Source: an optimization exercise on an open RTL-to-GDS flow (aim: small area). Production flows keep margins and buffers that such runs may drop. Function was checked by simulation only, so behaviour that the tests miss may differ from the original. The series may have gaps, and a smaller design here may also do less where the tests do not look.

Figure 1. Signal wires by layer (run 1).
Two of the layers only.
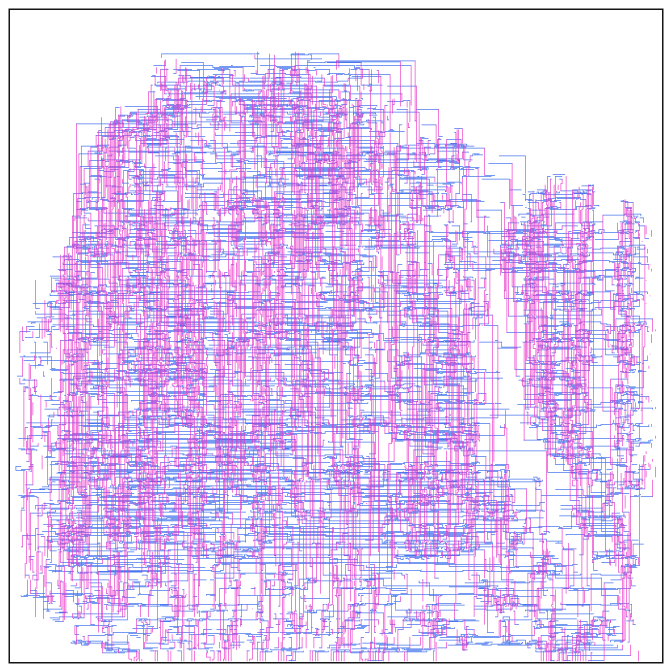
Figure 2. Wires after detailed routing (run 1).
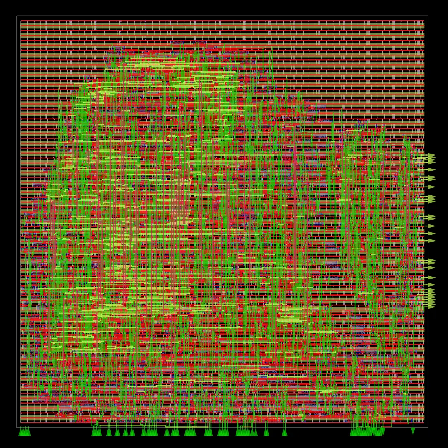
Figure 3. PDN straps and rails (run 1).
Pins as bars on the die edge. Tap cells in gray.
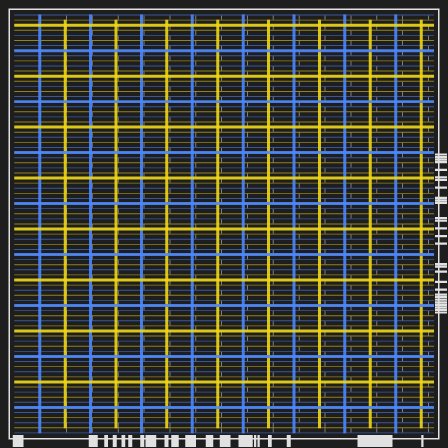
## flow/design.v in outline (module list and top-level ports)
// module ADD_step3: 49 lines
// module int_compare: 15 lines
// module right_shift: 8 lines
// module mul_26b: 1049 lines
// module cpa_hi: 131 lines
// module cpa_lo: 55 lines
// module adder_8b: 17 lines
// module subtract: 16 lines
// module rounder: 13 lines
// module left_shift: 17 lines
// module FPU_top_level: 96 lines
module FPU_top_level
(
 input         clk,
 input         nrst,
 input  [31:0] floating_point1,
 input  [31:0] floating_point2,
 input  [2:0]  frm,
 input  [6:0]  funct7,
 output [31:0] floating_point_out,
 output [4:0]  flags
 );
  // ...
==> flow/flow/run.sh <==
#!/bin/bash
# Own layout flow: the standard synthesis; full-adder polarity clean-up of the
# netlist (flow/fixinv.py); an area re-mapping of the other combinational
# cells with ABC (flow/reabc.tcl; registers and adders untouched); then the
# standard layout with the smallest buffer on the ports.  Each step's full
# output goes to a log file in this folder.
set -euo pipefail
W=$(pwd)
R=$W/orfs/results/$FLOW_PLATFORM/FPU_top_level/base
export LIB=$FLOW_HOME/platforms/$FLOW_PLATFORM/lib/sky130_fd_sc_hd__tt_025C_1v80.lib

bash standard.sh synth > synth.log 2>&1

cp "$R/1_2_yosys.v" "$W/1_2_yosys.standard.v"
python3 flow/fixinv.py "$W/1_2_yosys.standard.v" "$W/1_2_yosys.fixinv.v" > fixinv.log 2>&1
NETIN=$W/1_2_yosys.fixinv.v NETOUT=$W/1_2_yosys.reabc.v \
  ABC_SCRIPT='+strash;dch;map,-a;topo;upsize;dnsize' \
  yosys -c flow/reabc.tcl > reabc.log 2>&1
cp "$W/1_2_yosys.reabc.v" "$R/1_2_yosys.v"
rm -f "$R/1_synth.odb" "$R/1_synth.sdc"

export BUFFER_PORTS_ARGS="-buffer_cell sky130_fd_sc_hd__buf_1"
bash standard.sh finish > layout.log 2>&1
==> flow/flow/fixinv.py <==
#!/usr/bin/env python3
"""Remove inverters around full-adder cells in a flat sky130 gate netlist.

A full adder is self-dual: fa(~a, ~b, ~c) = (~cout, ~sum).  The script picks,
for every fa cell, whether to implement it in true or complemented form so
that as few nets as possible need an inverter, then rebuilds the inverters.
Registers and every other cell are left as they are.

usage: fixinv.py IN.v OUT.v
"""
import re
import sys
import collections

src = open(sys.argv[1]).read()

m = re.search(r'\bmodule\s', src)
cell_re = re.compile(r'^\s*(sky130_fd_sc_hd__\w+)\s+(\\\S+\s|\S+)\s*\((.*?)\);\s*$', re.S | re.M)
pin_re = re.compile(r'\.(\w+)\(\s*(\\\S+\s|[^()\s]+)\s*\)')

OUTPINS = {'X', 'Y', 'Q', 'Q_N', 'SUM', 'COUT', 'HI', 'LO'}

cells = []  # [type, name, [(pin, net)], span]
for mm in cell_re.finditer(src):
    typ, name, body = mm.group(1), mm.group(2), mm.group(3)
    pins = [(p, n.strip()) for p, n in pin_re.findall(body)]
    cells.append([typ, name, pins, mm.span()])

# output ports of the module
hdr = src[:cells[0][3][0]] if cells else src
outputs = set()
for mm in re.finditer(r'^\s*output\s+(?:\[(\d+):(\d+)\]\s*)?(\\\S+\s|\w+)\s*;', src, re.M):
    nm = mm.group(3).strip()
    if mm.group(1):
        hi, lo = int(mm.group(1)), int(mm.group(2))
        for i in range(min(hi, lo), max(hi, lo) + 1):
            outputs.add(f'{nm}[{i}]')
    else:
        outputs.add(nm)


def is_inv(t):
    return re.match(r'sky130_fd_sc_hd__(clk)?inv_\d+$', t) is not None


def is_fa(t):
    return re.match(r'sky130_fd_sc_hd__fa_\d+$', t) is not None


driver = {}
for ci, (typ, name, pins, span) in enumerate(cells):
    for p, n in pins:
        if p in OUTPINS:
            driver[n] = (ci, p)

# inverters that may be removed: output does not drive a port
removable = set()
for ci, (typ, name, pins, span) in enumerate(cells):
    if is_inv(typ):
        y = dict(pins)['Y']
        if y not in outputs:
            removable.add(ci)


def root(n):
    par = 0
    seen = 0
    while n in driver and driver[n][0] in removable:
        n = dict(cells[driver[n][0]][2])['A']
        par ^= 1
        seen += 1
        if seen > 100:
            raise SystemExit('inverter loop')
    return n, par


# load requirements: list of (cell index, pin, source net, parity)
loads = []
for ci, (typ, name, pins, span) in enumerate(cells):
    if ci in removable:
        continue
    for p, n in pins:
        if p in OUTPINS or p == 'CLK':
            continue
        s, par = root(n)
        loads.append((ci, p, s, par))

fa_cells = [ci for ci, c in enumerate(cells) if is_fa(c[0])]
flip = collections.defaultdict(int)

# per source: loads that need it
by_src = collections.defaultdict(list)
for li, (ci, p, s, par) in enumerate(loads):
    by_src[s].append(li)


def phys(s):
    d = driver.get(s)
    if d and is_fa(cells[d[0]][0]):
        return flip[d[0]]
    return 0


def need(li):
    ci, p, s, par = loads[li]
    return par ^ (flip[ci] if is_fa(cells[ci][0]) else 0)


def src_cost(s):
    ph = phys(s)
    return 1 if any(need(li) != ph for li in by_src[s]) else 0


def touched(ci):
    srcs = set()
    for p, n in cells[ci][2]:
        if p in OUTPINS:
            srcs.add(n)
        elif p != 'CLK':
            srcs.add(root(n)[0])
    return srcs


tsets = {ci: list(touched(ci)) for ci in fa_cells}
before = sum(src_cost(s) for s in by_src)
import random
rng = random.Random(1)
cur = before
best = cur
best_flip = dict(flip)
T = 0.6
steps = 60 * len(fa_cells) + 1000
for k in range(steps):
    ci = fa_cells[rng.randrange(len(fa_cells))]
    ss = tsets[ci]
    c0 = sum(src_cost(s) for s in ss)
    flip[ci] ^= 1
    c1 = sum(src_cost(s) for s in ss)
    d = c1 - c0
    temp = T * (1 - k / steps) + 1e-3
    if d <= 0 or rng.random() < pow(2.718, -d / temp):
        cur += d
        if cur < best:
            best = cur
            best_flip = dict(flip)
    else:
        flip[ci] ^= 1
flip = collections.defaultdict(int, best_flip)
improved = True
while improved:
    improved = False
    for ci in fa_cells:
        ss = tsets[ci]
        c0 = sum(src_cost(s) for s in ss)
        flip[ci] ^= 1
        if sum(src_cost(s) for s in ss) < c0:
            improved = True
        else:
            flip[ci] ^= 1
after = sum(src_cost(s) for s in by_src)

# rebuild connections
newpin = {}  # (ci, pin) -> net
invs = []
ninv = 0
for s, lis in by_src.items():
    ph = phys(s)
    inv_net = None
    for li in lis:
        ci, p, _, _ = loads[li]
        if need(li) == ph:
            newpin[(ci, p)] = s
        else:
            if inv_net is None:
                ninv += 1
                inv_net = f'_fixinv_{ninv}_'
                invs.append((f'_fixinv_cell_{ninv}_', s, inv_net))
            newpin[(ci, p)] = inv_net

out = []
pos = 0
for ci, (typ, name, pins, span) in enumerate(cells):
    out.append(src[pos:span[0]])
    pos = span[1]
    if ci in removable:
        continue
    plist = []
    for p, n in pins:
        n2 = newpin.get((ci, p), n)
        if n2.startswith('\\') and not n2.endswith(' '):
            n2 += ' '
        plist.append(f'    .{p}({n2})')
    out.append(f'  {typ} {name.strip()} ' + ('' if name.strip().startswith('\\') is False else '') + '(\n' + ',\n'.join(plist) + '\n  );')
tail = src[pos:]
decl = ''.join(f'  wire {net};\n' for _, _, net in invs)
icells = ''.join(f'  sky130_fd_sc_hd__inv_1 {cn} (\n    .A({s}{" " if s.startswith(chr(92)) and not s.endswith(" ") else ""}),\n    .Y({net})\n  );\n'
                 for cn, s, net in invs)
endm = tail.rfind('endmodule')
tail = tail[:endm] + icells + tail[endm:]
text = ''.join(out) + tail
# declare new wires after the module header (before the first cell)
first = text.find('  sky130_fd_sc_hd__')
text = text[:first] + decl + text[first:]
open(sys.argv[2], 'w').write(text)
nrem = len(removable)
print(f'fixinv: {len(fa_cells)} fa cells, {sum(flip.values())} flipped; '
      f'inverted sources {before} -> {after}; inverters removed {nrem}, added {ninv}')
==> flow/flow/reabc.tcl <==
# Re-map the combinational logic of the standard netlist for area.  Registers
# and full/half adders stay as they are (black boxes); every other cell is
# read as its liberty function and mapped again by ABC.
yosys read_liberty -ignore_miss_func $::env(LIB)
yosys blackbox sky130_fd_sc_hd__dfxtp_1 sky130_fd_sc_hd__dfrtp_1 sky130_fd_sc_hd__fa_1 sky130_fd_sc_hd__ha_1 sky130_fd_sc_hd__conb_1
yosys read_verilog $::env(NETIN)
yosys hierarchy -top $::env(FLOW_TOP)
yosys flatten
yosys opt -purge
yosys abc -liberty $::env(LIB) -dont_use sky130_fd_sc_hd__lpflow_bleeder_1 -dont_use sky130_fd_sc_hd__lpflow_clkbufkapwr_1 -dont_use sky130_fd_sc_hd__lpflow_clkbufkapwr_16 -dont_use sky130_fd_sc_hd__lpflow_clkbufkapwr_2 -dont_use sky130_fd_sc_hd__lpflow_clkbufkapwr_4 -dont_use sky130_fd_sc_hd__lpflow_clkbufkapwr_8 -dont_use sky130_fd_sc_hd__lpflow_clkinvkapwr_1 -dont_use sky130_fd_sc_hd__lpflow_clkinvkapwr_16 -dont_use sky130_fd_sc_hd__lpflow_clkinvkapwr_2 -dont_use sky130_fd_sc_hd__lpflow_clkinvkapwr_4 -dont_use sky130_fd_sc_hd__lpflow_clkinvkapwr_8 -dont_use sky130_fd_sc_hd__lpflow_decapkapwr_12 -dont_use sky130_fd_sc_hd__lpflow_decapkapwr_3 -dont_use sky130_fd_sc_hd__lpflow_decapkapwr_4 -dont_use sky130_fd_sc_hd__lpflow_decapkapwr_6 -dont_use sky130_fd_sc_hd__lpflow_decapkapwr_8 -dont_use sky130_fd_sc_hd__lpflow_inputiso0n_1 -dont_use sky130_fd_sc_hd__lpflow_inputiso0p_1 -dont_use sky130_fd_sc_hd__lpflow_inputiso1n_1 -dont_use sky130_fd_sc_hd__lpflow_inputiso1p_1 -dont_use sky130_fd_sc_hd__lpflow_inputisolatch_1 -dont_use sky130_fd_sc_hd__lpflow_isobufsrc_1 -dont_use sky130_fd_sc_hd__lpflow_isobufsrc_16 -dont_use sky130_fd_sc_hd__lpflow_isobufsrc_2 -dont_use sky130_fd_sc_hd__lpflow_isobufsrc_4 -dont_use sky130_fd_sc_hd__lpflow_isobufsrc_8 -dont_use sky130_fd_sc_hd__lpflow_isobufsrckapwr_16 -dont_use sky130_fd_sc_hd__lpflow_lsbuf_lh_hl_isowell_tap_1 -dont_use sky130_fd_sc_hd__lpflow_lsbuf_lh_hl_isowell_tap_2 -dont_use sky130_fd_sc_hd__lpflow_lsbuf_lh_hl_isowell_tap_4 -dont_use sky130_fd_sc_hd__lpflow_lsbuf_lh_isowell_4 -dont_use sky130_fd_sc_hd__lpflow_lsbuf_lh_isowell_tap_1 -dont_use sky130_fd_sc_hd__lpflow_lsbuf_lh_isowell_tap_2 -dont_use sky130_fd_sc_hd__lpflow_lsbuf_lh_isowell_tap_4 -dont_use sky130_fd_sc_hd__probe_p_8 -dont_use sky130_fd_sc_hd__probec_p_8  -script $::env(ABC_SCRIPT)
yosys opt_clean -purge
yosys rename -hide w:* i:* o:* %u %d
yosys rename -hide c:* t:sky130_fd_sc_hd__df* %d
yosys stat -liberty $::env(LIB)
yosys write_verilog -noattr $::env(NETOUT)
==> flow/standard.sh <==
#!/bin/bash
# synth_recipe.tcl (not shown) runs the flow's synth.tcl, then flattens the netlist and writes it again
# the make line also repeats each setting of config.mk as NAME=value (left out here)
make -C /OpenROAD-flow-scripts/flow DESIGN_CONFIG=/design/flow/config.mk WORK_HOME=/design/flow/orfs CLKGATE_MAP_FILE= SYNTH_SCRIPT=/design/flow/synth_recipe.tcl "${@:-finish}"
==> flow/config.mk <==
export PLATFORM = sky130hd
export DESIGN_NAME = FPU_top_level
export DESIGN_NICKNAME = FPU_top_level
export VERILOG_FILES = /design/flow/design.v
export SDC_FILE = /design/flow/constraint.sdc
export NUM_CORES = 4
export LEC_CHECK = 0
export ABC_AREA = 1
export CAP_MARGIN = 20
export CORE_MARGIN = 2
export CORE_UTILIZATION = 40
export CTS_BUF_LIST = sky130_fd_sc_hd__clkbuf_4 sky130_fd_sc_hd__clkbuf_8
export SLEW_MARGIN = 20
==> flow/constraint.sdc <==
create_clock -name core_clock -period 10.0 [get_ports {clk}]
set_input_delay 2.0000 -clock core_clock [delete_from_list [all_inputs] [get_ports {clk}]]
set_output_delay 2.0000 -clock core_clock [all_outputs]
set_load 0.01 [all_outputs]
==> run_summary.xml, run 1 <==
<?xml version="1.0" encoding="UTF-8"?>
<metrics>
  <group name="finish">
    <metric name="drive_gt1_share" unit="%">6.35</metric>
    <metric name="buffers_excl_clock" unit="">203</metric>
    <metric name="register_area" unit="um2">2210</metric>
    <metric name="utilization" unit="%">45.0</metric>
    <metric name="layout.area.top_class" unit="">multi-input gates</metric>
    <metric name="clock_buffers_and_inverters_area_share" unit="%">0.902</metric>
    <metric name="num-clock-buffers" unit="">9</metric>
    <metric name="multi_input_area" unit="um2">17000</metric>
    <metric name="synth_to_final_area_change" unit="%">11.5</metric>
    <metric name="seq_cell_count" unit="">109</metric>
    <metric name="number_of_inserted_diodes" unit="">0</metric>
    <metric name="layout.nets" unit="">3125</metric>
    <metric name="fin_area" unit="um2">22500</metric>
    <metric name="layout.cells.non_filler" unit="">3316</metric>
    <metric name="multi_input_area_share" unit="%">75.7</metric>
    <metric name="n_multi_input_combinational_cell" unit="">2040</metric>
    <metric name="fill_cells" unit="">5126</metric>
  </group>
  <group name="drt">
    <metric name="wire_per_inst" unit="um">22.7</metric>
    <metric name="final_antenna_net_count" unit="">0</metric>
    <metric name="avgViaCountPerCell" unit="">5.88</metric>
    <metric name="m1WireLength" unit="um">30000</metric>
    <metric name="drtPass1Iterations" unit="">5</metric>
    <metric name="dr_vias" unit="">19500</metric>
    <metric name="first_iter_violations" unit="">1968</metric>
    <metric name="drc" unit="">0</metric>
  </group>
  <group name="grt">
    <metric name="wire_length_of_the_first_global_routing_pass" unit="um">117000</metric>
    <metric name="top_usage_layer" unit="">met2</metric>
    <metric name="groute.layer.met1.usage" unit="%">36.2</metric>
    <metric name="pin_count_of_the_biggest_net_entering_global_routing" unit="">121</metric>
    <metric name="grt_antenna_before_repair" unit="">0</metric>
    <metric name="met3_layer_usage_reported_by_global_route" unit="%">4.52</metric>
    <metric name="first_global_vias" unit="">20000</metric>
    <metric name="gr-total-overflow" unit="">0</metric>
  </group>
  <group name="worst_setup_path">
    <metric name="timing.critical_path.to_type" unit="">primary output</metric>
    <metric name="critical-path-top-cell-by-count" unit="">fa_1</metric>
    <metric name="crit_path_top_delay_cell" unit="">dfxtp_1</metric>
    <metric name="timing.critical_path.fanout_max" unit="">20</metric>
    <metric name="r2r_cells" unit="">46</metric>
    <metric name="critPathBufInv" unit="">8</metric>
    <metric name="worstSetupPathType" unit="">reg2out</metric>
    <metric name="timing.reg2reg.setup_slack" unit="ps">630</metric>
    <metric name="max_stage_delay" unit="ps">490</metric>
    <metric name="critical_path_depth" unit="">34</metric>
    <metric name="worst-endpoint-arrival" unit="ps">7450</metric>
    <metric name="worst_ep_required_time" unit="ps">8000</metric>
    <metric name="worst_path_dominant_cell_family" unit="">adder cells</metric>
  </group>
  <group name="placement">
    <metric name="place_area" unit="um2">22100</metric>
    <metric name="placed_cells_incl_taps" unit="">3295</metric>
    <metric name="post-place-ws" unit="ps">226</metric>
    <metric name="place.gp.congestion" unit="">0.999</metric>
    <metric name="hpwlAfterDp" unit="um">58700</metric>
    <metric name="port-buffer-count" unit="">105</metric>
  </group>
  <group name="floorplanning">
    <metric name="floorplan.core_area" unit="um2">50000</metric>
    <metric name="io-pin-count" unit="">113</metric>
    <metric name="initial_core_util" unit="%">40.3</metric>
    <metric name="core.rowCount" unit="">82</metric>
    <metric name="die_width" unit="um">228</metric>
    <metric name="design.die.area" unit="um2">52200</metric>
    <metric name="chipHeight" unit="um">228</metric>
    <metric name="floorplan.tapcells" unit="">672</metric>
  </group>
  <group name="sta">
    <metric name="rsz0062_at_grt" unit="">yes</metric>
    <metric name="final.period_utilization" unit="%">94.5</metric>
    <metric name="finalClockSkew" unit="ps">24.3</metric>
    <metric name="maxSlewHeadroom" unit="%">40.7</metric>
    <metric name="timing.fmax" unit="MHz">106</metric>
    <metric name="setup_tns" unit="ps">0</metric>
    <metric name="timing.final.ws_setup" unit="ps">554</metric>
    <metric name="timing_max_transition_violations_final" unit="">0</metric>
    <metric name="finalSetupViolCount" unit="">0</metric>
    <metric name="worst_max_slew_pin_slew" unit="ps">882</metric>
    <metric name="final.min_clock_period" unit="ps">9450</metric>
  </group>
  <group name="yosys">
    <metric name="ys.warnings.count" unit="">1</metric>
    <metric name="synthCells" unit="">2424</metric>
    <metric name="mappedNetlistArea" unit="um2">20100</metric>
    <metric name="synth_fp_nets" unit="">2910</metric>
    <metric name="syn-mean-instance-area" unit="um2">8.31</metric>
  </group>
  <group name="cts">
    <metric name="clock_tree_from_tritoncts" unit="">done</metric>
    <metric name="clock_insertion_delay_worst_skew" unit="ps">420</metric>
    <metric name="clk_pin_slew_worst_paths" unit="ps">120</metric>
    <metric name="clockRootBuffer" unit="">clkbuf_8</metric>
    <metric name="cts.hold.buffers_added" unit="">0</metric>
    <metric name="ctsLongestPathBuffers" unit="">2</metric>
    <metric name="cts-buffers-inserted" unit="">9</metric>
    <metric name="numClockSinks" unit="">109</metric>
  </group>
  <group name="min_path">
    <metric name="hold_path_depth" unit="">0</metric>
    <metric name="min_path_type" unit="">reg2reg</metric>
  </group>
  <group name="outcome">
    <metric name="outcome" unit="">no timing/DRC/antenna violations</metric>
  </group>
  <group name="flow_run">
    <metric name="max_cap_violations" unit="">0</metric>
  </group>
</metrics>
Back to the opening pictures, Figure 1:
| layer | color | wire length |
|---|---|---|
| met1 | blue | 30.0 mm |
| met2 | magenta | 35.2 mm |

Back to the opening pictures, Figure 2:
length of routed met2 wiring: 35200 um
GR Util All Layers: 28.9%
met3 wire length: 5870 um
top layer in use: met4
aggregate routed wire length: 75300 um

Back to the opening pictures, Figure 3:
| net | color |
|---|---|
| VDD | yellow |
| VSS | blue |
met5 straps: 16
tap cells: 672
met4 straps: 16

==> run 1: cell usage in the layout, fill, tap and decap left out, types with 4 or more instances in the layout <==
master / n
nor2_1: 191
ha_1: 124
nor3_1: 19
o21ai_0: 190
a32oi_1: 5
fa_1: 285
xnor2_1: 32
or2_2: 12
buf_4: 97
a311o_1: 6
clkbuf_8: 9
nor2_4: 5
nand4_1: 18
o22ai_1: 278
o21a_1: 27
clkinv_1: 261
o31ai_1: 8
o21bai_1: 4
nor2_2: 4
a21oi_1: 120
o21ai_1: 6
nand3_1: 27
a22oi_1: 12
a221oi_1: 5
buf_1: 105
dfxtp_1: 104
nand2_1: 277
clkinvlp_4: 9
a31oi_1: 17
o221ai_1: 6
mux2i_1: 19
xor2_1: 294
nor4_1: 10
inv_2: 5
==> run 1: worst reg2reg max path, delay by kind of cell (launching register included) <==
| family | cells | cell delay, ps |
|---|---|---|
| adders and majority gates | 8 | 3260 |
| AOI/OAI and AO/OA | 18 | 3140 |
| and+or+nand+nor | 15 | 1660 |
| buffers and inverters | 3 | 550 |
| DFF | 1 | 360 |
| xor gates and xnor gates | 2 | 300 |
## Run 2: large edit since run 1, in outline
flow/design.v: 1466 -> 1579 lines; modules unchanged: 10
  mul_26b: edited, 1049 -> 1162 lines
--- a/flow/flow/run.sh
+++ b/flow/flow/run.sh
@@ -21,3 +21,4 @@
 
 export BUFFER_PORTS_ARGS="-buffer_cell sky130_fd_sc_hd__buf_1"
+export GPL_KEEP_OVERFLOW=0
 bash standard.sh finish > layout.log 2>&1
--- a/flow/config.mk
+++ b/flow/config.mk
@@ -10,4 +10,3 @@
 export CORE_MARGIN = 2
 export CORE_UTILIZATION = 40
-export CTS_BUF_LIST = sky130_fd_sc_hd__clkbuf_4 sky130_fd_sc_hd__clkbuf_8
 export SLEW_MARGIN = 20
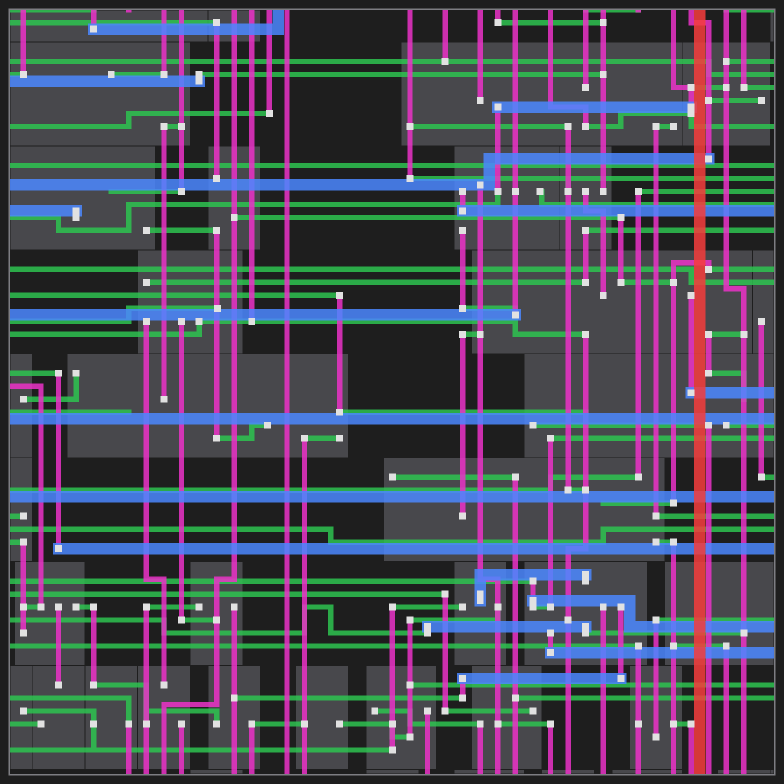
Figure 4: run 2, close-up of the layout.
Window x 102 to 122, y 57 to 77 um. Cells in gray, sequential cells in the stronger gray; small squares are vias.
| layer | color |
|---|---|
| met1 | green |
| met3 | blue |
| met4 | red |
| met2 | magenta |
cells with their middle in the window: 25
most frequent: fa_1 (7), nand2_1 (5), clkinv_1 (3)
sequential cells in the window: 0

==> run_summary.xml, run 2 <==
<?xml version="1.0" encoding="UTF-8"?>
<metrics>
  <group name="cts">
    <metric name="clk_pin_slew_worst_paths" unit="ps">70</metric>
    <metric name="clockRootBuffer" unit="">clkbuf_16</metric>
    <metric name="cts.hold.buffers_added" unit="">0</metric>
    <metric name="cts-buffers-inserted" unit="">9</metric>
    <metric name="numClockSinks" unit="">109</metric>
    <metric name="ctsLongestPathBuffers" unit="">2</metric>
    <metric name="clock_tree_from_tritoncts" unit="">done</metric>
    <metric name="clock_insertion_delay_worst_skew" unit="ps">390</metric>
  </group>
  <group name="worst_setup_path">
    <metric name="timing.critical_path.fanout_max" unit="">22</metric>
    <metric name="worst-endpoint-arrival" unit="ps">9820</metric>
    <metric name="r2r_cells" unit="">45</metric>
    <metric name="worst_path_dominant_cell_family" unit="">compound AO/OA/AOI/OAI gates</metric>
    <metric name="critical_path_depth" unit="">45</metric>
    <metric name="critical-path-top-cell-by-count" unit="">o21a_1</metric>
    <metric name="worst_ep_required_time" unit="ps">10270</metric>
    <metric name="worstSetupPathType" unit="">reg2reg</metric>
    <metric name="max_stage_delay" unit="ps">1080</metric>
    <metric name="cp-start-kind" unit="">flip-flop</metric>
    <metric name="timing.critical_path.to_type" unit="">flip-flop</metric>
    <metric name="crit_path_top_delay_cell" unit="">dfxtp_1</metric>
    <metric name="timing.reg2reg.setup_slack" unit="ps">460</metric>
  </group>
  <group name="drt">
    <metric name="final_antenna_net_count" unit="">0</metric>
    <metric name="met2RoutedLength" unit="um">34700</metric>
    <metric name="route.top_layer_used" unit="">met4</metric>
    <metric name="dr_vias" unit="">20400</metric>
    <metric name="avgViaCountPerCell" unit="">6.21</metric>
    <metric name="m1WireLength" unit="um">31200</metric>
    <metric name="drtPass1Iterations" unit="">6</metric>
    <metric name="routed_wl" unit="um">78400</metric>
  </group>
  <group name="yosys">
    <metric name="ys.warnings.count" unit="">1</metric>
    <metric name="syn-mean-instance-area" unit="um2">7.74</metric>
    <metric name="mappedNetlistArea" unit="um2">19200</metric>
    <metric name="synth_fp_nets" unit="">2962</metric>
  </group>
  <group name="placement">
    <metric name="post-place-ws" unit="ps">-1860</metric>
    <metric name="placed_cells_incl_taps" unit="">3218</metric>
    <metric name="hpwlAfterDp" unit="um">55000</metric>
    <metric name="place.gp.congestion" unit="">0.941</metric>
    <metric name="place_area" unit="um2">20700</metric>
  </group>
  <group name="sta">
    <metric name="final.period_utilization" unit="%">95.4</metric>
    <metric name="final.min_clock_period" unit="ps">9540</metric>
    <metric name="finalClockSkew" unit="ps">9.18</metric>
    <metric name="setup_tns" unit="ps">0</metric>
    <metric name="timing_max_transition_violations_final" unit="">0</metric>
    <metric name="worst_max_slew_pin_slew" unit="ps">1200</metric>
    <metric name="maxSlewHeadroom" unit="%">19.7</metric>
    <metric name="finalSetupViolCount" unit="">0</metric>
    <metric name="timing.fmax" unit="MHz">105</metric>
  </group>
  <group name="finish">
    <metric name="fill_cells" unit="">4794</metric>
    <metric name="leading_cell_type_in_the_layout_fill_and_taps_excluded" unit="">nand2_1</metric>
    <metric name="layout.cells.non_filler" unit="">3292</metric>
    <metric name="drive_gt1_share" unit="%">8.33</metric>
    <metric name="most-common-layout-cells" unit="">394 x nand2_1, 284 x fa_1, 280 x clkinv_1</metric>
    <metric name="number_of_inserted_diodes" unit="">0</metric>
  </group>
  <group name="grt">
    <metric name="pin_count_of_the_biggest_net_entering_global_routing" unit="">85</metric>
    <metric name="first_global_vias" unit="">19500</metric>
    <metric name="wire_length_of_the_first_global_routing_pass" unit="um">116000</metric>
    <metric name="grt_antenna_before_repair" unit="">1</metric>
    <metric name="met3_layer_usage_reported_by_global_route" unit="%">7.14</metric>
    <metric name="gr-total-overflow" unit="">0</metric>
    <metric name="top_usage_layer" unit="">met2</metric>
    <metric name="grtUsageTotal" unit="%">30.4</metric>
  </group>
  <group name="min_path">
    <metric name="min_path_type" unit="">reg2reg</metric>
    <metric name="hold_path_depth" unit="">0</metric>
  </group>
  <group name="outcome">
    <metric name="outcome" unit="">no timing/DRC/antenna violations</metric>
  </group>
  <group name="flow_run">
    <metric name="max_cap_violations" unit="">0</metric>
  </group>
  <group name="floorplanning">
    <metric name="design.die.area" unit="um2">49900</metric>
    <metric name="core.rowCount" unit="">80</metric>
    <metric name="io-pin-count" unit="">113</metric>
    <metric name="initial_core_util" unit="%">40.4</metric>
  </group>
</metrics>
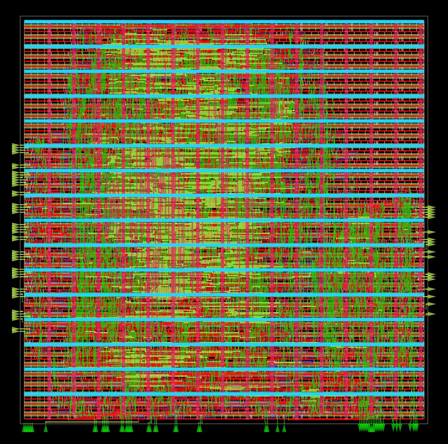
Figure 5: run 2, the whole layout, all layers.
Die X: 223 um
finished layout cell area: 22000 um2
Chip Height: 223 um
Post-Route Utilization: 46.2%

[run 2: cell count changes in the layout (fill, tap and decap cells not counted), moves of 55 or more]
cell      change
xor2_1      -269
o22ai_1     -138
a21oi_1     +122
nand2_1     +117
o221ai_1    +111
buf_4        -55
[run 2: what timing repair did]
item,4_1_cts,5_1_grt
endpoints found under the setup margin,43,34
buffers inserted,11,34
endpoints found under the hold margin,0,0
gates cloned,5,8
resized for setup,71,96
pin swaps,8,21
[run 2: cell type report]
cell class	instances	area (um2)	share of cell area (%)
clock buffer	10	239	1.09
clock inverter	6	76.3	0.347
inverter	322	1370	6.22
multi-input combinational	2063	16300	74.2
sequential	109	2210	10.1
tap	615	769	3.50
timing repair buffer	162	983	4.47
timing repair inverter	5	25.0	0.114
==> run 3, diff against run 2 <==
--- a/flow/flow/run.sh
+++ b/flow/flow/run.sh
@@ -22,3 +22,2 @@
 export BUFFER_PORTS_ARGS="-buffer_cell sky130_fd_sc_hd__buf_1"
-export GPL_KEEP_OVERFLOW=0
 bash standard.sh finish > layout.log 2>&1
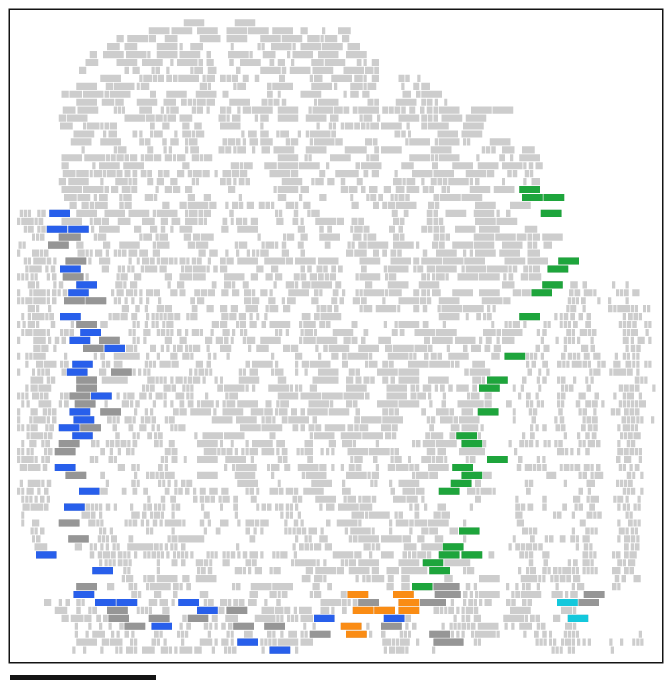
Figure 6: run 3, sequential cells colored by netlist name.
The bar under the picture is 50 um long. Other sequential cells in the stronger gray, the rest of the logic in the fainter gray.
| netlist name | color | placed flops |
|---|---|---|
| r1_big | blue | 32 |
| r2_t | green | 27 |
| r1_rmode | cyan | 2 |
| r2_exp | orange | 8 |
not colored: 40

==> run_summary.xml, run 3 <==
<?xml version="1.0" encoding="UTF-8"?>
<metrics>
  <group name="outcome">
    <metric name="outcome" unit="">no timing/DRC/antenna violations</metric>
  </group>
  <group name="placement">
    <metric name="hpwlAfterDp" unit="um">61600</metric>
    <metric name="port-buffer-count" unit="">105</metric>
    <metric name="post-place-ws" unit="ps">287</metric>
    <metric name="placed_cells_incl_taps" unit="">3377</metric>
    <metric name="place.gp.congestion" unit="">1.01</metric>
  </group>
  <group name="grt">
    <metric name="grtUsageMet2" unit="%">48.1</metric>
    <metric name="wire_length_of_the_first_global_routing_pass" unit="um">118000</metric>
    <metric name="grt_antenna_before_repair" unit="">2</metric>
    <metric name="first_global_vias" unit="">19700</metric>
    <metric name="grtUsageTotal" unit="%">31.2</metric>
    <metric name="groute.layer.met1.usage" unit="%">42.0</metric>
    <metric name="top_usage_layer" unit="">met2</metric>
    <metric name="gr-total-overflow" unit="">0</metric>
    <metric name="met3_layer_usage_reported_by_global_route" unit="%">6.49</metric>
    <metric name="pin_count_of_the_biggest_net_entering_global_routing" unit="">115</metric>
  </group>
  <group name="min_path">
    <metric name="min_path_type" unit="">reg2reg</metric>
    <metric name="hold_path_depth" unit="">0</metric>
  </group>
  <group name="floorplanning">
    <metric name="chipHeight" unit="um">223</metric>
    <metric name="die_width" unit="um">223</metric>
    <metric name="initial_core_util" unit="%">40.4</metric>
    <metric name="floorplan.core_area" unit="um2">47600</metric>
    <metric name="io-pin-count" unit="">113</metric>
    <metric name="core.rowCount" unit="">80</metric>
    <metric name="design.die.area" unit="um2">49900</metric>
  </group>
  <group name="drt">
    <metric name="m1WireLength" unit="um">31600</metric>
    <metric name="dr_wl_met3" unit="um">8520</metric>
    <metric name="first_iter_violations" unit="">2778</metric>
    <metric name="avgViaCountPerCell" unit="">6.07</metric>
    <metric name="drtPass1Iterations" unit="">6</metric>
    <metric name="met2RoutedLength" unit="um">33700</metric>
    <metric name="drc" unit="">0</metric>
    <metric name="routed_wl" unit="um">78000</metric>
    <metric name="dr_vias" unit="">20700</metric>
    <metric name="wire_per_inst" unit="um">22.9</metric>
    <metric name="final_antenna_net_count" unit="">0</metric>
    <metric name="route.top_layer_used" unit="">met5</metric>
  </group>
  <group name="worst_setup_path">
    <metric name="worstSetupPathType" unit="">reg2reg</metric>
    <metric name="critical_path_depth" unit="">40</metric>
    <metric name="r2r_cells" unit="">40</metric>
    <metric name="cp-start-kind" unit="">flip-flop</metric>
    <metric name="worst_ep_required_time" unit="ps">10260</metric>
    <metric name="timing.critical_path.fanout_max" unit="">7</metric>
    <metric name="worst-endpoint-arrival" unit="ps">9660</metric>
    <metric name="critPathBufInv" unit="">4</metric>
    <metric name="worst_path_dominant_cell_family" unit="">adder cells</metric>
    <metric name="crit_path_top_delay_cell" unit="">dfrtp_4</metric>
    <metric name="max_stage_delay" unit="ps">540</metric>
    <metric name="timing.reg2reg.setup_slack" unit="ps">600</metric>
    <metric name="timing.critical_path.to_type" unit="">flip-flop</metric>
    <metric name="critical-path-top-cell-by-count" unit="">fa_1</metric>
  </group>
  <group name="sta">
    <metric name="final.period_utilization" unit="%">94.0</metric>
    <metric name="timing_max_transition_violations_final" unit="">0</metric>
    <metric name="final.min_clock_period" unit="ps">9400</metric>
    <metric name="maxSlewHeadroom" unit="%">34.2</metric>
    <metric name="worst_max_slew_pin_slew" unit="ps">985</metric>
    <metric name="hold_violations" unit="">0</metric>
    <metric name="rsz0062_at_grt" unit="">yes</metric>
    <metric name="finalSetupViolCount" unit="">0</metric>
    <metric name="timing.fmax" unit="MHz">106</metric>
    <metric name="setup_tns" unit="ps">0</metric>
    <metric name="finalClockSkew" unit="ps">14.5</metric>
    <metric name="timing.final.ws_setup" unit="ps">603</metric>
  </group>
  <group name="cts">
    <metric name="cts.hold.buffers_added" unit="">0</metric>
    <metric name="clock_insertion_delay_worst_skew" unit="ps">380</metric>
    <metric name="numClockSinks" unit="">109</metric>
    <metric name="clockRootBuffer" unit="">clkbuf_16</metric>
    <metric name="htree_levels" unit="">3</metric>
    <metric name="cts-buffers-inserted" unit="">9</metric>
    <metric name="clock_tree_from_tritoncts" unit="">done</metric>
    <metric name="clk_pin_slew_worst_paths" unit="ps">80</metric>
    <metric name="ctsLongestPathBuffers" unit="">2</metric>
  </group>
  <group name="yosys">
    <metric name="syn-mean-instance-area" unit="um2">7.74</metric>
    <metric name="synth_fp_nets" unit="">2962</metric>
    <metric name="synthCells" unit="">2487</metric>
    <metric name="ys.warnings.count" unit="">1</metric>
    <metric name="mappedNetlistArea" unit="um2">19200</metric>
  </group>
  <group name="finish">
    <metric name="utilization" unit="%">46.5</metric>
    <metric name="most-common-layout-cells" unit="">401 x nand2_1, 312 x clkinv_1, 284 x fa_1</metric>
    <metric name="drive_gt1_share" unit="%">8.65</metric>
    <metric name="layout.cells.non_filler" unit="">3401</metric>
    <metric name="leading_cell_type_in_the_layout_fill_and_taps_excluded" unit="">nand2_1</metric>
    <metric name="layout.nets" unit="">3255</metric>
    <metric name="synth_to_final_area_change" unit="%">15.1</metric>
  </group>
  <group name="flow_run">
    <metric name="max_cap_violations" unit="">0</metric>
  </group>
</metrics>
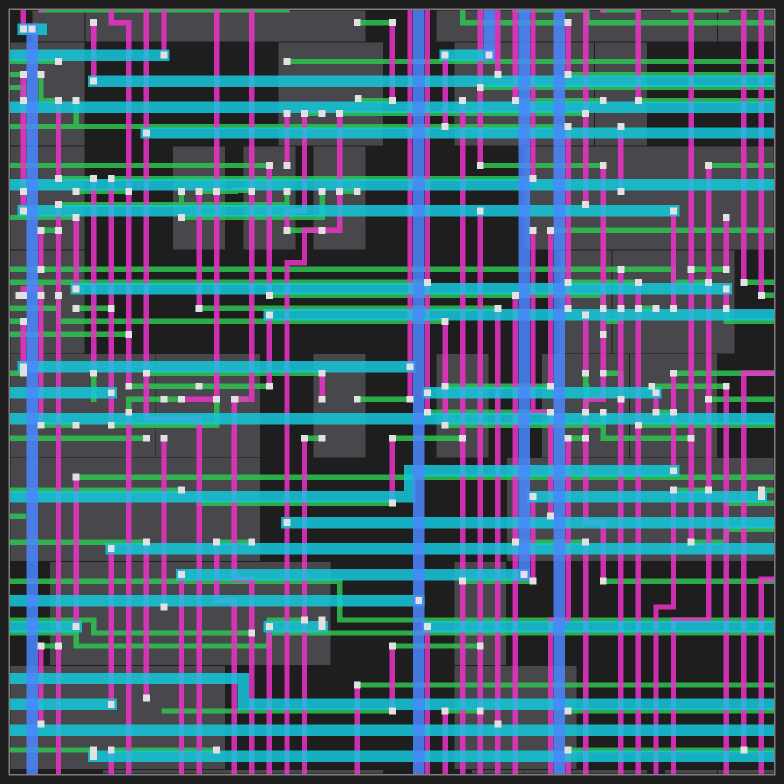
Figure 7: run 3, close-up of the layout.
Window x 102 to 122, y 57 to 77 um. Cells in gray, sequential cells in the stronger gray; small squares are vias.
| layer | color |
|---|---|
| met4 | blue |
| met1 | green |
| met3 | cyan |
| met2 | magenta |
cells with their middle in the window: 24
most frequent: fa_1 (6)
sequential cells in the window: 0

==> run 3: timing repair <==
| action | CTS | global route |
|---|---|---|
| buffers inserted | 0 | 7 |
| pin swaps | 0 | 13 |
| setup endpoints to repair | 2 | 20 |
| resized for setup | 1 | 34 |
==> run 3: area by class of cell <==
class / count / area, um2
fillers: 4815 / 25500
well taps: 615 / 769
clock buffers: 9 / 225
diodes: 1 / 2.50
clock inverters: 7 / 78.8
multi-input cells: 2056 / 15900
inverters: 322 / 1220
flip-flops and latches: 109 / 2210
repair buffers: 282 / 1740
==> run 3: stage by stage <==
step / hold slack, ps / instance area, um2
2_1_floorplan: 310 / 19200
3_3_place_gp: 316 / 21700
3_5_place_dp: 312 / 21700
4_1_cts: 331 / 22000
5_1_grt: 342 / 22100
6_report: 331 / 22100
==> run 4, diff against run 3 <==
--- a/flow/design.v
+++ b/flow/design.v
@@ -1371,50 +1371,26 @@
 );
-  wire [20:0] p = a ^ b;
-  wire [20:0] g0 = a & b;
-  wire [20:0] G0, P0;
-  assign G0[0] = g0[0] | (p[0] & ci);
-  assign P0[0] = 1'b0;
-  assign G0[20:1] = g0[20:1];
-  assign P0[20:1] = p[20:1];
-  wire G1_1 = G0[1] | (P0[1] & G0[0]);
-  wire P1_1 = P0[1] & P0[0];
-  wire G2_2 = G0[2] | (P0[2] & G1_1);
-  wire P2_2 = P0[2] & P1_1;
-  wire G3_3 = G0[3] | (P0[3] & G2_2);
-  wire P3_3 = P0[3] & P2_2;
-  wire G4_4 = G0[4] | (P0[4] & G3_3);
-  wire P4_4 = P0[4] & P3_3;
-  wire G5_5 = G0[5] | (P0[5] & G4_4);
-  wire P5_5 = P0[5] & P4_4;
-  wire G6_6 = G0[6] | (P0[6] & G5_5);
-  wire P6_6 = P0[6] & P5_5;
-  wire G7_7 = G0[7] | (P0[7] & G6_6);
-  wire P7_7 = P0[7] & P6_6;
-  wire G8_8 = G0[8] | (P0[8] & G7_7);
-  wire P8_8 = P0[8] & P7_7;
-  wire G9_9 = G0[9] | (P0[9] & G8_8);
-  wire P9_9 = P0[9] & P8_8;
-  wire G10_10 = G0[10] | (P0[10] & G9_9);
-  wire P10_10 = P0[10] & P9_9;
-  wire G11_11 = G0[11] | (P0[11] & G10_10);
-  wire P11_11 = P0[11] & P10_10;
-  wire G12_12 = G0[12] | (P0[12] & G11_11);
-  wire P12_12 = P0[12] & P11_11;
-  wire G13_13 = G0[13] | (P0[13] & G12_12);
-  wire P13_13 = P0[13] & P12_12;
-  wire G14_14 = G0[14] | (P0[14] & G13_13);
-  wire P14_14 = P0[14] & P13_13;
-  wire G15_15 = G0[15] | (P0[15] & G14_14);
-  wire P15_15 = P0[15] & P14_14;
-  wire G16_16 = G0[16] | (P0[16] & G15_15);
-  wire P16_16 = P0[16] & P15_15;
-  wire G17_17 = G0[17] | (P0[17] & G16_16);
-  wire P17_17 = P0[17] & P16_16;
-  wire G18_18 = G0[18] | (P0[18] & G17_17);
-  wire P18_18 = P0[18] & P17_17;
-  wire G19_19 = G0[19] | (P0[19] & G18_18);
-  wire P19_19 = P0[19] & P18_18;
-  wire G20_20 = G0[20] | (P0[20] & G19_19);
-  wire P20_20 = P0[20] & P19_19;
-  assign co = G20_20;
+  wire [21:0] c;
+  assign c[0] = ci;
+  assign c[1] = (a[0] & b[0]) | (a[0] & c[0]) | (b[0] & c[0]);
+  assign c[2] = (a[1] & b[1]) | (a[1] & c[1]) | (b[1] & c[1]);
+  assign c[3] = (a[2] & b[2]) | (a[2] & c[2]) | (b[2] & c[2]);
+  assign c[4] = (a[3] & b[3]) | (a[3] & c[3]) | (b[3] & c[3]);
+  assign c[5] = (a[4] & b[4]) | (a[4] & c[4]) | (b[4] & c[4]);
+  assign c[6] = (a[5] & b[5]) | (a[5] & c[5]) | (b[5] & c[5]);
+  assign c[7] = (a[6] & b[6]) | (a[6] & c[6]) | (b[6] & c[6]);
+  assign c[8] = (a[7] & b[7]) | (a[7] & c[7]) | (b[7] & c[7]);
+  assign c[9] = (a[8] & b[8]) | (a[8] & c[8]) | (b[8] & c[8]);
+  assign c[10] = (a[9] & b[9]) | (a[9] & c[9]) | (b[9] & c[9]);
+  assign c[11] = (a[10] & b[10]) | (a[10] & c[10]) | (b[10] & c[10]);
+  assign c[12] = (a[11] & b[11]) | (a[11] & c[11]) | (b[11] & c[11]);
+  assign c[13] = (a[12] & b[12]) | (a[12] & c[12]) | (b[12] & c[12]);
+  assign c[14] = (a[13] & b[13]) | (a[13] & c[13]) | (b[13] & c[13]);
+  assign c[15] = (a[14] & b[14]) | (a[14] & c[14]) | (b[14] & c[14]);
+  assign c[16] = (a[15] & b[15]) | (a[15] & c[15]) | (b[15] & c[15]);
+  assign c[17] = (a[16] & b[16]) | (a[16] & c[16]) | (b[16] & c[16]);
+  assign c[18] = (a[17] & b[17]) | (a[17] & c[17]) | (b[17] & c[17]);
+  assign c[19] = (a[18] & b[18]) | (a[18] & c[18]) | (b[18] & c[18]);
+  assign c[20] = (a[19] & b[19]) | (a[19] & c[19]) | (b[19] & c[19]);
+  assign c[21] = (a[20] & b[20]) | (a[20] & c[20]) | (b[20] & c[20]);
+  assign co = c[21];
 endmodule
==> flow/flow/run.sh (replaced) <==
#!/bin/bash
# Own layout flow:
#  1. the standard synthesis (bash standard.sh synth);
#  2. flow/fixinv.py: full-adder polarity clean-up (removes inverters between
#     full adders; registers untouched);
#  3. flow/reabc.tcl: ABC re-maps the other combinational cells for area;
#     cells whose pre-placement slack is below KEEP_NS (flow/slack.tcl,
#     flow/keepmark.py) and all registers and adders are left as they are;
#  4. the standard layout, with the smallest buffer on the ports and without
#     keeping global placement's timing-driven buffers.
# Each step's full output goes to a log file in this folder.
set -euo pipefail
W=$(pwd)
R=$W/orfs/results/$FLOW_PLATFORM/FPU_top_level/base
export PLATFORM_DIR=$FLOW_HOME/platforms/$FLOW_PLATFORM
export LIB=$PLATFORM_DIR/lib/sky130_fd_sc_hd__tt_025C_1v80.lib
KEEP_NS=${KEEP_NS:--100}

bash standard.sh synth > synth.log 2>&1

cp "$R/1_2_yosys.v" "$W/1_2_yosys.standard.v"
python3 flow/fixinv.py "$W/1_2_yosys.standard.v" "$W/1_2_yosys.fixinv.v" > fixinv.log 2>&1
NETIN=$W/1_2_yosys.fixinv.v SLACKOUT=$W/slack.txt \
  openroad -no_init -exit flow/slack.tcl > slack.log 2>&1
python3 flow/keepmark.py mark "$W/1_2_yosys.fixinv.v" "$W/slack.txt" "$KEEP_NS" "$W/1_2_yosys.marked.v" > keepmark.log 2>&1
NETIN=$W/1_2_yosys.marked.v NETOUT=$W/1_2_yosys.reabc_marked.v \
  ABC_SCRIPT='+strash;dch;map,-a;topo;upsize;dnsize' \
  yosys -c flow/reabc.tcl > reabc.log 2>&1
python3 flow/keepmark.py unmark "$W/1_2_yosys.reabc_marked.v" "$W/1_2_yosys.reabc.v" >> keepmark.log 2>&1
cp "$W/1_2_yosys.reabc.v" "$R/1_2_yosys.v"
rm -f "$R/1_synth.odb" "$R/1_synth.sdc"

export BUFFER_PORTS_ARGS="-buffer_cell sky130_fd_sc_hd__buf_1"
export GPL_KEEP_OVERFLOW=0
bash standard.sh finish > layout.log 2>&1
==> flow/flow/keepmark.py (new file) <==
#!/usr/bin/env python3
"""Mark timing-critical cells so that the ABC re-mapping leaves them alone.

usage: keepmark.py mark IN.v SLACK.txt THRESHOLD OUT.v
       keepmark.py unmark IN.v OUT.v

mark: every cell whose worst output slack (ns, from SLACK.txt: "name slack"
lines) is below THRESHOLD gets its type renamed to KEEP__<type>, and a
blackbox module for each such type is appended (ports taken from the
liberty file in $LIB).
unmark: renames KEEP__<type> back to <type> and drops the blackbox modules.
"""
import os
import re
import sys

mode = sys.argv[1]
cell_re = re.compile(r'^(\s*)(sky130_fd_sc_hd__\w+)(\s+)(\\\S+\s|\S+)(\s*\()', re.M)

if mode == 'mark':
    src = open(sys.argv[2]).read()
    slack = {}
    for line in open(sys.argv[3]):
        p = line.split()
        if len(p) == 2:
            slack[p[0]] = float(p[1])
    thr = float(sys.argv[4])
    used = set()

    def rep(m):
        typ, name = m.group(2), m.group(4).strip()
        key = name[1:] if name.startswith('\\') else name
        s = slack.get(key, 1e9)
        if s < thr and not re.search(r'__(df|fa_|ha_|conb)', typ):
            used.add(typ)
            return f'{m.group(1)}KEEP__{typ}{m.group(3)}{m.group(4)}{m.group(5)}'
        return m.group(0)

    out = cell_re.sub(rep, src)
    lib = open(os.environ['LIB']).read()
    mods = []
    for typ in sorted(used):
        i = lib.index(f'cell ("{typ}")') if f'cell ("{typ}")' in lib else lib.index(f'cell ({typ})')
        j = lib.find('\n    cell (', i + 10)
        body = lib[i:j if j > 0 else len(lib)]
        pins = re.findall(r'(?<![\w])pin \("?(\w+)"?\)\s*\{(.*?)direction\s*:\s*"?(\w+)"?', body, re.S)
        ports = [(p, d) for p, _, d in pins]
        decl = ', '.join(p for p, _ in ports)
        lines = [f'(* blackbox *)\nmodule KEEP__{typ} ({decl});']
        for p, d in ports:
            lines.append(f'  {"output" if d == "output" else "input"} {p};')
        lines.append('endmodule\n')
        mods.append('\n'.join(lines))
    open(sys.argv[5], 'w').write(out + '\n' + '\n'.join(mods))
    print(f'keepmark: {sum(1 for _ in re.finditer("KEEP__", out))} cells kept, {len(used)} types')
else:
    src = open(sys.argv[2]).read()
    src = re.sub(r'\(\* blackbox \*\)\s*module KEEP__.*?endmodule\s*', '', src, flags=re.S)
    src = re.sub(r'^(\s*)module\s+KEEP__\w+.*?endmodule\s*', '', src, flags=re.S | re.M)
    src = src.replace('KEEP__sky130', 'sky130')
    open(sys.argv[3], 'w').write(src)
==> flow/flow/slack.tcl (new file) <==
# Worst output-pin slack of every cell of $NETIN, before placement.
read_lef $::env(PLATFORM_DIR)/lef/sky130_fd_sc_hd.tlef
read_lef $::env(PLATFORM_DIR)/lef/sky130_fd_sc_hd_merged.lef
read_liberty $::env(LIB)
read_verilog $::env(NETIN)
link_design $::env(FLOW_TOP)
read_sdc $::env(FLOW_SDC)
set f [open $::env(SLACKOUT) w]
foreach inst [get_cells *] {
  set worst 1e9
  foreach pin [get_pins -of_objects $inst -filter "direction == output"] {
    set s [get_property $pin slack_max]
    if {$s != "" && $s < $worst} { set worst $s }
  }
  puts $f "[get_name $inst] $worst"
}
close $f
--- a/flow/config.mk
+++ b/flow/config.mk
@@ -8,5 +8,5 @@
 export ABC_AREA = 1
-export CAP_MARGIN = 20
+export CAP_MARGIN = 5
 export CORE_MARGIN = 2
 export CORE_UTILIZATION = 40
-export SLEW_MARGIN = 20
+export SLEW_MARGIN = 5
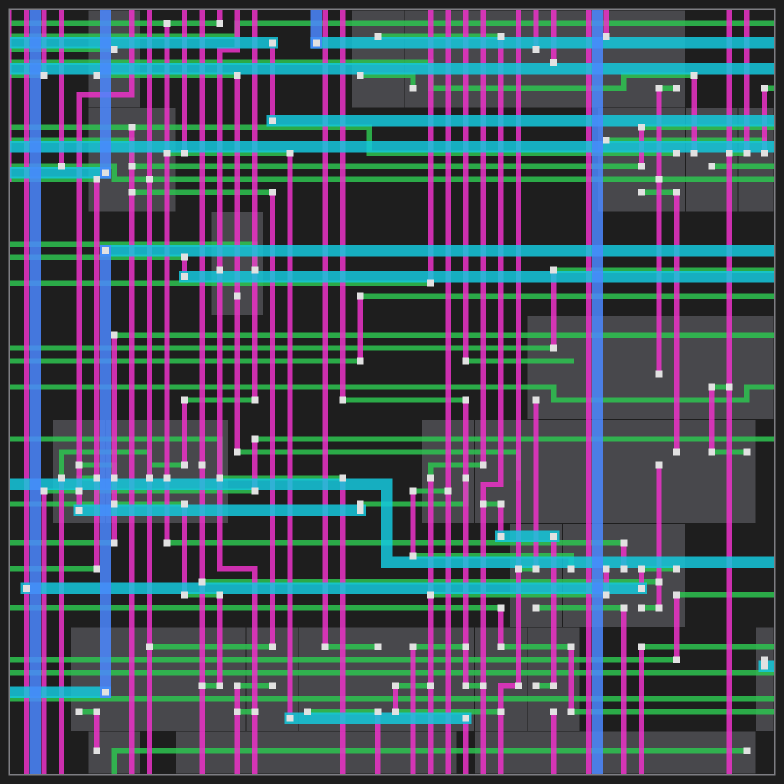
Figure 8: run 4, close-up of the layout.
Window x 101 to 121, y 56 to 76 um. Cells in gray, sequential cells in the stronger gray; small squares are vias.

==> run_summary.xml, run 4 <==
<?xml version="1.0" encoding="UTF-8"?>
<metrics>
  <group name="grt">
    <metric name="groute.layer.met1.usage" unit="%">42.6</metric>
    <metric name="top_usage_layer" unit="">met2</metric>
    <metric name="gr-total-overflow" unit="">0</metric>
    <metric name="grtUsageMet2" unit="%">47.2</metric>
    <metric name="met3_layer_usage_reported_by_global_route" unit="%">7.99</metric>
    <metric name="first_global_vias" unit="">19800</metric>
    <metric name="wire_length_of_the_first_global_routing_pass" unit="um">118000</metric>
    <metric name="grt_antenna_before_repair" unit="">1</metric>
    <metric name="pin_count_of_the_biggest_net_entering_global_routing" unit="">124</metric>
    <metric name="grtUsageTotal" unit="%">31.1</metric>
  </group>
  <group name="min_path">
    <metric name="hold_path_depth" unit="">0</metric>
    <metric name="min_path_type" unit="">reg2reg</metric>
  </group>
  <group name="finish">
    <metric name="number_of_inserted_diodes" unit="">0</metric>
    <metric name="leading_cell_type_in_the_layout_fill_and_taps_excluded" unit="">nand2_1</metric>
    <metric name="most-common-layout-cells" unit="">340 x nand2_1, 290 x clkinv_1, 281 x fa_1</metric>
    <metric name="layout.nets" unit="">3091</metric>
    <metric name="utilization" unit="%">46.5</metric>
    <metric name="drive_gt1_share" unit="%">8.14</metric>
    <metric name="synth_to_final_area_change" unit="%">14.5</metric>
  </group>
  <group name="worst_setup_path">
    <metric name="cp-start-kind" unit="">flip-flop</metric>
    <metric name="worstSetupPathType" unit="">reg2reg</metric>
    <metric name="critical_path_depth" unit="">53</metric>
    <metric name="worst-endpoint-arrival" unit="ps">9950</metric>
    <metric name="worst_ep_required_time" unit="ps">10250</metric>
    <metric name="worst_path_dominant_cell_family" unit="">compound AO/OA/AOI/OAI gates</metric>
    <metric name="critPathBufInv" unit="">5</metric>
    <metric name="max_stage_delay" unit="ps">530</metric>
    <metric name="timing.critical_path.fanout_max" unit="">23</metric>
    <metric name="crit_path_top_delay_cell" unit="">fa_1</metric>
    <metric name="critical-path-top-cell-by-count" unit="">nor2_2</metric>
    <metric name="timing.critical_path.to_type" unit="">flip-flop</metric>
    <metric name="timing.reg2reg.setup_slack" unit="ps">300</metric>
    <metric name="r2r_cells" unit="">53</metric>
  </group>
  <group name="cts">
    <metric name="ctsLongestPathBuffers" unit="">2</metric>
    <metric name="clock_tree_from_tritoncts" unit="">done</metric>
    <metric name="post_cts_buffers" unit="">19</metric>
    <metric name="htree_levels" unit="">3</metric>
    <metric name="cts.hold.buffers_added" unit="">0</metric>
    <metric name="ctsResizeCount" unit="">80</metric>
    <metric name="cts-buffers-inserted" unit="">9</metric>
    <metric name="numClockSinks" unit="">109</metric>
    <metric name="clockRootBuffer" unit="">clkbuf_16</metric>
    <metric name="clk_pin_slew_worst_paths" unit="ps">80</metric>
    <metric name="clock_insertion_delay_worst_skew" unit="ps">370</metric>
  </group>
  <group name="sta">
    <metric name="finalClockSkew" unit="ps">13.5</metric>
    <metric name="hold_violations" unit="">0</metric>
    <metric name="worst_max_slew_pin_slew" unit="ps">1340</metric>
    <metric name="timing_max_transition_violations_final" unit="">0</metric>
    <metric name="maxSlewHeadroom" unit="%">10.7</metric>
    <metric name="final.min_clock_period" unit="ps">9700</metric>
    <metric name="timing.fmax" unit="MHz">103</metric>
    <metric name="finalSetupViolCount" unit="">0</metric>
    <metric name="timing.final.ws_setup" unit="ps">298</metric>
    <metric name="final.period_utilization" unit="%">97.0</metric>
  </group>
  <group name="flow_run">
    <metric name="max_cap_violations" unit="">0</metric>
  </group>
  <group name="yosys">
    <metric name="synth_fp_nets" unit="">2904</metric>
    <metric name="ys.warnings.count" unit="">1</metric>
    <metric name="mappedNetlistArea" unit="um2">18900</metric>
    <metric name="synthCells" unit="">2449</metric>
    <metric name="syn-mean-instance-area" unit="um2">7.74</metric>
  </group>
  <group name="drt">
    <metric name="wire_per_inst" unit="um">24.3</metric>
    <metric name="drtPass1Iterations" unit="">7</metric>
    <metric name="route.top_layer_used" unit="">met5</metric>
    <metric name="final_antenna_net_count" unit="">0</metric>
    <metric name="dr_wl_met3" unit="um">9120</metric>
    <metric name="routed_wl" unit="um">79100</metric>
    <metric name="m1WireLength" unit="um">32900</metric>
    <metric name="dr_vias" unit="">20600</metric>
    <metric name="avgViaCountPerCell" unit="">6.33</metric>
    <metric name="met2RoutedLength" unit="um">33900</metric>
    <metric name="first_iter_violations" unit="">2389</metric>
    <metric name="drc" unit="">0</metric>
  </group>
  <group name="outcome">
    <metric name="outcome" unit="">no timing/DRC/antenna violations</metric>
  </group>
  <group name="floorplanning">
    <metric name="initial_core_util" unit="%">40.6</metric>
    <metric name="io-pin-count" unit="">113</metric>
    <metric name="floorplan.core_area" unit="um2">46700</metric>
  </group>
  <group name="placement">
    <metric name="hpwlAfterDp" unit="um">56700</metric>
    <metric name="place.gp.congestion" unit="">0.960</metric>
    <metric name="port-buffer-count" unit="">105</metric>
    <metric name="post-place-ws" unit="ps">-2380</metric>
  </group>
</metrics>
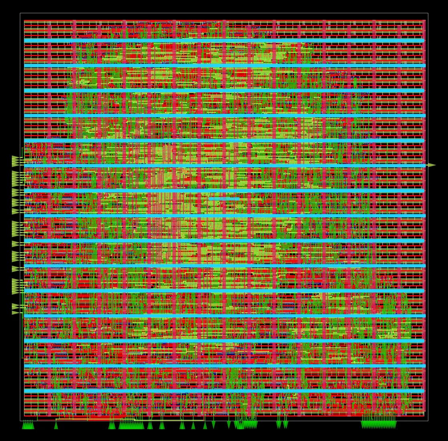
Figure 9: run 4, the whole layout, all layers.
Chip Height: 222 um
std cell rows: 79
die footprint: 49100 um2
Die X: 222 um

## run 4: changes by cell type in the layout (fill, tap and decap cells not counted), sizes merged, moves of 19 or more
cell	before	now
ha	114	95
o221ai	120	83
buf	282	163
nand2	402	358
a22oi	47	76
o21ai	205	264
## run 4: area by class of cell
class | count | area, um2
Sequential cell | 109 | 2210
Timing Repair inverter | 4 | 25.0
Clock buffer | 9 | 225
Timing Repair Buffer | 163 | 987
Multi-Input combinational cell | 2032 | 16100
Clock inverter | 6 | 57.6
Tap cell | 607 | 759
Fill cell | 4767 | 25000
Inverter | 317 | 1270
## run 4: per-stage QoR
step / TNS [ps] / hold WS, ps / cell area, um2 / instances
after global placement: -67320 / 318 / 20100 / 3161
after global routing: -293 / 348 / 21700 / 3247
after detailed placement: -62130 / 316 / 20400 / 3173
after floorplan: 0 / 310 / 19000 / 2449
final: 0 / 330 / 21700 / 3247
after CTS: 0 / 332 / 21100 / 3214
==> run 5, diff against run 4 <==
--- a/flow/config.mk
+++ b/flow/config.mk
@@ -8,5 +8,5 @@
 export ABC_AREA = 1
-export CAP_MARGIN = 5
+export CAP_MARGIN = 20
 export CORE_MARGIN = 2
 export CORE_UTILIZATION = 40
-export SLEW_MARGIN = 5
+export SLEW_MARGIN = 20
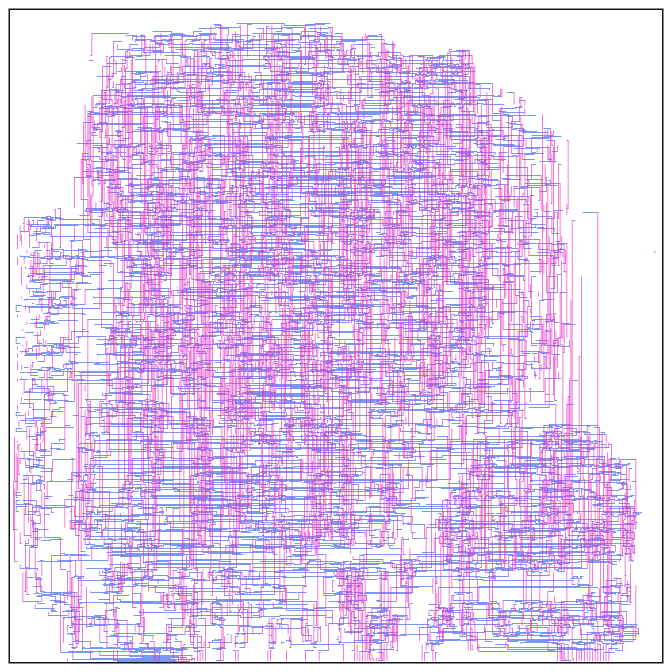
Figure 10: run 5, signal wires by layer.
Two of the layers only.
aggregate routed wire length: 78300 um
GR Util All Layers: 30.9%
wire per inst: 24.1 um
DR vias: 20400

==> run_summary.xml, run 5 <==
<?xml version="1.0" encoding="UTF-8"?>
<metrics>
  <group name="cts">
    <metric name="post_cts_buffers" unit="">19</metric>
    <metric name="cts-buffers-inserted" unit="">9</metric>
    <metric name="clockRootBuffer" unit="">clkbuf_16</metric>
    <metric name="ctsLongestPathBuffers" unit="">2</metric>
    <metric name="htree_levels" unit="">3</metric>
    <metric name="numClockSinks" unit="">109</metric>
    <metric name="ctsResizeCount" unit="">83</metric>
    <metric name="clk_pin_slew_worst_paths" unit="ps">70</metric>
    <metric name="clock_tree_from_tritoncts" unit="">done</metric>
    <metric name="clock_insertion_delay_worst_skew" unit="ps">370</metric>
    <metric name="cts.hold.buffers_added" unit="">0</metric>
  </group>
  <group name="flow_run">
    <metric name="max_cap_violations" unit="">0</metric>
  </group>
  <group name="worst_setup_path">
    <metric name="critPathBufInv" unit="">8</metric>
    <metric name="timing.critical_path.fanout_max" unit="">17</metric>
    <metric name="critical_path_depth" unit="">33</metric>
    <metric name="worstSetupPathType" unit="">reg2out</metric>
    <metric name="max_stage_delay" unit="ps">410</metric>
    <metric name="critical-path-top-cell-by-count" unit="">fa_1</metric>
    <metric name="timing.critical_path.to_type" unit="">primary output</metric>
    <metric name="crit_path_top_delay_cell" unit="">fa_1</metric>
    <metric name="r2r_cells" unit="">57</metric>
    <metric name="worst_path_dominant_cell_family" unit="">adder cells</metric>
    <metric name="cp-start-kind" unit="">flip-flop</metric>
    <metric name="worst-endpoint-arrival" unit="ps">7630</metric>
    <metric name="worst_ep_required_time" unit="ps">8000</metric>
    <metric name="timing.reg2reg.setup_slack" unit="ps">500</metric>
  </group>
  <group name="finish">
    <metric name="most-common-layout-cells" unit="">340 x nand2_1, 290 x clkinv_1, 279 x fa_1</metric>
    <metric name="layout.nets" unit="">3089</metric>
    <metric name="layout.cells.non_filler" unit="">3245</metric>
    <metric name="number_of_inserted_diodes" unit="">0</metric>
    <metric name="synth_to_final_area_change" unit="%">14.5</metric>
    <metric name="fill_cells" unit="">4772</metric>
    <metric name="drive_gt1_share" unit="%">8.04</metric>
    <metric name="utilization" unit="%">46.5</metric>
    <metric name="leading_cell_type_in_the_layout_fill_and_taps_excluded" unit="">nand2_1</metric>
  </group>
  <group name="drt">
    <metric name="drc" unit="">0</metric>
    <metric name="avgViaCountPerCell" unit="">6.27</metric>
    <metric name="first_iter_violations" unit="">2432</metric>
    <metric name="final_antenna_net_count" unit="">0</metric>
    <metric name="drtPass1Iterations" unit="">6</metric>
  </group>
  <group name="floorplanning">
    <metric name="design.die.area" unit="um2">49100</metric>
    <metric name="die_width" unit="um">222</metric>
    <metric name="core.rowCount" unit="">79</metric>
    <metric name="initial_core_util" unit="%">40.6</metric>
    <metric name="io-pin-count" unit="">113</metric>
    <metric name="chipHeight" unit="um">222</metric>
    <metric name="floorplan.core_area" unit="um2">46700</metric>
  </group>
  <group name="placement">
    <metric name="port-buffer-count" unit="">105</metric>
    <metric name="place.gp.congestion" unit="">0.960</metric>
    <metric name="hpwlAfterDp" unit="um">57000</metric>
    <metric name="placed_cells_incl_taps" unit="">3177</metric>
  </group>
  <group name="yosys">
    <metric name="synth_fp_nets" unit="">2904</metric>
    <metric name="synthCells" unit="">2449</metric>
    <metric name="mappedNetlistArea" unit="um2">18900</metric>
    <metric name="ys.warnings.count" unit="">1</metric>
    <metric name="syn-mean-instance-area" unit="um2">7.74</metric>
  </group>
  <group name="sta">
    <metric name="timing_max_transition_violations_final" unit="">0</metric>
    <metric name="hold_violations" unit="">0</metric>
    <metric name="final.period_utilization" unit="%">96.3</metric>
    <metric name="maxSlewHeadroom" unit="%">20.3</metric>
    <metric name="worst_max_slew_pin_slew" unit="ps">1190</metric>
    <metric name="final.min_clock_period" unit="ps">9630</metric>
    <metric name="finalSetupViolCount" unit="">0</metric>
    <metric name="timing.fmax" unit="MHz">104</metric>
    <metric name="finalClockSkew" unit="ps">12.0</metric>
  </group>
  <group name="grt">
    <metric name="grt_antenna_before_repair" unit="">1</metric>
    <metric name="wire_length_of_the_first_global_routing_pass" unit="um">117000</metric>
    <metric name="gr-total-overflow" unit="">0</metric>
    <metric name="pin_count_of_the_biggest_net_entering_global_routing" unit="">84</metric>
    <metric name="first_global_vias" unit="">19500</metric>
  </group>
  <group name="outcome">
    <metric name="outcome" unit="">no timing/DRC/antenna violations</metric>
  </group>
  <group name="min_path">
    <metric name="min_path_type" unit="">reg2reg</metric>
    <metric name="hold_path_depth" unit="">0</metric>
  </group>
</metrics>
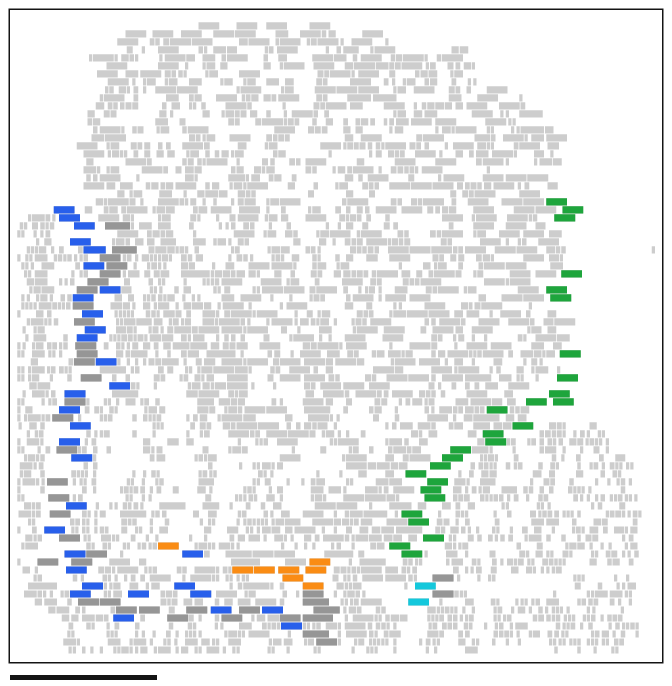
Figure 11: run 5, sequential cells colored by netlist name.
The bar under the picture is 50 um long. Other sequential cells in the stronger gray, the rest of the logic in the fainter gray.
| netlist name | color | placed flops |
|---|---|---|
| r1_big | blue | 32 |
| r1_rmode | cyan | 2 |
| r2_t | green | 27 |
| r2_exp | orange | 8 |

run 5: area by class of cell:
| type | count | area, um2 | area share, % |
|---|---|---|---|
| well taps | 607 | 759 | 3.50 |
| inverters | 317 | 1270 | 5.87 |
| flip-flops and latches | 109 | 2210 | 10.2 |
| repair buffers | 168 | 1080 | 4.98 |
| clock inverters | 6 | 58.8 | 0.271 |
| clock buffers | 9 | 225 | 1.04 |
| repair inverters | 1 | 7.51 | 0.0346 |
| multi-input cells | 2028 | 16100 | 74.1 |
run 5: routing by layer:
layer | share of wire (%) | vias up | GRT usage, %
met4 | 4.0 | 2 | 10.7
met5 | 0.014 | - | 0
met2 | 43 | 1281 | 46.9
li1 | - | 9095 | -
met3 | 12 | 227 | 8.28
met1 | 41 | 9756 | 42.5
run 5: per-stage QoR:
step / setup WS (ps) / TNS [ps] / hold WS [ps] / instance area, um2
finish: 374 / 0 / 329 / 21700
global placement: -2720 / -67320 / 318 / 20100
CTS: 4.39 / 0 / 331 / 21200
detailed placement: -2530 / -48840 / 315 / 20500
global route: -67.6 / -121 / 356 / 21700
floorplan: 43.5 / 0 / 310 / 19000
==> run 6, diff against run 5 <==
--- a/flow/flow/run.sh
+++ b/flow/flow/run.sh
@@ -16,3 +16,3 @@
 export LIB=$PLATFORM_DIR/lib/sky130_fd_sc_hd__tt_025C_1v80.lib
-KEEP_NS=${KEEP_NS:--100}
+KEEP_NS=${KEEP_NS:-2.0}
 
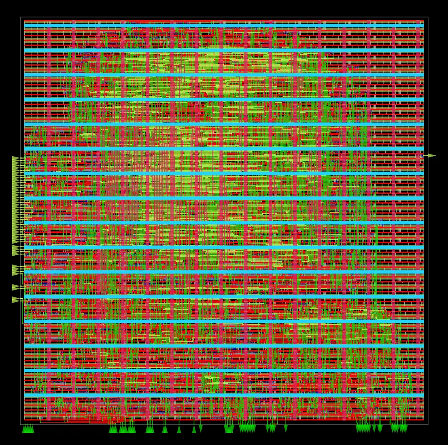
Figure 12: run 6, the whole layout, all layers.
Die X: 225 um
std cell rows: 81
aggregate routed wire length: 79900 um

==> run_summary.xml, run 6 <==
<?xml version="1.0" encoding="UTF-8"?>
<metrics>
  <group name="finish">
    <metric name="drive_gt1_share" unit="%">8.14</metric>
    <metric name="most-common-layout-cells" unit="">412 x nand2_1, 282 x fa_1, 242 x clkinv_1</metric>
    <metric name="fin_area" unit="um2">21900</metric>
    <metric name="leading_cell_type_in_the_layout_fill_and_taps_excluded" unit="">nand2_1</metric>
    <metric name="layout.nets" unit="">3166</metric>
    <metric name="synth_to_final_area_change" unit="%">12.3</metric>
    <metric name="number_of_inserted_diodes" unit="">0</metric>
    <metric name="layout.cells.non_filler" unit="">3338</metric>
    <metric name="utilization" unit="%">45.2</metric>
  </group>
  <group name="grt">
    <metric name="met3_layer_usage_reported_by_global_route" unit="%">9.14</metric>
    <metric name="first_global_vias" unit="">20000</metric>
    <metric name="groute.layer.met1.usage" unit="%">42.1</metric>
    <metric name="gr-total-overflow" unit="">0</metric>
    <metric name="grtUsageTotal" unit="%">31.4</metric>
    <metric name="grtUsageMet2" unit="%">46.7</metric>
    <metric name="grt_antenna_before_repair" unit="">1</metric>
    <metric name="top_usage_layer" unit="">met2</metric>
    <metric name="pin_count_of_the_biggest_net_entering_global_routing" unit="">82</metric>
    <metric name="wire_length_of_the_first_global_routing_pass" unit="um">121000</metric>
  </group>
  <group name="floorplanning">
    <metric name="initial_core_util" unit="%">40.3</metric>
    <metric name="floorplan.core_area" unit="um2">48500</metric>
    <metric name="io-pin-count" unit="">113</metric>
    <metric name="design.die.area" unit="um2">50600</metric>
  </group>
  <group name="placement">
    <metric name="port-buffer-count" unit="">105</metric>
    <metric name="placed_cells_incl_taps" unit="">3266</metric>
    <metric name="place_area" unit="um2">20800</metric>
    <metric name="hpwlAfterDp" unit="um">58600</metric>
    <metric name="post-place-ws" unit="ps">-1620</metric>
    <metric name="place.gp.congestion" unit="">0.968</metric>
  </group>
  <group name="worst_setup_path">
    <metric name="timing.reg2reg.setup_slack" unit="ps">290</metric>
    <metric name="critPathBufInv" unit="">1</metric>
    <metric name="worst-endpoint-arrival" unit="ps">9970</metric>
    <metric name="worstSetupPathType" unit="">reg2reg</metric>
    <metric name="worst_path_dominant_cell_family" unit="">adder cells</metric>
    <metric name="worst_ep_required_time" unit="ps">10260</metric>
    <metric name="r2r_cells" unit="">37</metric>
    <metric name="crit_path_top_delay_cell" unit="">clkinv_1</metric>
    <metric name="critical_path_depth" unit="">37</metric>
    <metric name="max_stage_delay" unit="ps">1250</metric>
    <metric name="timing.critical_path.fanout_max" unit="">22</metric>
    <metric name="critical-path-top-cell-by-count" unit="">nand3_1</metric>
    <metric name="timing.critical_path.to_type" unit="">flip-flop</metric>
    <metric name="cp-start-kind" unit="">flip-flop</metric>
  </group>
  <group name="sta">
    <metric name="final.period_utilization" unit="%">97.1</metric>
    <metric name="setup_tns" unit="ps">0</metric>
    <metric name="worst_max_slew_pin_slew" unit="ps">1190</metric>
    <metric name="timing.fmax" unit="MHz">103</metric>
    <metric name="maxSlewHeadroom" unit="%">20.7</metric>
    <metric name="timing.hold.ws" unit="ps">332</metric>
    <metric name="final.min_clock_period" unit="ps">9710</metric>
    <metric name="hold_violations" unit="">0</metric>
    <metric name="timing.final.ws_setup" unit="ps">287</metric>
    <metric name="timing_max_transition_violations_final" unit="">0</metric>
    <metric name="finalSetupViolCount" unit="">0</metric>
    <metric name="finalClockSkew" unit="ps">18.2</metric>
  </group>
  <group name="drt">
    <metric name="wire_per_inst" unit="um">23.9</metric>
    <metric name="m1WireLength" unit="um">32500</metric>
    <metric name="avgViaCountPerCell" unit="">6.21</metric>
    <metric name="final_antenna_net_count" unit="">0</metric>
    <metric name="dr_wl_met3" unit="um">9200</metric>
    <metric name="route.top_layer_used" unit="">met4</metric>
    <metric name="dr_vias" unit="">20700</metric>
    <metric name="drc" unit="">0</metric>
    <metric name="first_iter_violations" unit="">2348</metric>
    <metric name="met2RoutedLength" unit="um">34100</metric>
    <metric name="drtPass1Iterations" unit="">7</metric>
  </group>
  <group name="cts">
    <metric name="htree_levels" unit="">3</metric>
    <metric name="clockRootBuffer" unit="">clkbuf_16</metric>
    <metric name="clock_insertion_delay_worst_skew" unit="ps">370</metric>
    <metric name="ctsLongestPathBuffers" unit="">2</metric>
    <metric name="numClockSinks" unit="">109</metric>
    <metric name="clk_pin_slew_worst_paths" unit="ps">80</metric>
    <metric name="cts.hold.buffers_added" unit="">0</metric>
    <metric name="clock_tree_from_tritoncts" unit="">done</metric>
    <metric name="cts-buffers-inserted" unit="">9</metric>
  </group>
  <group name="yosys">
    <metric name="syn-mean-instance-area" unit="um2">7.58</metric>
    <metric name="ys.warnings.count" unit="">1</metric>
    <metric name="mappedNetlistArea" unit="um2">19500</metric>
    <metric name="synthCells" unit="">2580</metric>
    <metric name="synth_fp_nets" unit="">3035</metric>
  </group>
  <group name="outcome">
    <metric name="outcome" unit="">no timing/DRC/antenna violations</metric>
  </group>
  <group name="min_path">
    <metric name="min_path_type" unit="">reg2reg</metric>
    <metric name="hold_path_depth" unit="">0</metric>
  </group>
  <group name="flow_run">
    <metric name="max_cap_violations" unit="">0</metric>
  </group>
</metrics>
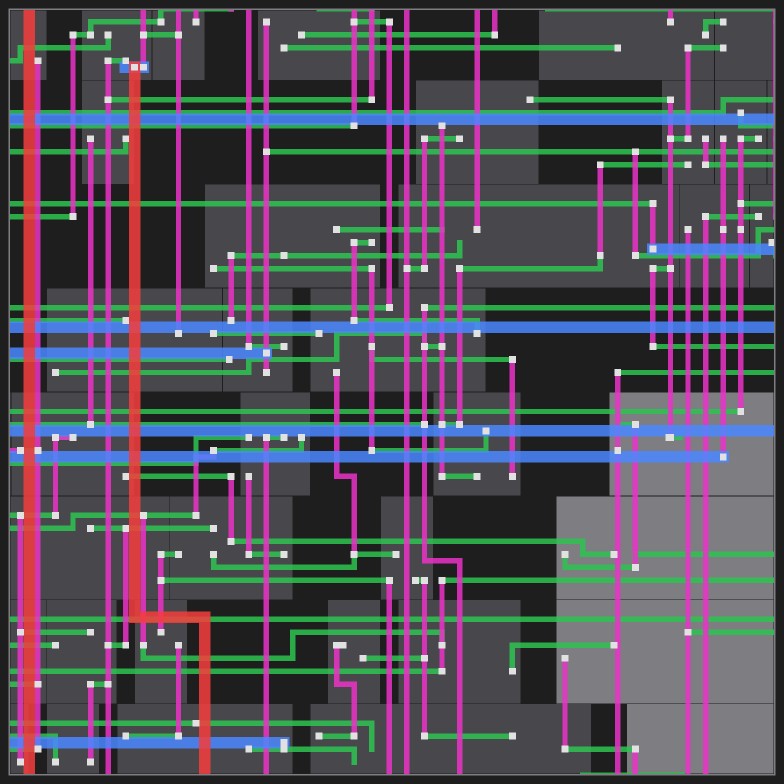
Figure 13: run 6, close-up of the layout.
Window x 103 to 123, y 58 to 78 um. Cells in gray, sequential cells in the stronger gray; small squares are vias.
| layer | color |
|---|---|
| met4 | red |
| met1 | green |
| met3 | blue |
| met2 | magenta |
cells with their middle in the window: 32
sequential cells in the window: 4
most frequent: nand2_1 (6), ha_1 (4)

[run 6: worst register-to-register path, delay by kind of cell, from the launching register on]
| family | cells | cell delay, ps |
|---|---|---|
| AO/OA/AOI/OAI | 17 | 2880 |
| XOR/XNOR | 1 | 170 |
| adder cells (fa/ha/maj) | 7 | 3150 |
| buffers and inverters | 1 | 1250 |
| flip-flops | 1 | 1100 |
| AND/OR/NAND/NOR | 11 | 1020 |
[run 6: final cells by class]
type                            instances  area [um2]
Clock inverter                          7        91.3
Multi-Input combinational cell       2067       16200
Sequential cell                       109        2220
Clock buffer                            9         225
Tap cell                              622         778
Fill cell                            4867       26600
Timing Repair inverter                  2        10.0
Inverter                              355        1410
Timing Repair Buffer                  167        1010
[run 6: repair_timing]
| action | CTS | global route |
|---|---|---|
| endpoints found under the setup margin | 45 | 35 |
| endpoints found under the hold margin | 0 | 0 |
| cloned | 4 | 0 |
| setup buffers | 26 | 24 |
| pin swaps | 4 | 18 |
| resized for setup | 51 | 65 |
==> run 7, diff against run 6 <==
--- a/flow/flow/run.sh
+++ b/flow/flow/run.sh
@@ -16,3 +16,3 @@
 export LIB=$PLATFORM_DIR/lib/sky130_fd_sc_hd__tt_025C_1v80.lib
-KEEP_NS=${KEEP_NS:-2.0}
+KEEP_NS=${KEEP_NS:-0.5}
 
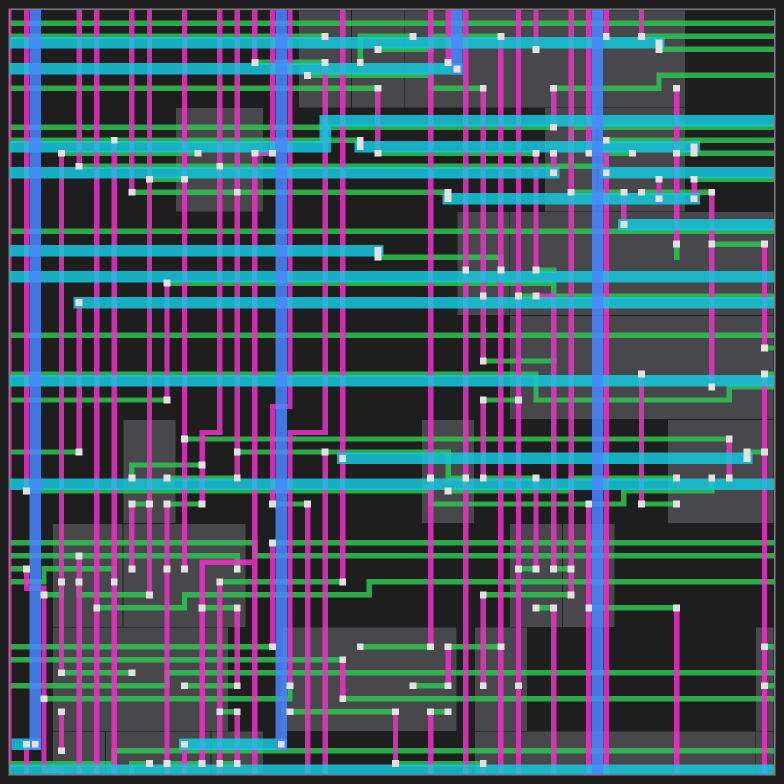
Figure 14: run 7, close-up of the layout.
Window x 101 to 121, y 56 to 76 um. Cells in gray, sequential cells in the stronger gray; small squares are vias.
| layer | color |
|---|---|
| met2 | magenta |
| met1 | green |
| met3 | cyan |
| met4 | blue |
cells with their middle in the window: 19
most frequent: clkinv_1 (4), nand2_1 (4), fa_1 (3)
sequential cells in the window: 0

==> run_summary.xml, run 7 <==
<?xml version="1.0" encoding="UTF-8"?>
<metrics>
  <group name="finish">
    <metric name="utilization" unit="%">46.5</metric>
    <metric name="fill_cells" unit="">4772</metric>
    <metric name="number_of_inserted_diodes" unit="">0</metric>
    <metric name="leading_cell_type_in_the_layout_fill_and_taps_excluded" unit="">nand2_1</metric>
    <metric name="layout.nets" unit="">3089</metric>
    <metric name="layout.cells.non_filler" unit="">3245</metric>
    <metric name="fin_area" unit="um2">21700</metric>
    <metric name="drive_gt1_share" unit="%">8.04</metric>
    <metric name="synth_to_final_area_change" unit="%">14.5</metric>
    <metric name="most-common-layout-cells" unit="">340 x nand2_1, 290 x clkinv_1, 279 x fa_1</metric>
  </group>
  <group name="drt">
    <metric name="drtPass1Iterations" unit="">6</metric>
    <metric name="final_antenna_net_count" unit="">0</metric>
    <metric name="first_iter_violations" unit="">2432</metric>
    <metric name="dr_vias" unit="">20400</metric>
    <metric name="drc" unit="">0</metric>
    <metric name="avgViaCountPerCell" unit="">6.27</metric>
    <metric name="wire_per_inst" unit="um">24.1</metric>
  </group>
  <group name="sta">
    <metric name="timing.fmax" unit="MHz">104</metric>
    <metric name="hold_violations" unit="">0</metric>
    <metric name="finalSetupViolCount" unit="">0</metric>
    <metric name="timing.hold.ws" unit="ps">329</metric>
    <metric name="setup_tns" unit="ps">0</metric>
    <metric name="final.min_clock_period" unit="ps">9630</metric>
    <metric name="timing_max_transition_violations_final" unit="">0</metric>
    <metric name="timing.final.ws_setup" unit="ps">374</metric>
    <metric name="worst_max_slew_pin_slew" unit="ps">1190</metric>
    <metric name="finalClockSkew" unit="ps">12.0</metric>
    <metric name="maxSlewHeadroom" unit="%">20.3</metric>
    <metric name="final.period_utilization" unit="%">96.3</metric>
  </group>
  <group name="cts">
    <metric name="htree_levels" unit="">3</metric>
    <metric name="ctsResizeCount" unit="">83</metric>
    <metric name="clock_tree_from_tritoncts" unit="">done</metric>
    <metric name="post_cts_buffers" unit="">19</metric>
    <metric name="numClockSinks" unit="">109</metric>
    <metric name="clockRootBuffer" unit="">clkbuf_16</metric>
    <metric name="clock_insertion_delay_worst_skew" unit="ps">370</metric>
    <metric name="cts-buffers-inserted" unit="">9</metric>
    <metric name="ctsLongestPathBuffers" unit="">2</metric>
    <metric name="cts.hold.buffers_added" unit="">0</metric>
    <metric name="clk_pin_slew_worst_paths" unit="ps">70</metric>
  </group>
  <group name="worst_setup_path">
    <metric name="worst_path_dominant_cell_family" unit="">adder cells</metric>
    <metric name="worstSetupPathType" unit="">reg2out</metric>
    <metric name="max_stage_delay" unit="ps">410</metric>
    <metric name="crit_path_top_delay_cell" unit="">fa_1</metric>
    <metric name="cp-start-kind" unit="">flip-flop</metric>
    <metric name="critPathBufInv" unit="">8</metric>
    <metric name="timing.reg2reg.setup_slack" unit="ps">500</metric>
    <metric name="worst-endpoint-arrival" unit="ps">7630</metric>
    <metric name="critical-path-top-cell-by-count" unit="">fa_1</metric>
    <metric name="worst_ep_required_time" unit="ps">8000</metric>
    <metric name="r2r_cells" unit="">57</metric>
    <metric name="timing.critical_path.to_type" unit="">primary output</metric>
    <metric name="critical_path_depth" unit="">33</metric>
    <metric name="timing.critical_path.fanout_max" unit="">17</metric>
  </group>
  <group name="grt">
    <metric name="wire_length_of_the_first_global_routing_pass" unit="um">117000</metric>
    <metric name="first_global_vias" unit="">19500</metric>
    <metric name="gr-total-overflow" unit="">0</metric>
    <metric name="grtUsageTotal" unit="%">30.9</metric>
    <metric name="grt_antenna_before_repair" unit="">1</metric>
    <metric name="pin_count_of_the_biggest_net_entering_global_routing" unit="">84</metric>
  </group>
  <group name="floorplanning">
    <metric name="core.rowCount" unit="">79</metric>
    <metric name="die_width" unit="um">222</metric>
    <metric name="floorplan.core_area" unit="um2">46700</metric>
    <metric name="initial_core_util" unit="%">40.6</metric>
    <metric name="chipHeight" unit="um">222</metric>
    <metric name="design.die.area" unit="um2">49100</metric>
    <metric name="io-pin-count" unit="">113</metric>
  </group>
  <group name="placement">
    <metric name="place_area" unit="um2">20500</metric>
    <metric name="hpwlAfterDp" unit="um">57000</metric>
    <metric name="place.gp.congestion" unit="">0.960</metric>
    <metric name="placed_cells_incl_taps" unit="">3177</metric>
    <metric name="post-place-ws" unit="ps">-2530</metric>
    <metric name="port-buffer-count" unit="">105</metric>
  </group>
  <group name="yosys">
    <metric name="ys.warnings.count" unit="">1</metric>
    <metric name="syn-mean-instance-area" unit="um2">7.74</metric>
    <metric name="synthCells" unit="">2449</metric>
    <metric name="synth_fp_nets" unit="">2904</metric>
    <metric name="mappedNetlistArea" unit="um2">18900</metric>
  </group>
  <group name="outcome">
    <metric name="outcome" unit="">no timing/DRC/antenna violations</metric>
  </group>
  <group name="flow_run">
    <metric name="max_cap_violations" unit="">0</metric>
  </group>
  <group name="min_path">
    <metric name="hold_path_depth" unit="">0</metric>
    <metric name="min_path_type" unit="">reg2reg</metric>
  </group>
</metrics>
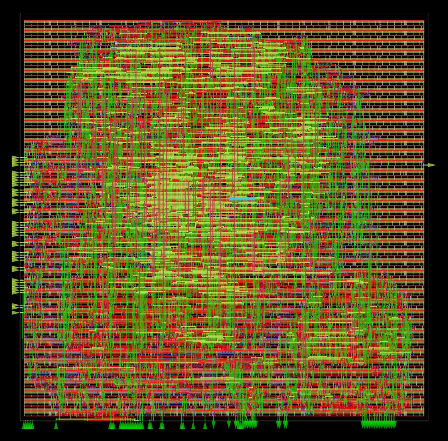
Figure 15: run 7, wires after detailed routing.
top layer in use: met5
met3 wire length: 9230 um
length of routed met2 wiring: 33700 um
Metal-1 WL: 32200 um
aggregate routed wire length: 78300 um

[run 7: layout make-up]
cell class / instances / area, um2 / share of cell area (%)
multi-input cells: 2028 / 16100 / 74.1
flip-flops and latches: 109 / 2210 / 10.2
inverters: 317 / 1270 / 5.87
repair buffers: 168 / 1080 / 4.98
well taps: 607 / 759 / 3.50
clock buffers: 9 / 225 / 1.04
clock inverters: 6 / 58.8 / 0.271
repair inverters: 1 / 7.51 / 0.0346
[run 7: layer usage]
| metal | up-vias | part of all wire [%] | track usage [%] |
|---|---|---|---|
| met5 | - | 0.014 | 0 |
| met1 | 9756 | 41 | 42.5 |
| met4 | 2 | 4.0 | 10.7 |
| li1 | 9095 | - | - |
| met3 | 227 | 12 | 8.28 |
| met2 | 1281 | 43 | 46.9 |
==> run 8, diff against run 7 <==
--- a/flow/flow/run.sh
+++ b/flow/flow/run.sh
@@ -16,3 +16,3 @@
 export LIB=$PLATFORM_DIR/lib/sky130_fd_sc_hd__tt_025C_1v80.lib
-KEEP_NS=${KEEP_NS:-0.5}
+KEEP_NS=${KEEP_NS:-1.5}
 
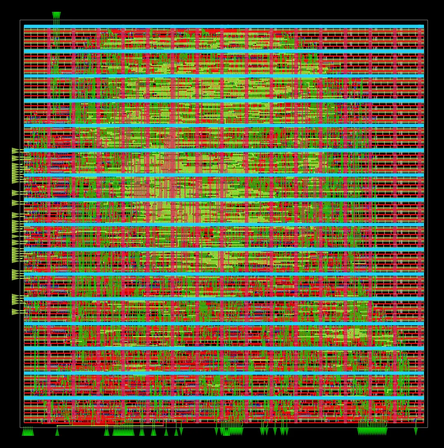
Figure 16: run 8, the whole layout, all layers.
finished layout cell area: 21800 um2
Cell Count, Final, Fillers Out: 3309
aggregate routed wire length: 80000 um
Post-Route Utilization: 45.7%
die footprint: 50100 um2

==> run_summary.xml, run 8 <==
<?xml version="1.0" encoding="UTF-8"?>
<metrics>
  <group name="outcome">
    <metric name="outcome" unit="">no timing/DRC/antenna violations</metric>
  </group>
  <group name="finish">
    <metric name="most-common-layout-cells" unit="">384 x nand2_1, 281 x fa_1, 273 x clkinv_1</metric>
    <metric name="layout.nets" unit="">3141</metric>
    <metric name="synth_to_final_area_change" unit="%">12.8</metric>
    <metric name="drive_gt1_share" unit="%">7.99</metric>
    <metric name="leading_cell_type_in_the_layout_fill_and_taps_excluded" unit="">nand2_1</metric>
  </group>
  <group name="drt">
    <metric name="drtPass1Iterations" unit="">7</metric>
    <metric name="m1WireLength" unit="um">32900</metric>
    <metric name="first_iter_violations" unit="">2495</metric>
    <metric name="dr_wl_met3" unit="um">9150</metric>
    <metric name="drc" unit="">0</metric>
    <metric name="route.top_layer_used" unit="">met4</metric>
    <metric name="dr_vias" unit="">20800</metric>
    <metric name="wire_per_inst" unit="um">24.2</metric>
    <metric name="met2RoutedLength" unit="um">34700</metric>
    <metric name="avgViaCountPerCell" unit="">6.28</metric>
    <metric name="final_antenna_net_count" unit="">0</metric>
  </group>
  <group name="grt">
    <metric name="pin_count_of_the_biggest_net_entering_global_routing" unit="">82</metric>
    <metric name="first_global_vias" unit="">19800</metric>
    <metric name="grtUsageTotal" unit="%">31.1</metric>
    <metric name="gr-total-overflow" unit="">0</metric>
    <metric name="top_usage_layer" unit="">met2</metric>
    <metric name="met3_layer_usage_reported_by_global_route" unit="%">8.15</metric>
    <metric name="groute.layer.met1.usage" unit="%">42.0</metric>
    <metric name="grt_antenna_before_repair" unit="">0</metric>
    <metric name="grtUsageMet2" unit="%">47.9</metric>
    <metric name="wire_length_of_the_first_global_routing_pass" unit="um">119000</metric>
  </group>
  <group name="sta">
    <metric name="hold_violations" unit="">0</metric>
    <metric name="final.min_clock_period" unit="ps">9680</metric>
    <metric name="rsz0062_at_grt" unit="">yes</metric>
    <metric name="finalSetupViolCount" unit="">0</metric>
    <metric name="finalClockSkew" unit="ps">34.2</metric>
    <metric name="timing.fmax" unit="MHz">103</metric>
    <metric name="maxSlewHeadroom" unit="%">14.4</metric>
    <metric name="worst_max_slew_pin_slew" unit="ps">1280</metric>
    <metric name="final.period_utilization" unit="%">96.8</metric>
    <metric name="timing.hold.ws" unit="ps">332</metric>
    <metric name="timing_max_transition_violations_final" unit="">0</metric>
    <metric name="setup_tns" unit="ps">0</metric>
  </group>
  <group name="cts">
    <metric name="clock_tree_from_tritoncts" unit="">done</metric>
    <metric name="ctsLongestPathBuffers" unit="">2</metric>
    <metric name="clock_insertion_delay_worst_skew" unit="ps">420</metric>
    <metric name="cts-buffers-inserted" unit="">9</metric>
    <metric name="numClockSinks" unit="">109</metric>
    <metric name="cts.hold.buffers_added" unit="">0</metric>
    <metric name="clockRootBuffer" unit="">clkbuf_16</metric>
    <metric name="clk_pin_slew_worst_paths" unit="ps">90</metric>
    <metric name="htree_levels" unit="">3</metric>
  </group>
  <group name="yosys">
    <metric name="ys.warnings.count" unit="">1</metric>
    <metric name="synthCells" unit="">2532</metric>
    <metric name="syn-mean-instance-area" unit="um2">7.64</metric>
    <metric name="mappedNetlistArea" unit="um2">19300</metric>
    <metric name="synth_fp_nets" unit="">2987</metric>
  </group>
  <group name="placement">
    <metric name="port-buffer-count" unit="">105</metric>
    <metric name="hpwlAfterDp" unit="um">58200</metric>
    <metric name="place.gp.congestion" unit="">0.957</metric>
    <metric name="place_area" unit="um2">20700</metric>
  </group>
  <group name="worst_setup_path">
    <metric name="timing.critical_path.to_type" unit="">flip-flop</metric>
    <metric name="cp-start-kind" unit="">flip-flop</metric>
    <metric name="timing.reg2reg.setup_slack" unit="ps">320</metric>
    <metric name="timing.critical_path.fanout_max" unit="">25</metric>
    <metric name="worst-endpoint-arrival" unit="ps">9970</metric>
    <metric name="worst_ep_required_time" unit="ps">10290</metric>
    <metric name="max_stage_delay" unit="ps">1180</metric>
    <metric name="crit_path_top_delay_cell" unit="">clkinv_1</metric>
    <metric name="critical-path-top-cell-by-count" unit="">fa_1</metric>
    <metric name="r2r_cells" unit="">37</metric>
    <metric name="worstSetupPathType" unit="">reg2reg</metric>
  </group>
  <group name="floorplanning">
    <metric name="core.rowCount" unit="">80</metric>
    <metric name="io-pin-count" unit="">113</metric>
    <metric name="initial_core_util" unit="%">40.5</metric>
  </group>
  <group name="min_path">
    <metric name="min_path_type" unit="">reg2reg</metric>
    <metric name="hold_path_depth" unit="">0</metric>
  </group>
  <group name="flow_run">
    <metric name="max_cap_violations" unit="">0</metric>
  </group>
</metrics>
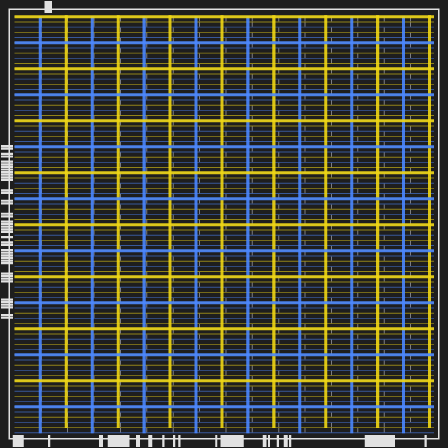
Figure 17: run 8, PDN straps and rails.
Pins as bars on the die edge. Tap cells in gray.
Die X: 224 um
Core Footprint: 47700 um2

==> run 8: timing repair <==
item,in CTS,in global routing
gates cloned,1,4
pin swaps,2,23
endpoints found under the setup margin,50,43
resized for setup,58,67
setup buffers,15,30
==> run 8: layout make-up <==
class / instances / area (um2)
Fill cell: 4818 / 25900
Multi-Input combinational cell: 2052 / 16100
Sequential cell: 109 / 2220
Inverter: 347 / 1400
Timing Repair Buffer: 164 / 943
Tap cell: 615 / 769
Clock buffer: 9 / 225
Clock inverter: 7 / 86.3
Timing Repair inverter: 3 / 21.3
Antenna cell: 3 / 7.51
==> run 8: worst max-delay path, delay by kind of cell (launching register included) <==
kind	cells	cell delay, ps
adder cells (fa/ha/maj)	7	3110
buffers and inverters	1	1180
AND/OR/NAND/NOR	9	850
flip-flops	1	910
XOR/XNOR	1	180
AO/OA/AOI/OAI	19	3350
==> run 8: stage by stage <==
stage	setup slack [ps]	util, %	instances
2_1_floorplan	578	-	2532
3_3_place_gp	-3010	42.7	3226
3_5_place_dp	-1960	43.3	3240
4_1_cts	10.3	44.6	3272
5_1_grt	-79.5	45.7	3306
6_report	315	45.7	3309
==> run 9, diff against run 8 <==
--- a/flow/flow/run.sh
+++ b/flow/flow/run.sh
@@ -16,3 +16,3 @@
 export LIB=$PLATFORM_DIR/lib/sky130_fd_sc_hd__tt_025C_1v80.lib
-KEEP_NS=${KEEP_NS:-1.5}
+KEEP_NS=${KEEP_NS:-1.0}
 
--- a/flow/config.mk
+++ b/flow/config.mk
@@ -11,2 +11,3 @@
 export CORE_UTILIZATION = 40
+export CTS_BUF_LIST = sky130_fd_sc_hd__clkbuf_8
 export SLEW_MARGIN = 20
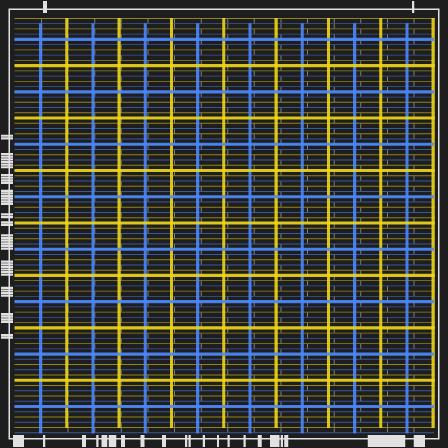
Figure 18: run 9, PDN straps and rails.
Pins as bars on the die edge. Tap cells in gray.
| net | color |
|---|---|
| VDD | yellow |
| VSS | blue |
met4 straps: 16
rows: 79
tap cells: 607
met1 rails: 80
met5 straps: 15

==> run_summary.xml, run 9 <==
<?xml version="1.0" encoding="UTF-8"?>
<metrics>
  <group name="outcome">
    <metric name="outcome" unit="">no timing/DRC/antenna violations</metric>
  </group>
  <group name="finish">
    <metric name="leading_cell_type_in_the_layout_fill_and_taps_excluded" unit="">nand2_1</metric>
    <metric name="number_of_inserted_diodes" unit="">0</metric>
    <metric name="utilization" unit="%">45.9</metric>
    <metric name="drive_gt1_share" unit="%">7.50</metric>
    <metric name="synth_to_final_area_change" unit="%">12.9</metric>
    <metric name="most-common-layout-cells" unit="">412 x nand2_1, 286 x clkinv_1, 280 x fa_1</metric>
    <metric name="layout.nets" unit="">3104</metric>
    <metric name="fill_cells" unit="">4718</metric>
  </group>
  <group name="drt">
    <metric name="routed_wl" unit="um">78600</metric>
    <metric name="first_iter_violations" unit="">2721</metric>
    <metric name="drtPass1Iterations" unit="">7</metric>
    <metric name="wire_per_inst" unit="um">24.1</metric>
    <metric name="final_antenna_net_count" unit="">0</metric>
    <metric name="drc" unit="">0</metric>
    <metric name="dr_vias" unit="">20600</metric>
    <metric name="avgViaCountPerCell" unit="">6.32</metric>
  </group>
  <group name="sta">
    <metric name="final.period_utilization" unit="%">96.1</metric>
    <metric name="final.min_clock_period" unit="ps">9610</metric>
    <metric name="maxSlewHeadroom" unit="%">18.9</metric>
    <metric name="finalClockSkew" unit="ps">19.6</metric>
    <metric name="timing_max_transition_violations_final" unit="">0</metric>
    <metric name="timing.final.ws_setup" unit="ps">393</metric>
    <metric name="worst_max_slew_pin_slew" unit="ps">1210</metric>
    <metric name="hold_violations" unit="">0</metric>
    <metric name="timing.fmax" unit="MHz">104</metric>
    <metric name="finalSetupViolCount" unit="">0</metric>
  </group>
  <group name="floorplanning">
    <metric name="chipHeight" unit="um">222</metric>
    <metric name="die_width" unit="um">222</metric>
    <metric name="io-pin-count" unit="">113</metric>
    <metric name="design.die.area" unit="um2">49300</metric>
    <metric name="core.rowCount" unit="">79</metric>
    <metric name="initial_core_util" unit="%">40.6</metric>
    <metric name="floorplan.core_area" unit="um2">46800</metric>
  </group>
  <group name="worst_setup_path">
    <metric name="cp-start-kind" unit="">flip-flop</metric>
    <metric name="worst_path_dominant_cell_family" unit="">adder cells</metric>
    <metric name="critPathBufInv" unit="">5</metric>
    <metric name="worst_ep_required_time" unit="ps">10320</metric>
    <metric name="critical_path_depth" unit="">54</metric>
    <metric name="timing.reg2reg.setup_slack" unit="ps">390</metric>
    <metric name="worst-endpoint-arrival" unit="ps">9930</metric>
    <metric name="timing.critical_path.to_type" unit="">flip-flop</metric>
    <metric name="r2r_cells" unit="">54</metric>
    <metric name="max_stage_delay" unit="ps">580</metric>
    <metric name="worstSetupPathType" unit="">reg2reg</metric>
    <metric name="crit_path_top_delay_cell" unit="">fa_1</metric>
    <metric name="critical-path-top-cell-by-count" unit="">nand2_1</metric>
    <metric name="timing.critical_path.fanout_max" unit="">5</metric>
  </group>
  <group name="yosys">
    <metric name="ys.warnings.count" unit="">1</metric>
    <metric name="syn-mean-instance-area" unit="um2">7.71</metric>
    <metric name="synth_fp_nets" unit="">2919</metric>
    <metric name="mappedNetlistArea" unit="um2">19000</metric>
    <metric name="synthCells" unit="">2464</metric>
  </group>
  <group name="grt">
    <metric name="grt_antenna_before_repair" unit="">1</metric>
    <metric name="first_global_vias" unit="">19400</metric>
    <metric name="pin_count_of_the_biggest_net_entering_global_routing" unit="">82</metric>
    <metric name="wire_length_of_the_first_global_routing_pass" unit="um">118000</metric>
    <metric name="gr-total-overflow" unit="">0</metric>
    <metric name="grtUsageTotal" unit="%">31.1</metric>
  </group>
  <group name="placement">
    <metric name="port-buffer-count" unit="">105</metric>
    <metric name="hpwlAfterDp" unit="um">56400</metric>
    <metric name="place.gp.congestion" unit="">0.959</metric>
    <metric name="post-place-ws" unit="ps">-1910</metric>
  </group>
  <group name="cts">
    <metric name="htree_levels" unit="">3</metric>
    <metric name="clock_tree_from_tritoncts" unit="">done</metric>
    <metric name="cts-buffers-inserted" unit="">9</metric>
    <metric name="clock_insertion_delay_worst_skew" unit="ps">430</metric>
    <metric name="ctsResizeCount" unit="">55</metric>
    <metric name="clk_pin_slew_worst_paths" unit="ps">110</metric>
    <metric name="post_cts_buffers" unit="">12</metric>
    <metric name="numClockSinks" unit="">109</metric>
    <metric name="ctsLongestPathBuffers" unit="">2</metric>
    <metric name="clockRootBuffer" unit="">clkbuf_8</metric>
    <metric name="cts.hold.buffers_added" unit="">0</metric>
  </group>
  <group name="flow_run">
    <metric name="max_cap_violations" unit="">0</metric>
  </group>
  <group name="min_path">
    <metric name="min_path_type" unit="">reg2reg</metric>
    <metric name="hold_path_depth" unit="">0</metric>
  </group>
</metrics>
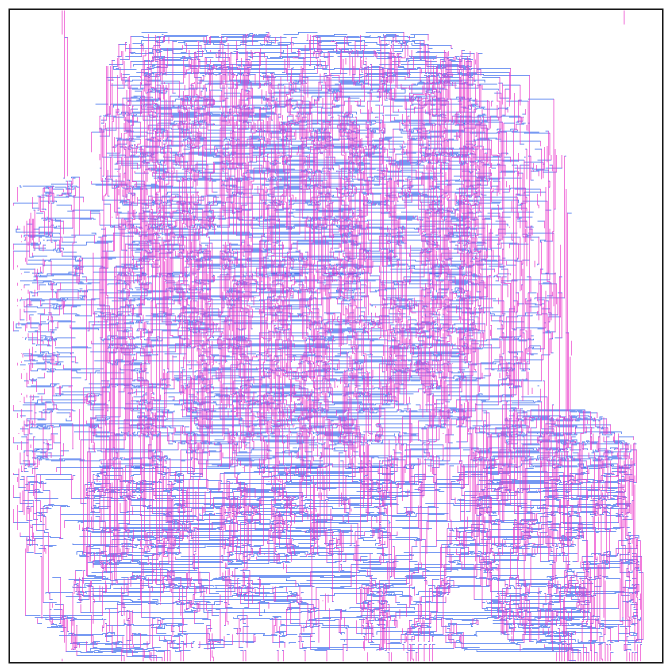
Figure 19: run 9, signal wires by layer.
Two of the layers only.
| layer | color | wire length |
|---|---|---|
| met1 | blue | 32.2 mm |
| met2 | magenta | 33.9 mm |

[run 9: per-stage QoR]
step | instances | hold WS [ps] | TNS (ps) | instance area (um2)
after floorplan | 2464 | 310 | 0 | 19000
after global placement | 3174 | 313 | -73000 | 20200
after detailed placement | 3186 | 316 | -39600 | 20400
after CTS | 3218 | 342 | 0 | 21000
after global routing | 3261 | 363 | -18.7 | 21500
final | 3261 | 341 | 0 | 21500
[run 9: metal layers]
layer / routed length [um] / global-route usage (%) / share of wire [%] / vias up
met5: 17 / 0 / 0.022 / -
met4: 3300 / 11.8 / 4.2 / 2
met3: 9160 / 8.31 / 12 / 251
met2: 33900 / 47.3 / 43 / 1310
met1: 32200 / 42.2 / 41 / 9909
li1: - / - / - / 9125
[run 9: layout make-up]
class | count | area [um2] | share of cell area, %
repair inverters | 1 | 5.00 | 0.0233
repair buffers | 170 | 996 | 4.64
well taps | 607 | 759 | 3.54
inverters | 315 | 1230 | 5.74
clock inverters | 7 | 91.3 | 0.426
clock buffers | 9 | 124 | 0.577
flip-flops and latches | 109 | 2220 | 10.3
multi-input cells | 2043 | 16000 | 74.7
==> run 10, diff against run 9 <==
--- a/flow/config.mk
+++ b/flow/config.mk
@@ -11,3 +11,3 @@
 export CORE_UTILIZATION = 40
-export CTS_BUF_LIST = sky130_fd_sc_hd__clkbuf_8
+export PLACE_DENSITY = 0.75
 export SLEW_MARGIN = 20
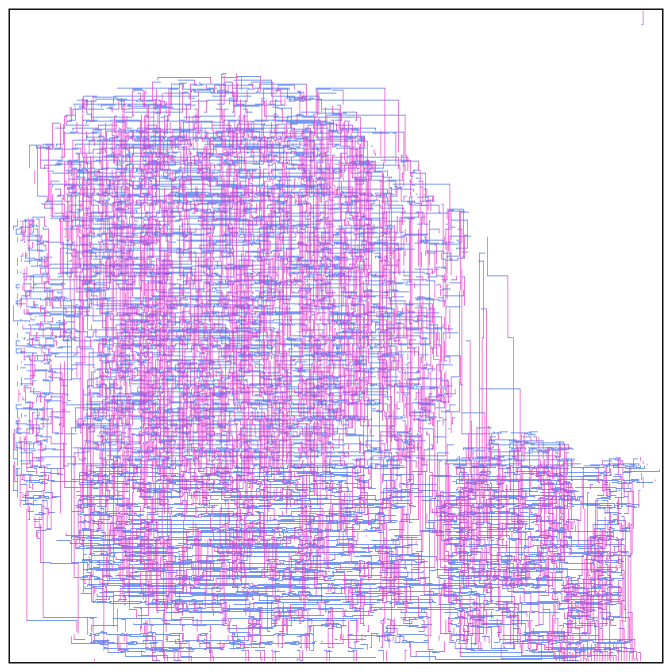
Figure 20: run 10, signal wires by layer.
Two of the layers only.
DR vias: 20400
GR Util All Layers: 28.0%

==> run_summary.xml, run 10 <==
<?xml version="1.0" encoding="UTF-8"?>
<metrics>
  <group name="outcome">
    <metric name="outcome" unit="">no timing/DRC/antenna violations</metric>
  </group>
  <group name="cts">
    <metric name="clock_tree_from_tritoncts" unit="">done</metric>
    <metric name="cts-buffers-inserted" unit="">9</metric>
    <metric name="htree_levels" unit="">3</metric>
    <metric name="numClockSinks" unit="">109</metric>
    <metric name="post_cts_buffers" unit="">6</metric>
    <metric name="ctsLongestPathBuffers" unit="">2</metric>
    <metric name="clk_pin_slew_worst_paths" unit="ps">80</metric>
    <metric name="cts.hold.buffers_added" unit="">0</metric>
    <metric name="ctsResizeCount" unit="">40</metric>
    <metric name="clockRootBuffer" unit="">clkbuf_16</metric>
    <metric name="clock_insertion_delay_worst_skew" unit="ps">380</metric>
  </group>
  <group name="worst_setup_path">
    <metric name="worst_path_dominant_cell_family" unit="">adder cells</metric>
    <metric name="timing.critical_path.fanout_max" unit="">25</metric>
    <metric name="worst_ep_required_time" unit="ps">10260</metric>
    <metric name="worst-endpoint-arrival" unit="ps">9850</metric>
    <metric name="timing.critical_path.to_type" unit="">flip-flop</metric>
    <metric name="worstSetupPathType" unit="">reg2reg</metric>
    <metric name="timing.reg2reg.setup_slack" unit="ps">410</metric>
    <metric name="critPathBufInv" unit="">2</metric>
    <metric name="cp-start-kind" unit="">flip-flop</metric>
    <metric name="crit_path_top_delay_cell" unit="">fa_1</metric>
    <metric name="critical_path_depth" unit="">49</metric>
    <metric name="r2r_cells" unit="">49</metric>
    <metric name="max_stage_delay" unit="ps">600</metric>
  </group>
  <group name="grt">
    <metric name="gr-total-overflow" unit="">0</metric>
    <metric name="pin_count_of_the_biggest_net_entering_global_routing" unit="">82</metric>
    <metric name="grt_antenna_before_repair" unit="">1</metric>
    <metric name="first_global_vias" unit="">18800</metric>
    <metric name="wire_length_of_the_first_global_routing_pass" unit="um">109000</metric>
  </group>
  <group name="finish">
    <metric name="layout.cells.non_filler" unit="">3264</metric>
    <metric name="fill_cells" unit="">4567</metric>
    <metric name="leading_cell_type_in_the_layout_fill_and_taps_excluded" unit="">nand2_1</metric>
    <metric name="number_of_inserted_diodes" unit="">0</metric>
    <metric name="register_area" unit="um2">2220</metric>
    <metric name="layout.nets" unit="">3107</metric>
    <metric name="synth_to_final_area_change" unit="%">13.3</metric>
    <metric name="drive_gt1_share" unit="%">7.34</metric>
    <metric name="most-common-layout-cells" unit="">412 x nand2_1, 292 x clkinv_1, 280 x fa_1</metric>
    <metric name="multi_input_area" unit="um2">16000</metric>
    <metric name="utilization" unit="%">46.1</metric>
  </group>
  <group name="sta">
    <metric name="final.period_utilization" unit="%">95.9</metric>
    <metric name="final.min_clock_period" unit="ps">9590</metric>
    <metric name="finalClockSkew" unit="ps">13.3</metric>
    <metric name="maxSlewHeadroom" unit="%">25.0</metric>
    <metric name="timing_max_transition_violations_final" unit="">0</metric>
    <metric name="timing.fmax" unit="MHz">104</metric>
    <metric name="hold_violations" unit="">0</metric>
    <metric name="finalSetupViolCount" unit="">0</metric>
    <metric name="setup_tns" unit="ps">0</metric>
    <metric name="worst_max_slew_pin_slew" unit="ps">1120</metric>
    <metric name="timing.hold.ws" unit="ps">338</metric>
  </group>
  <group name="min_path">
    <metric name="min_path_type" unit="">reg2reg</metric>
    <metric name="hold_path_depth" unit="">0</metric>
  </group>
  <group name="flow_run">
    <metric name="max_cap_violations" unit="">0</metric>
  </group>
  <group name="drt">
    <metric name="drtPass1Iterations" unit="">9</metric>
    <metric name="wire_per_inst" unit="um">21.7</metric>
    <metric name="avgViaCountPerCell" unit="">6.26</metric>
    <metric name="first_iter_violations" unit="">2707</metric>
    <metric name="routed_wl" unit="um">71000</metric>
    <metric name="drc" unit="">0</metric>
    <metric name="final_antenna_net_count" unit="">0</metric>
  </group>
  <group name="placement">
    <metric name="placed_cells_incl_taps" unit="">3185</metric>
    <metric name="port-buffer-count" unit="">105</metric>
    <metric name="hpwlAfterDp" unit="um">51400</metric>
    <metric name="place.gp.congestion" unit="">1.02</metric>
  </group>
  <group name="yosys">
    <metric name="synthCells" unit="">2464</metric>
    <metric name="mappedNetlistArea" unit="um2">19000</metric>
    <metric name="syn-mean-instance-area" unit="um2">7.71</metric>
    <metric name="ys.warnings.count" unit="">1</metric>
    <metric name="synth_fp_nets" unit="">2919</metric>
  </group>
  <group name="floorplanning">
    <metric name="initial_core_util" unit="%">40.6</metric>
    <metric name="floorplan.core_area" unit="um2">46800</metric>
    <metric name="design.die.area" unit="um2">49300</metric>
    <metric name="core.rowCount" unit="">79</metric>
    <metric name="die_width" unit="um">222</metric>
    <metric name="io-pin-count" unit="">113</metric>
    <metric name="chipHeight" unit="um">222</metric>
  </group>
</metrics>
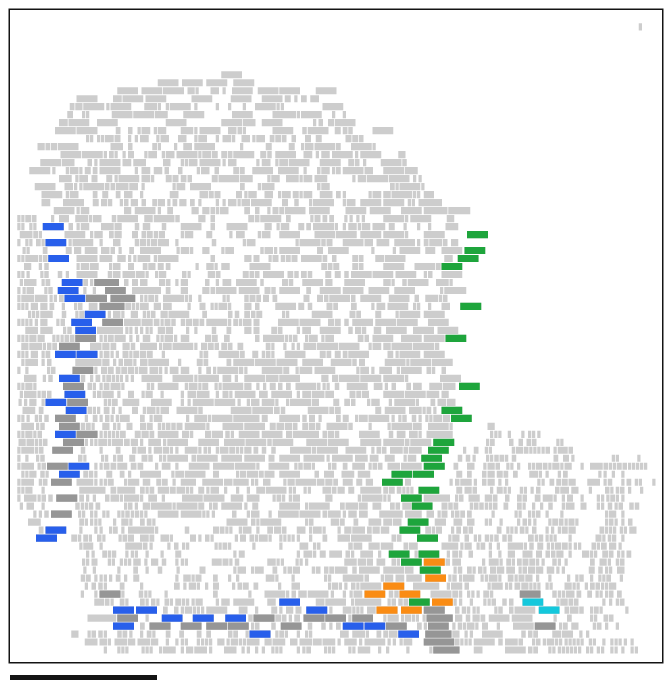
Figure 21: run 10, sequential cells colored by netlist name.
The bar under the picture is 50 um long. Other sequential cells in the stronger gray, the rest of the logic in the fainter gray.
| netlist name | color | placed flops |
|---|---|---|
| r1_big | blue | 32 |
| r2_exp | orange | 8 |
| r1_rmode | cyan | 2 |
| r2_t | green | 27 |

==> run 10: per-layer routing <==
layer / track usage (%) / up-vias / routed length (um)
met5: 0 / - / 0
met4: 11.4 / 0 / 3220
met3: 9.00 / 280 / 9970
met2: 41.7 / 1532 / 29500
met1: 37.5 / 9473 / 28200
li1: - / 9136 / -
==> run 10: final cells by class <==
type	count	share of cell area [%]
multi-input combinational	2043	74.2
sequential	109	10.3
inverter	315	5.68
timing repair buffer	173	4.85
tap	607	3.53
clock buffer	9	1.05
clock inverter	7	0.383
timing repair inverter	1	0.0232
==> run 10: stage by stage <==
stage          setup slack (ps)  instance area, um2
2_1_floorplan               112               19000
3_3_place_gp              -2220               20200
3_5_place_dp              -1900               20400
4_1_cts                    21.3               20900
5_1_grt                    -124               21500
6_report                    414               21500
==> run 11, diff against run 10 <==
--- a/flow/config.mk
+++ b/flow/config.mk
@@ -11,3 +11,2 @@
 export CORE_UTILIZATION = 40
-export PLACE_DENSITY = 0.75
 export SLEW_MARGIN = 20
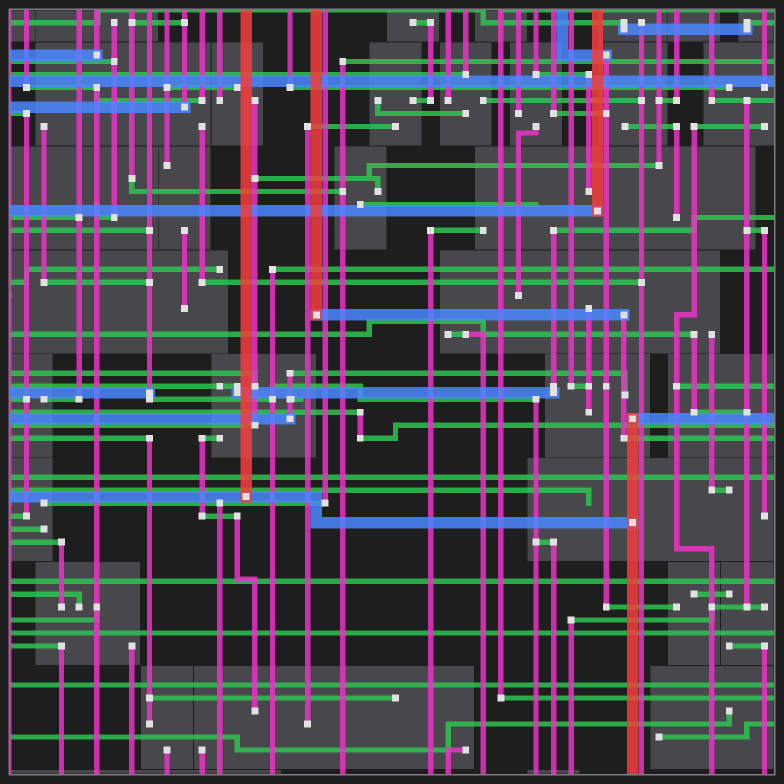
Figure 22: run 11, close-up of the layout.
Window x 101 to 121, y 57 to 77 um. Cells in gray, sequential cells in the stronger gray; small squares are vias.
| layer | color |
|---|---|
| met1 | green |
| met2 | magenta |
| met3 | blue |
| met4 | red |
sequential cells in the window: 0
most frequent: fa_1 (6), clkinv_1 (4)
cells with their middle in the window: 25

==> run_summary.xml, run 11 <==
<?xml version="1.0" encoding="UTF-8"?>
<metrics>
  <group name="outcome">
    <metric name="outcome" unit="">no timing/DRC/antenna violations</metric>
  </group>
  <group name="drt">
    <metric name="wire_per_inst" unit="um">24.1</metric>
    <metric name="drtPass1Iterations" unit="">7</metric>
    <metric name="dr_wl_met3" unit="um">8940</metric>
    <metric name="routed_wl" unit="um">78200</metric>
    <metric name="avgViaCountPerCell" unit="">6.30</metric>
    <metric name="met2RoutedLength" unit="um">33900</metric>
    <metric name="drc" unit="">0</metric>
    <metric name="first_iter_violations" unit="">2488</metric>
    <metric name="route.top_layer_used" unit="">met4</metric>
  </group>
  <group name="min_path">
    <metric name="min_path_type" unit="">reg2reg</metric>
    <metric name="hold_path_depth" unit="">0</metric>
  </group>
  <group name="worst_setup_path">
    <metric name="timing.critical_path.to_type" unit="">flip-flop</metric>
    <metric name="critPathBufInv" unit="">2</metric>
    <metric name="worstSetupPathType" unit="">reg2reg</metric>
    <metric name="worst-endpoint-arrival" unit="ps">9960</metric>
    <metric name="critical_path_depth" unit="">39</metric>
    <metric name="crit_path_top_delay_cell" unit="">clkinv_1</metric>
    <metric name="timing.critical_path.fanout_max" unit="">23</metric>
  </group>
  <group name="finish">
    <metric name="fin_area" unit="um2">21500</metric>
    <metric name="number_of_inserted_diodes" unit="">0</metric>
    <metric name="fill_cells" unit="">4712</metric>
    <metric name="layout.nets" unit="">3092</metric>
    <metric name="synth_to_final_area_change" unit="%">13.0</metric>
  </group>
  <group name="placement">
    <metric name="place.gp.congestion" unit="">0.959</metric>
    <metric name="hpwlAfterDp" unit="um">56400</metric>
    <metric name="port-buffer-count" unit="">105</metric>
  </group>
  <group name="sta">
    <metric name="finalSetupViolCount" unit="">0</metric>
    <metric name="final.min_clock_period" unit="ps">9710</metric>
    <metric name="finalClockSkew" unit="ps">14.3</metric>
    <metric name="timing.hold.ws" unit="ps">333</metric>
    <metric name="hold_violations" unit="">0</metric>
    <metric name="setup_tns" unit="ps">0</metric>
  </group>
  <group name="cts">
    <metric name="clockRootBuffer" unit="">clkbuf_16</metric>
    <metric name="htree_levels" unit="">3</metric>
  </group>
  <group name="grt">
    <metric name="first_global_vias" unit="">19400</metric>
    <metric name="grt_antenna_before_repair" unit="">0</metric>
    <metric name="pin_count_of_the_biggest_net_entering_global_routing" unit="">82</metric>
    <metric name="wire_length_of_the_first_global_routing_pass" unit="um">118000</metric>
  </group>
  <group name="flow_run">
    <metric name="max_cap_violations" unit="">0</metric>
  </group>
  <group name="floorplanning">
    <metric name="die_width" unit="um">222</metric>
    <metric name="io-pin-count" unit="">113</metric>
    <metric name="floorplan.core_area" unit="um2">46800</metric>
  </group>
  <group name="yosys">
    <metric name="synthCells" unit="">2464</metric>
    <metric name="ys.warnings.count" unit="">1</metric>
  </group>
</metrics>
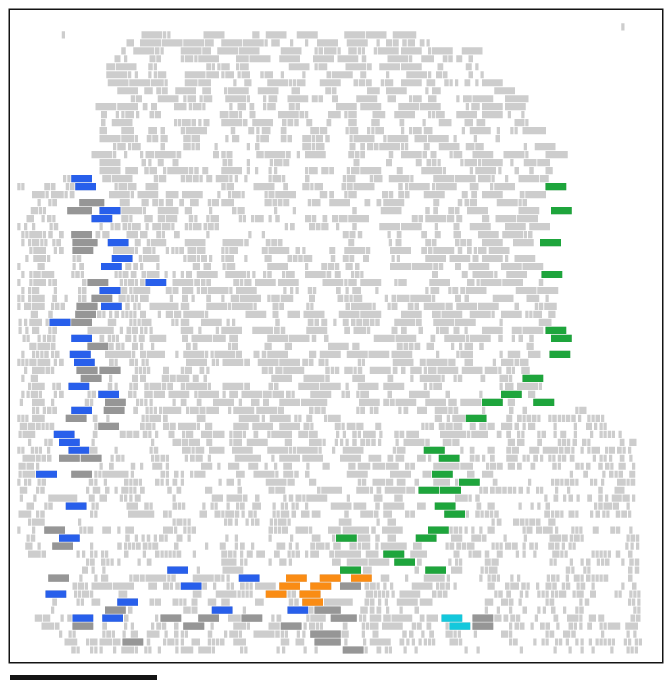
Figure 23: run 11, sequential cells colored by netlist name.
The bar under the picture is 50 um long. Other sequential cells in the stronger gray, the rest of the logic in the fainter gray.
Post-Route Utilization: 45.9%
register fraction of the total cell area: 10.3%
register cell area after layout: 2220 um2

## run 11: routing by layer
metal | GRT usage (%) | up-vias
met5 | 0 | -
met4 | 11.5 | 0
met3 | 7.69 | 236
met2 | 47.4 | 1353
met1 | 42.4 | 9762
li1 | - | 9118
## run 11: area by class of cell
| cell class | count | area (um2) | area share [%] |
|---|---|---|---|
| Clock inverter | 6 | 61.3 | 0.286 |
| Clock buffer | 10 | 250 | 1.17 |
| Tap cell | 607 | 759 | 3.54 |
| Multi-Input combinational cell | 2043 | 16000 | 74.7 |
| Timing Repair Buffer | 158 | 905 | 4.21 |
| Inverter | 315 | 1230 | 5.72 |
| Timing Repair inverter | 1 | 5.00 | 0.0233 |
| Sequential cell | 109 | 2220 | 10.3 |
## run 11: timing repair
action	CTS	global route
buffers inserted	11	30
setup endpoints to repair	51	42
resized for setup	48	65
pin swaps	6	25
gates cloned	4	2

[port drivers added, routing unchanged]
The results above use ideal ports. As a check the final layouts listed here were re-extracted and re-timed, cells and wires unchanged. Step 1, drivers: a clkbuf_16 drives clk and a buf_2 each remaining input, both assumed. Step 2 adds t to the input delays and takes it off the output delays; t is the mean of the earliest and latest rising clock arrival at the registers after step 1. Input paths then give back, and output paths get back, about the clock's delay inside the block. a / b / c = no drivers / after step 1 / after step 2; a / b = the first two.
| run | t (ns) | setup WS [ns] | worst hold slack (ns) | worst setup path at the end |
|---|---|---|---|---|
| run 1 | 0.452 | 0.554 / 0.510 / 0.633 | 0.365 / 0.365 / 0.365 | register to register |
| run 2 | 0.432 | 0.456 / 0.456 / 0.456 | 0.332 / 0.332 / 0.332 | register to register |
| run 3 | 0.429 | 0.603 / 0.603 / 0.603 | 0.331 / 0.331 / 0.331 | register to register |
| run 4 | 0.415 | 0.298 / 0.298 / 0.298 | 0.330 / 0.330 / 0.330 | register to register |
| run 5 | 0.424 | 0.374 / 0.317 / 0.503 | 0.329 / 0.329 / 0.329 | register to register |
| run 6 | 0.413 | 0.287 / 0.287 / 0.287 | 0.332 / 0.332 / 0.332 | register to register |
| run 7 | 0.424 | 0.374 / 0.317 / 0.503 | 0.329 / 0.329 / 0.329 | register to register |
| run 8 | 0.456 | 0.315 / 0.270 / 0.315 | 0.332 / 0.332 / 0.332 | register to register |
| run 9 | 0.467 | 0.393 / 0.372 / 0.393 | 0.341 / 0.341 / 0.341 | register to register |
| run 10 | 0.416 | 0.414 / 0.414 / 0.414 | 0.338 / 0.338 / 0.338 | register to register |
| run 11 | 0.413 | 0.294 / 0.294 / 0.294 | 0.333 / 0.333 / 0.333 | register to register |
After both steps every run listed still meets setup and hold.
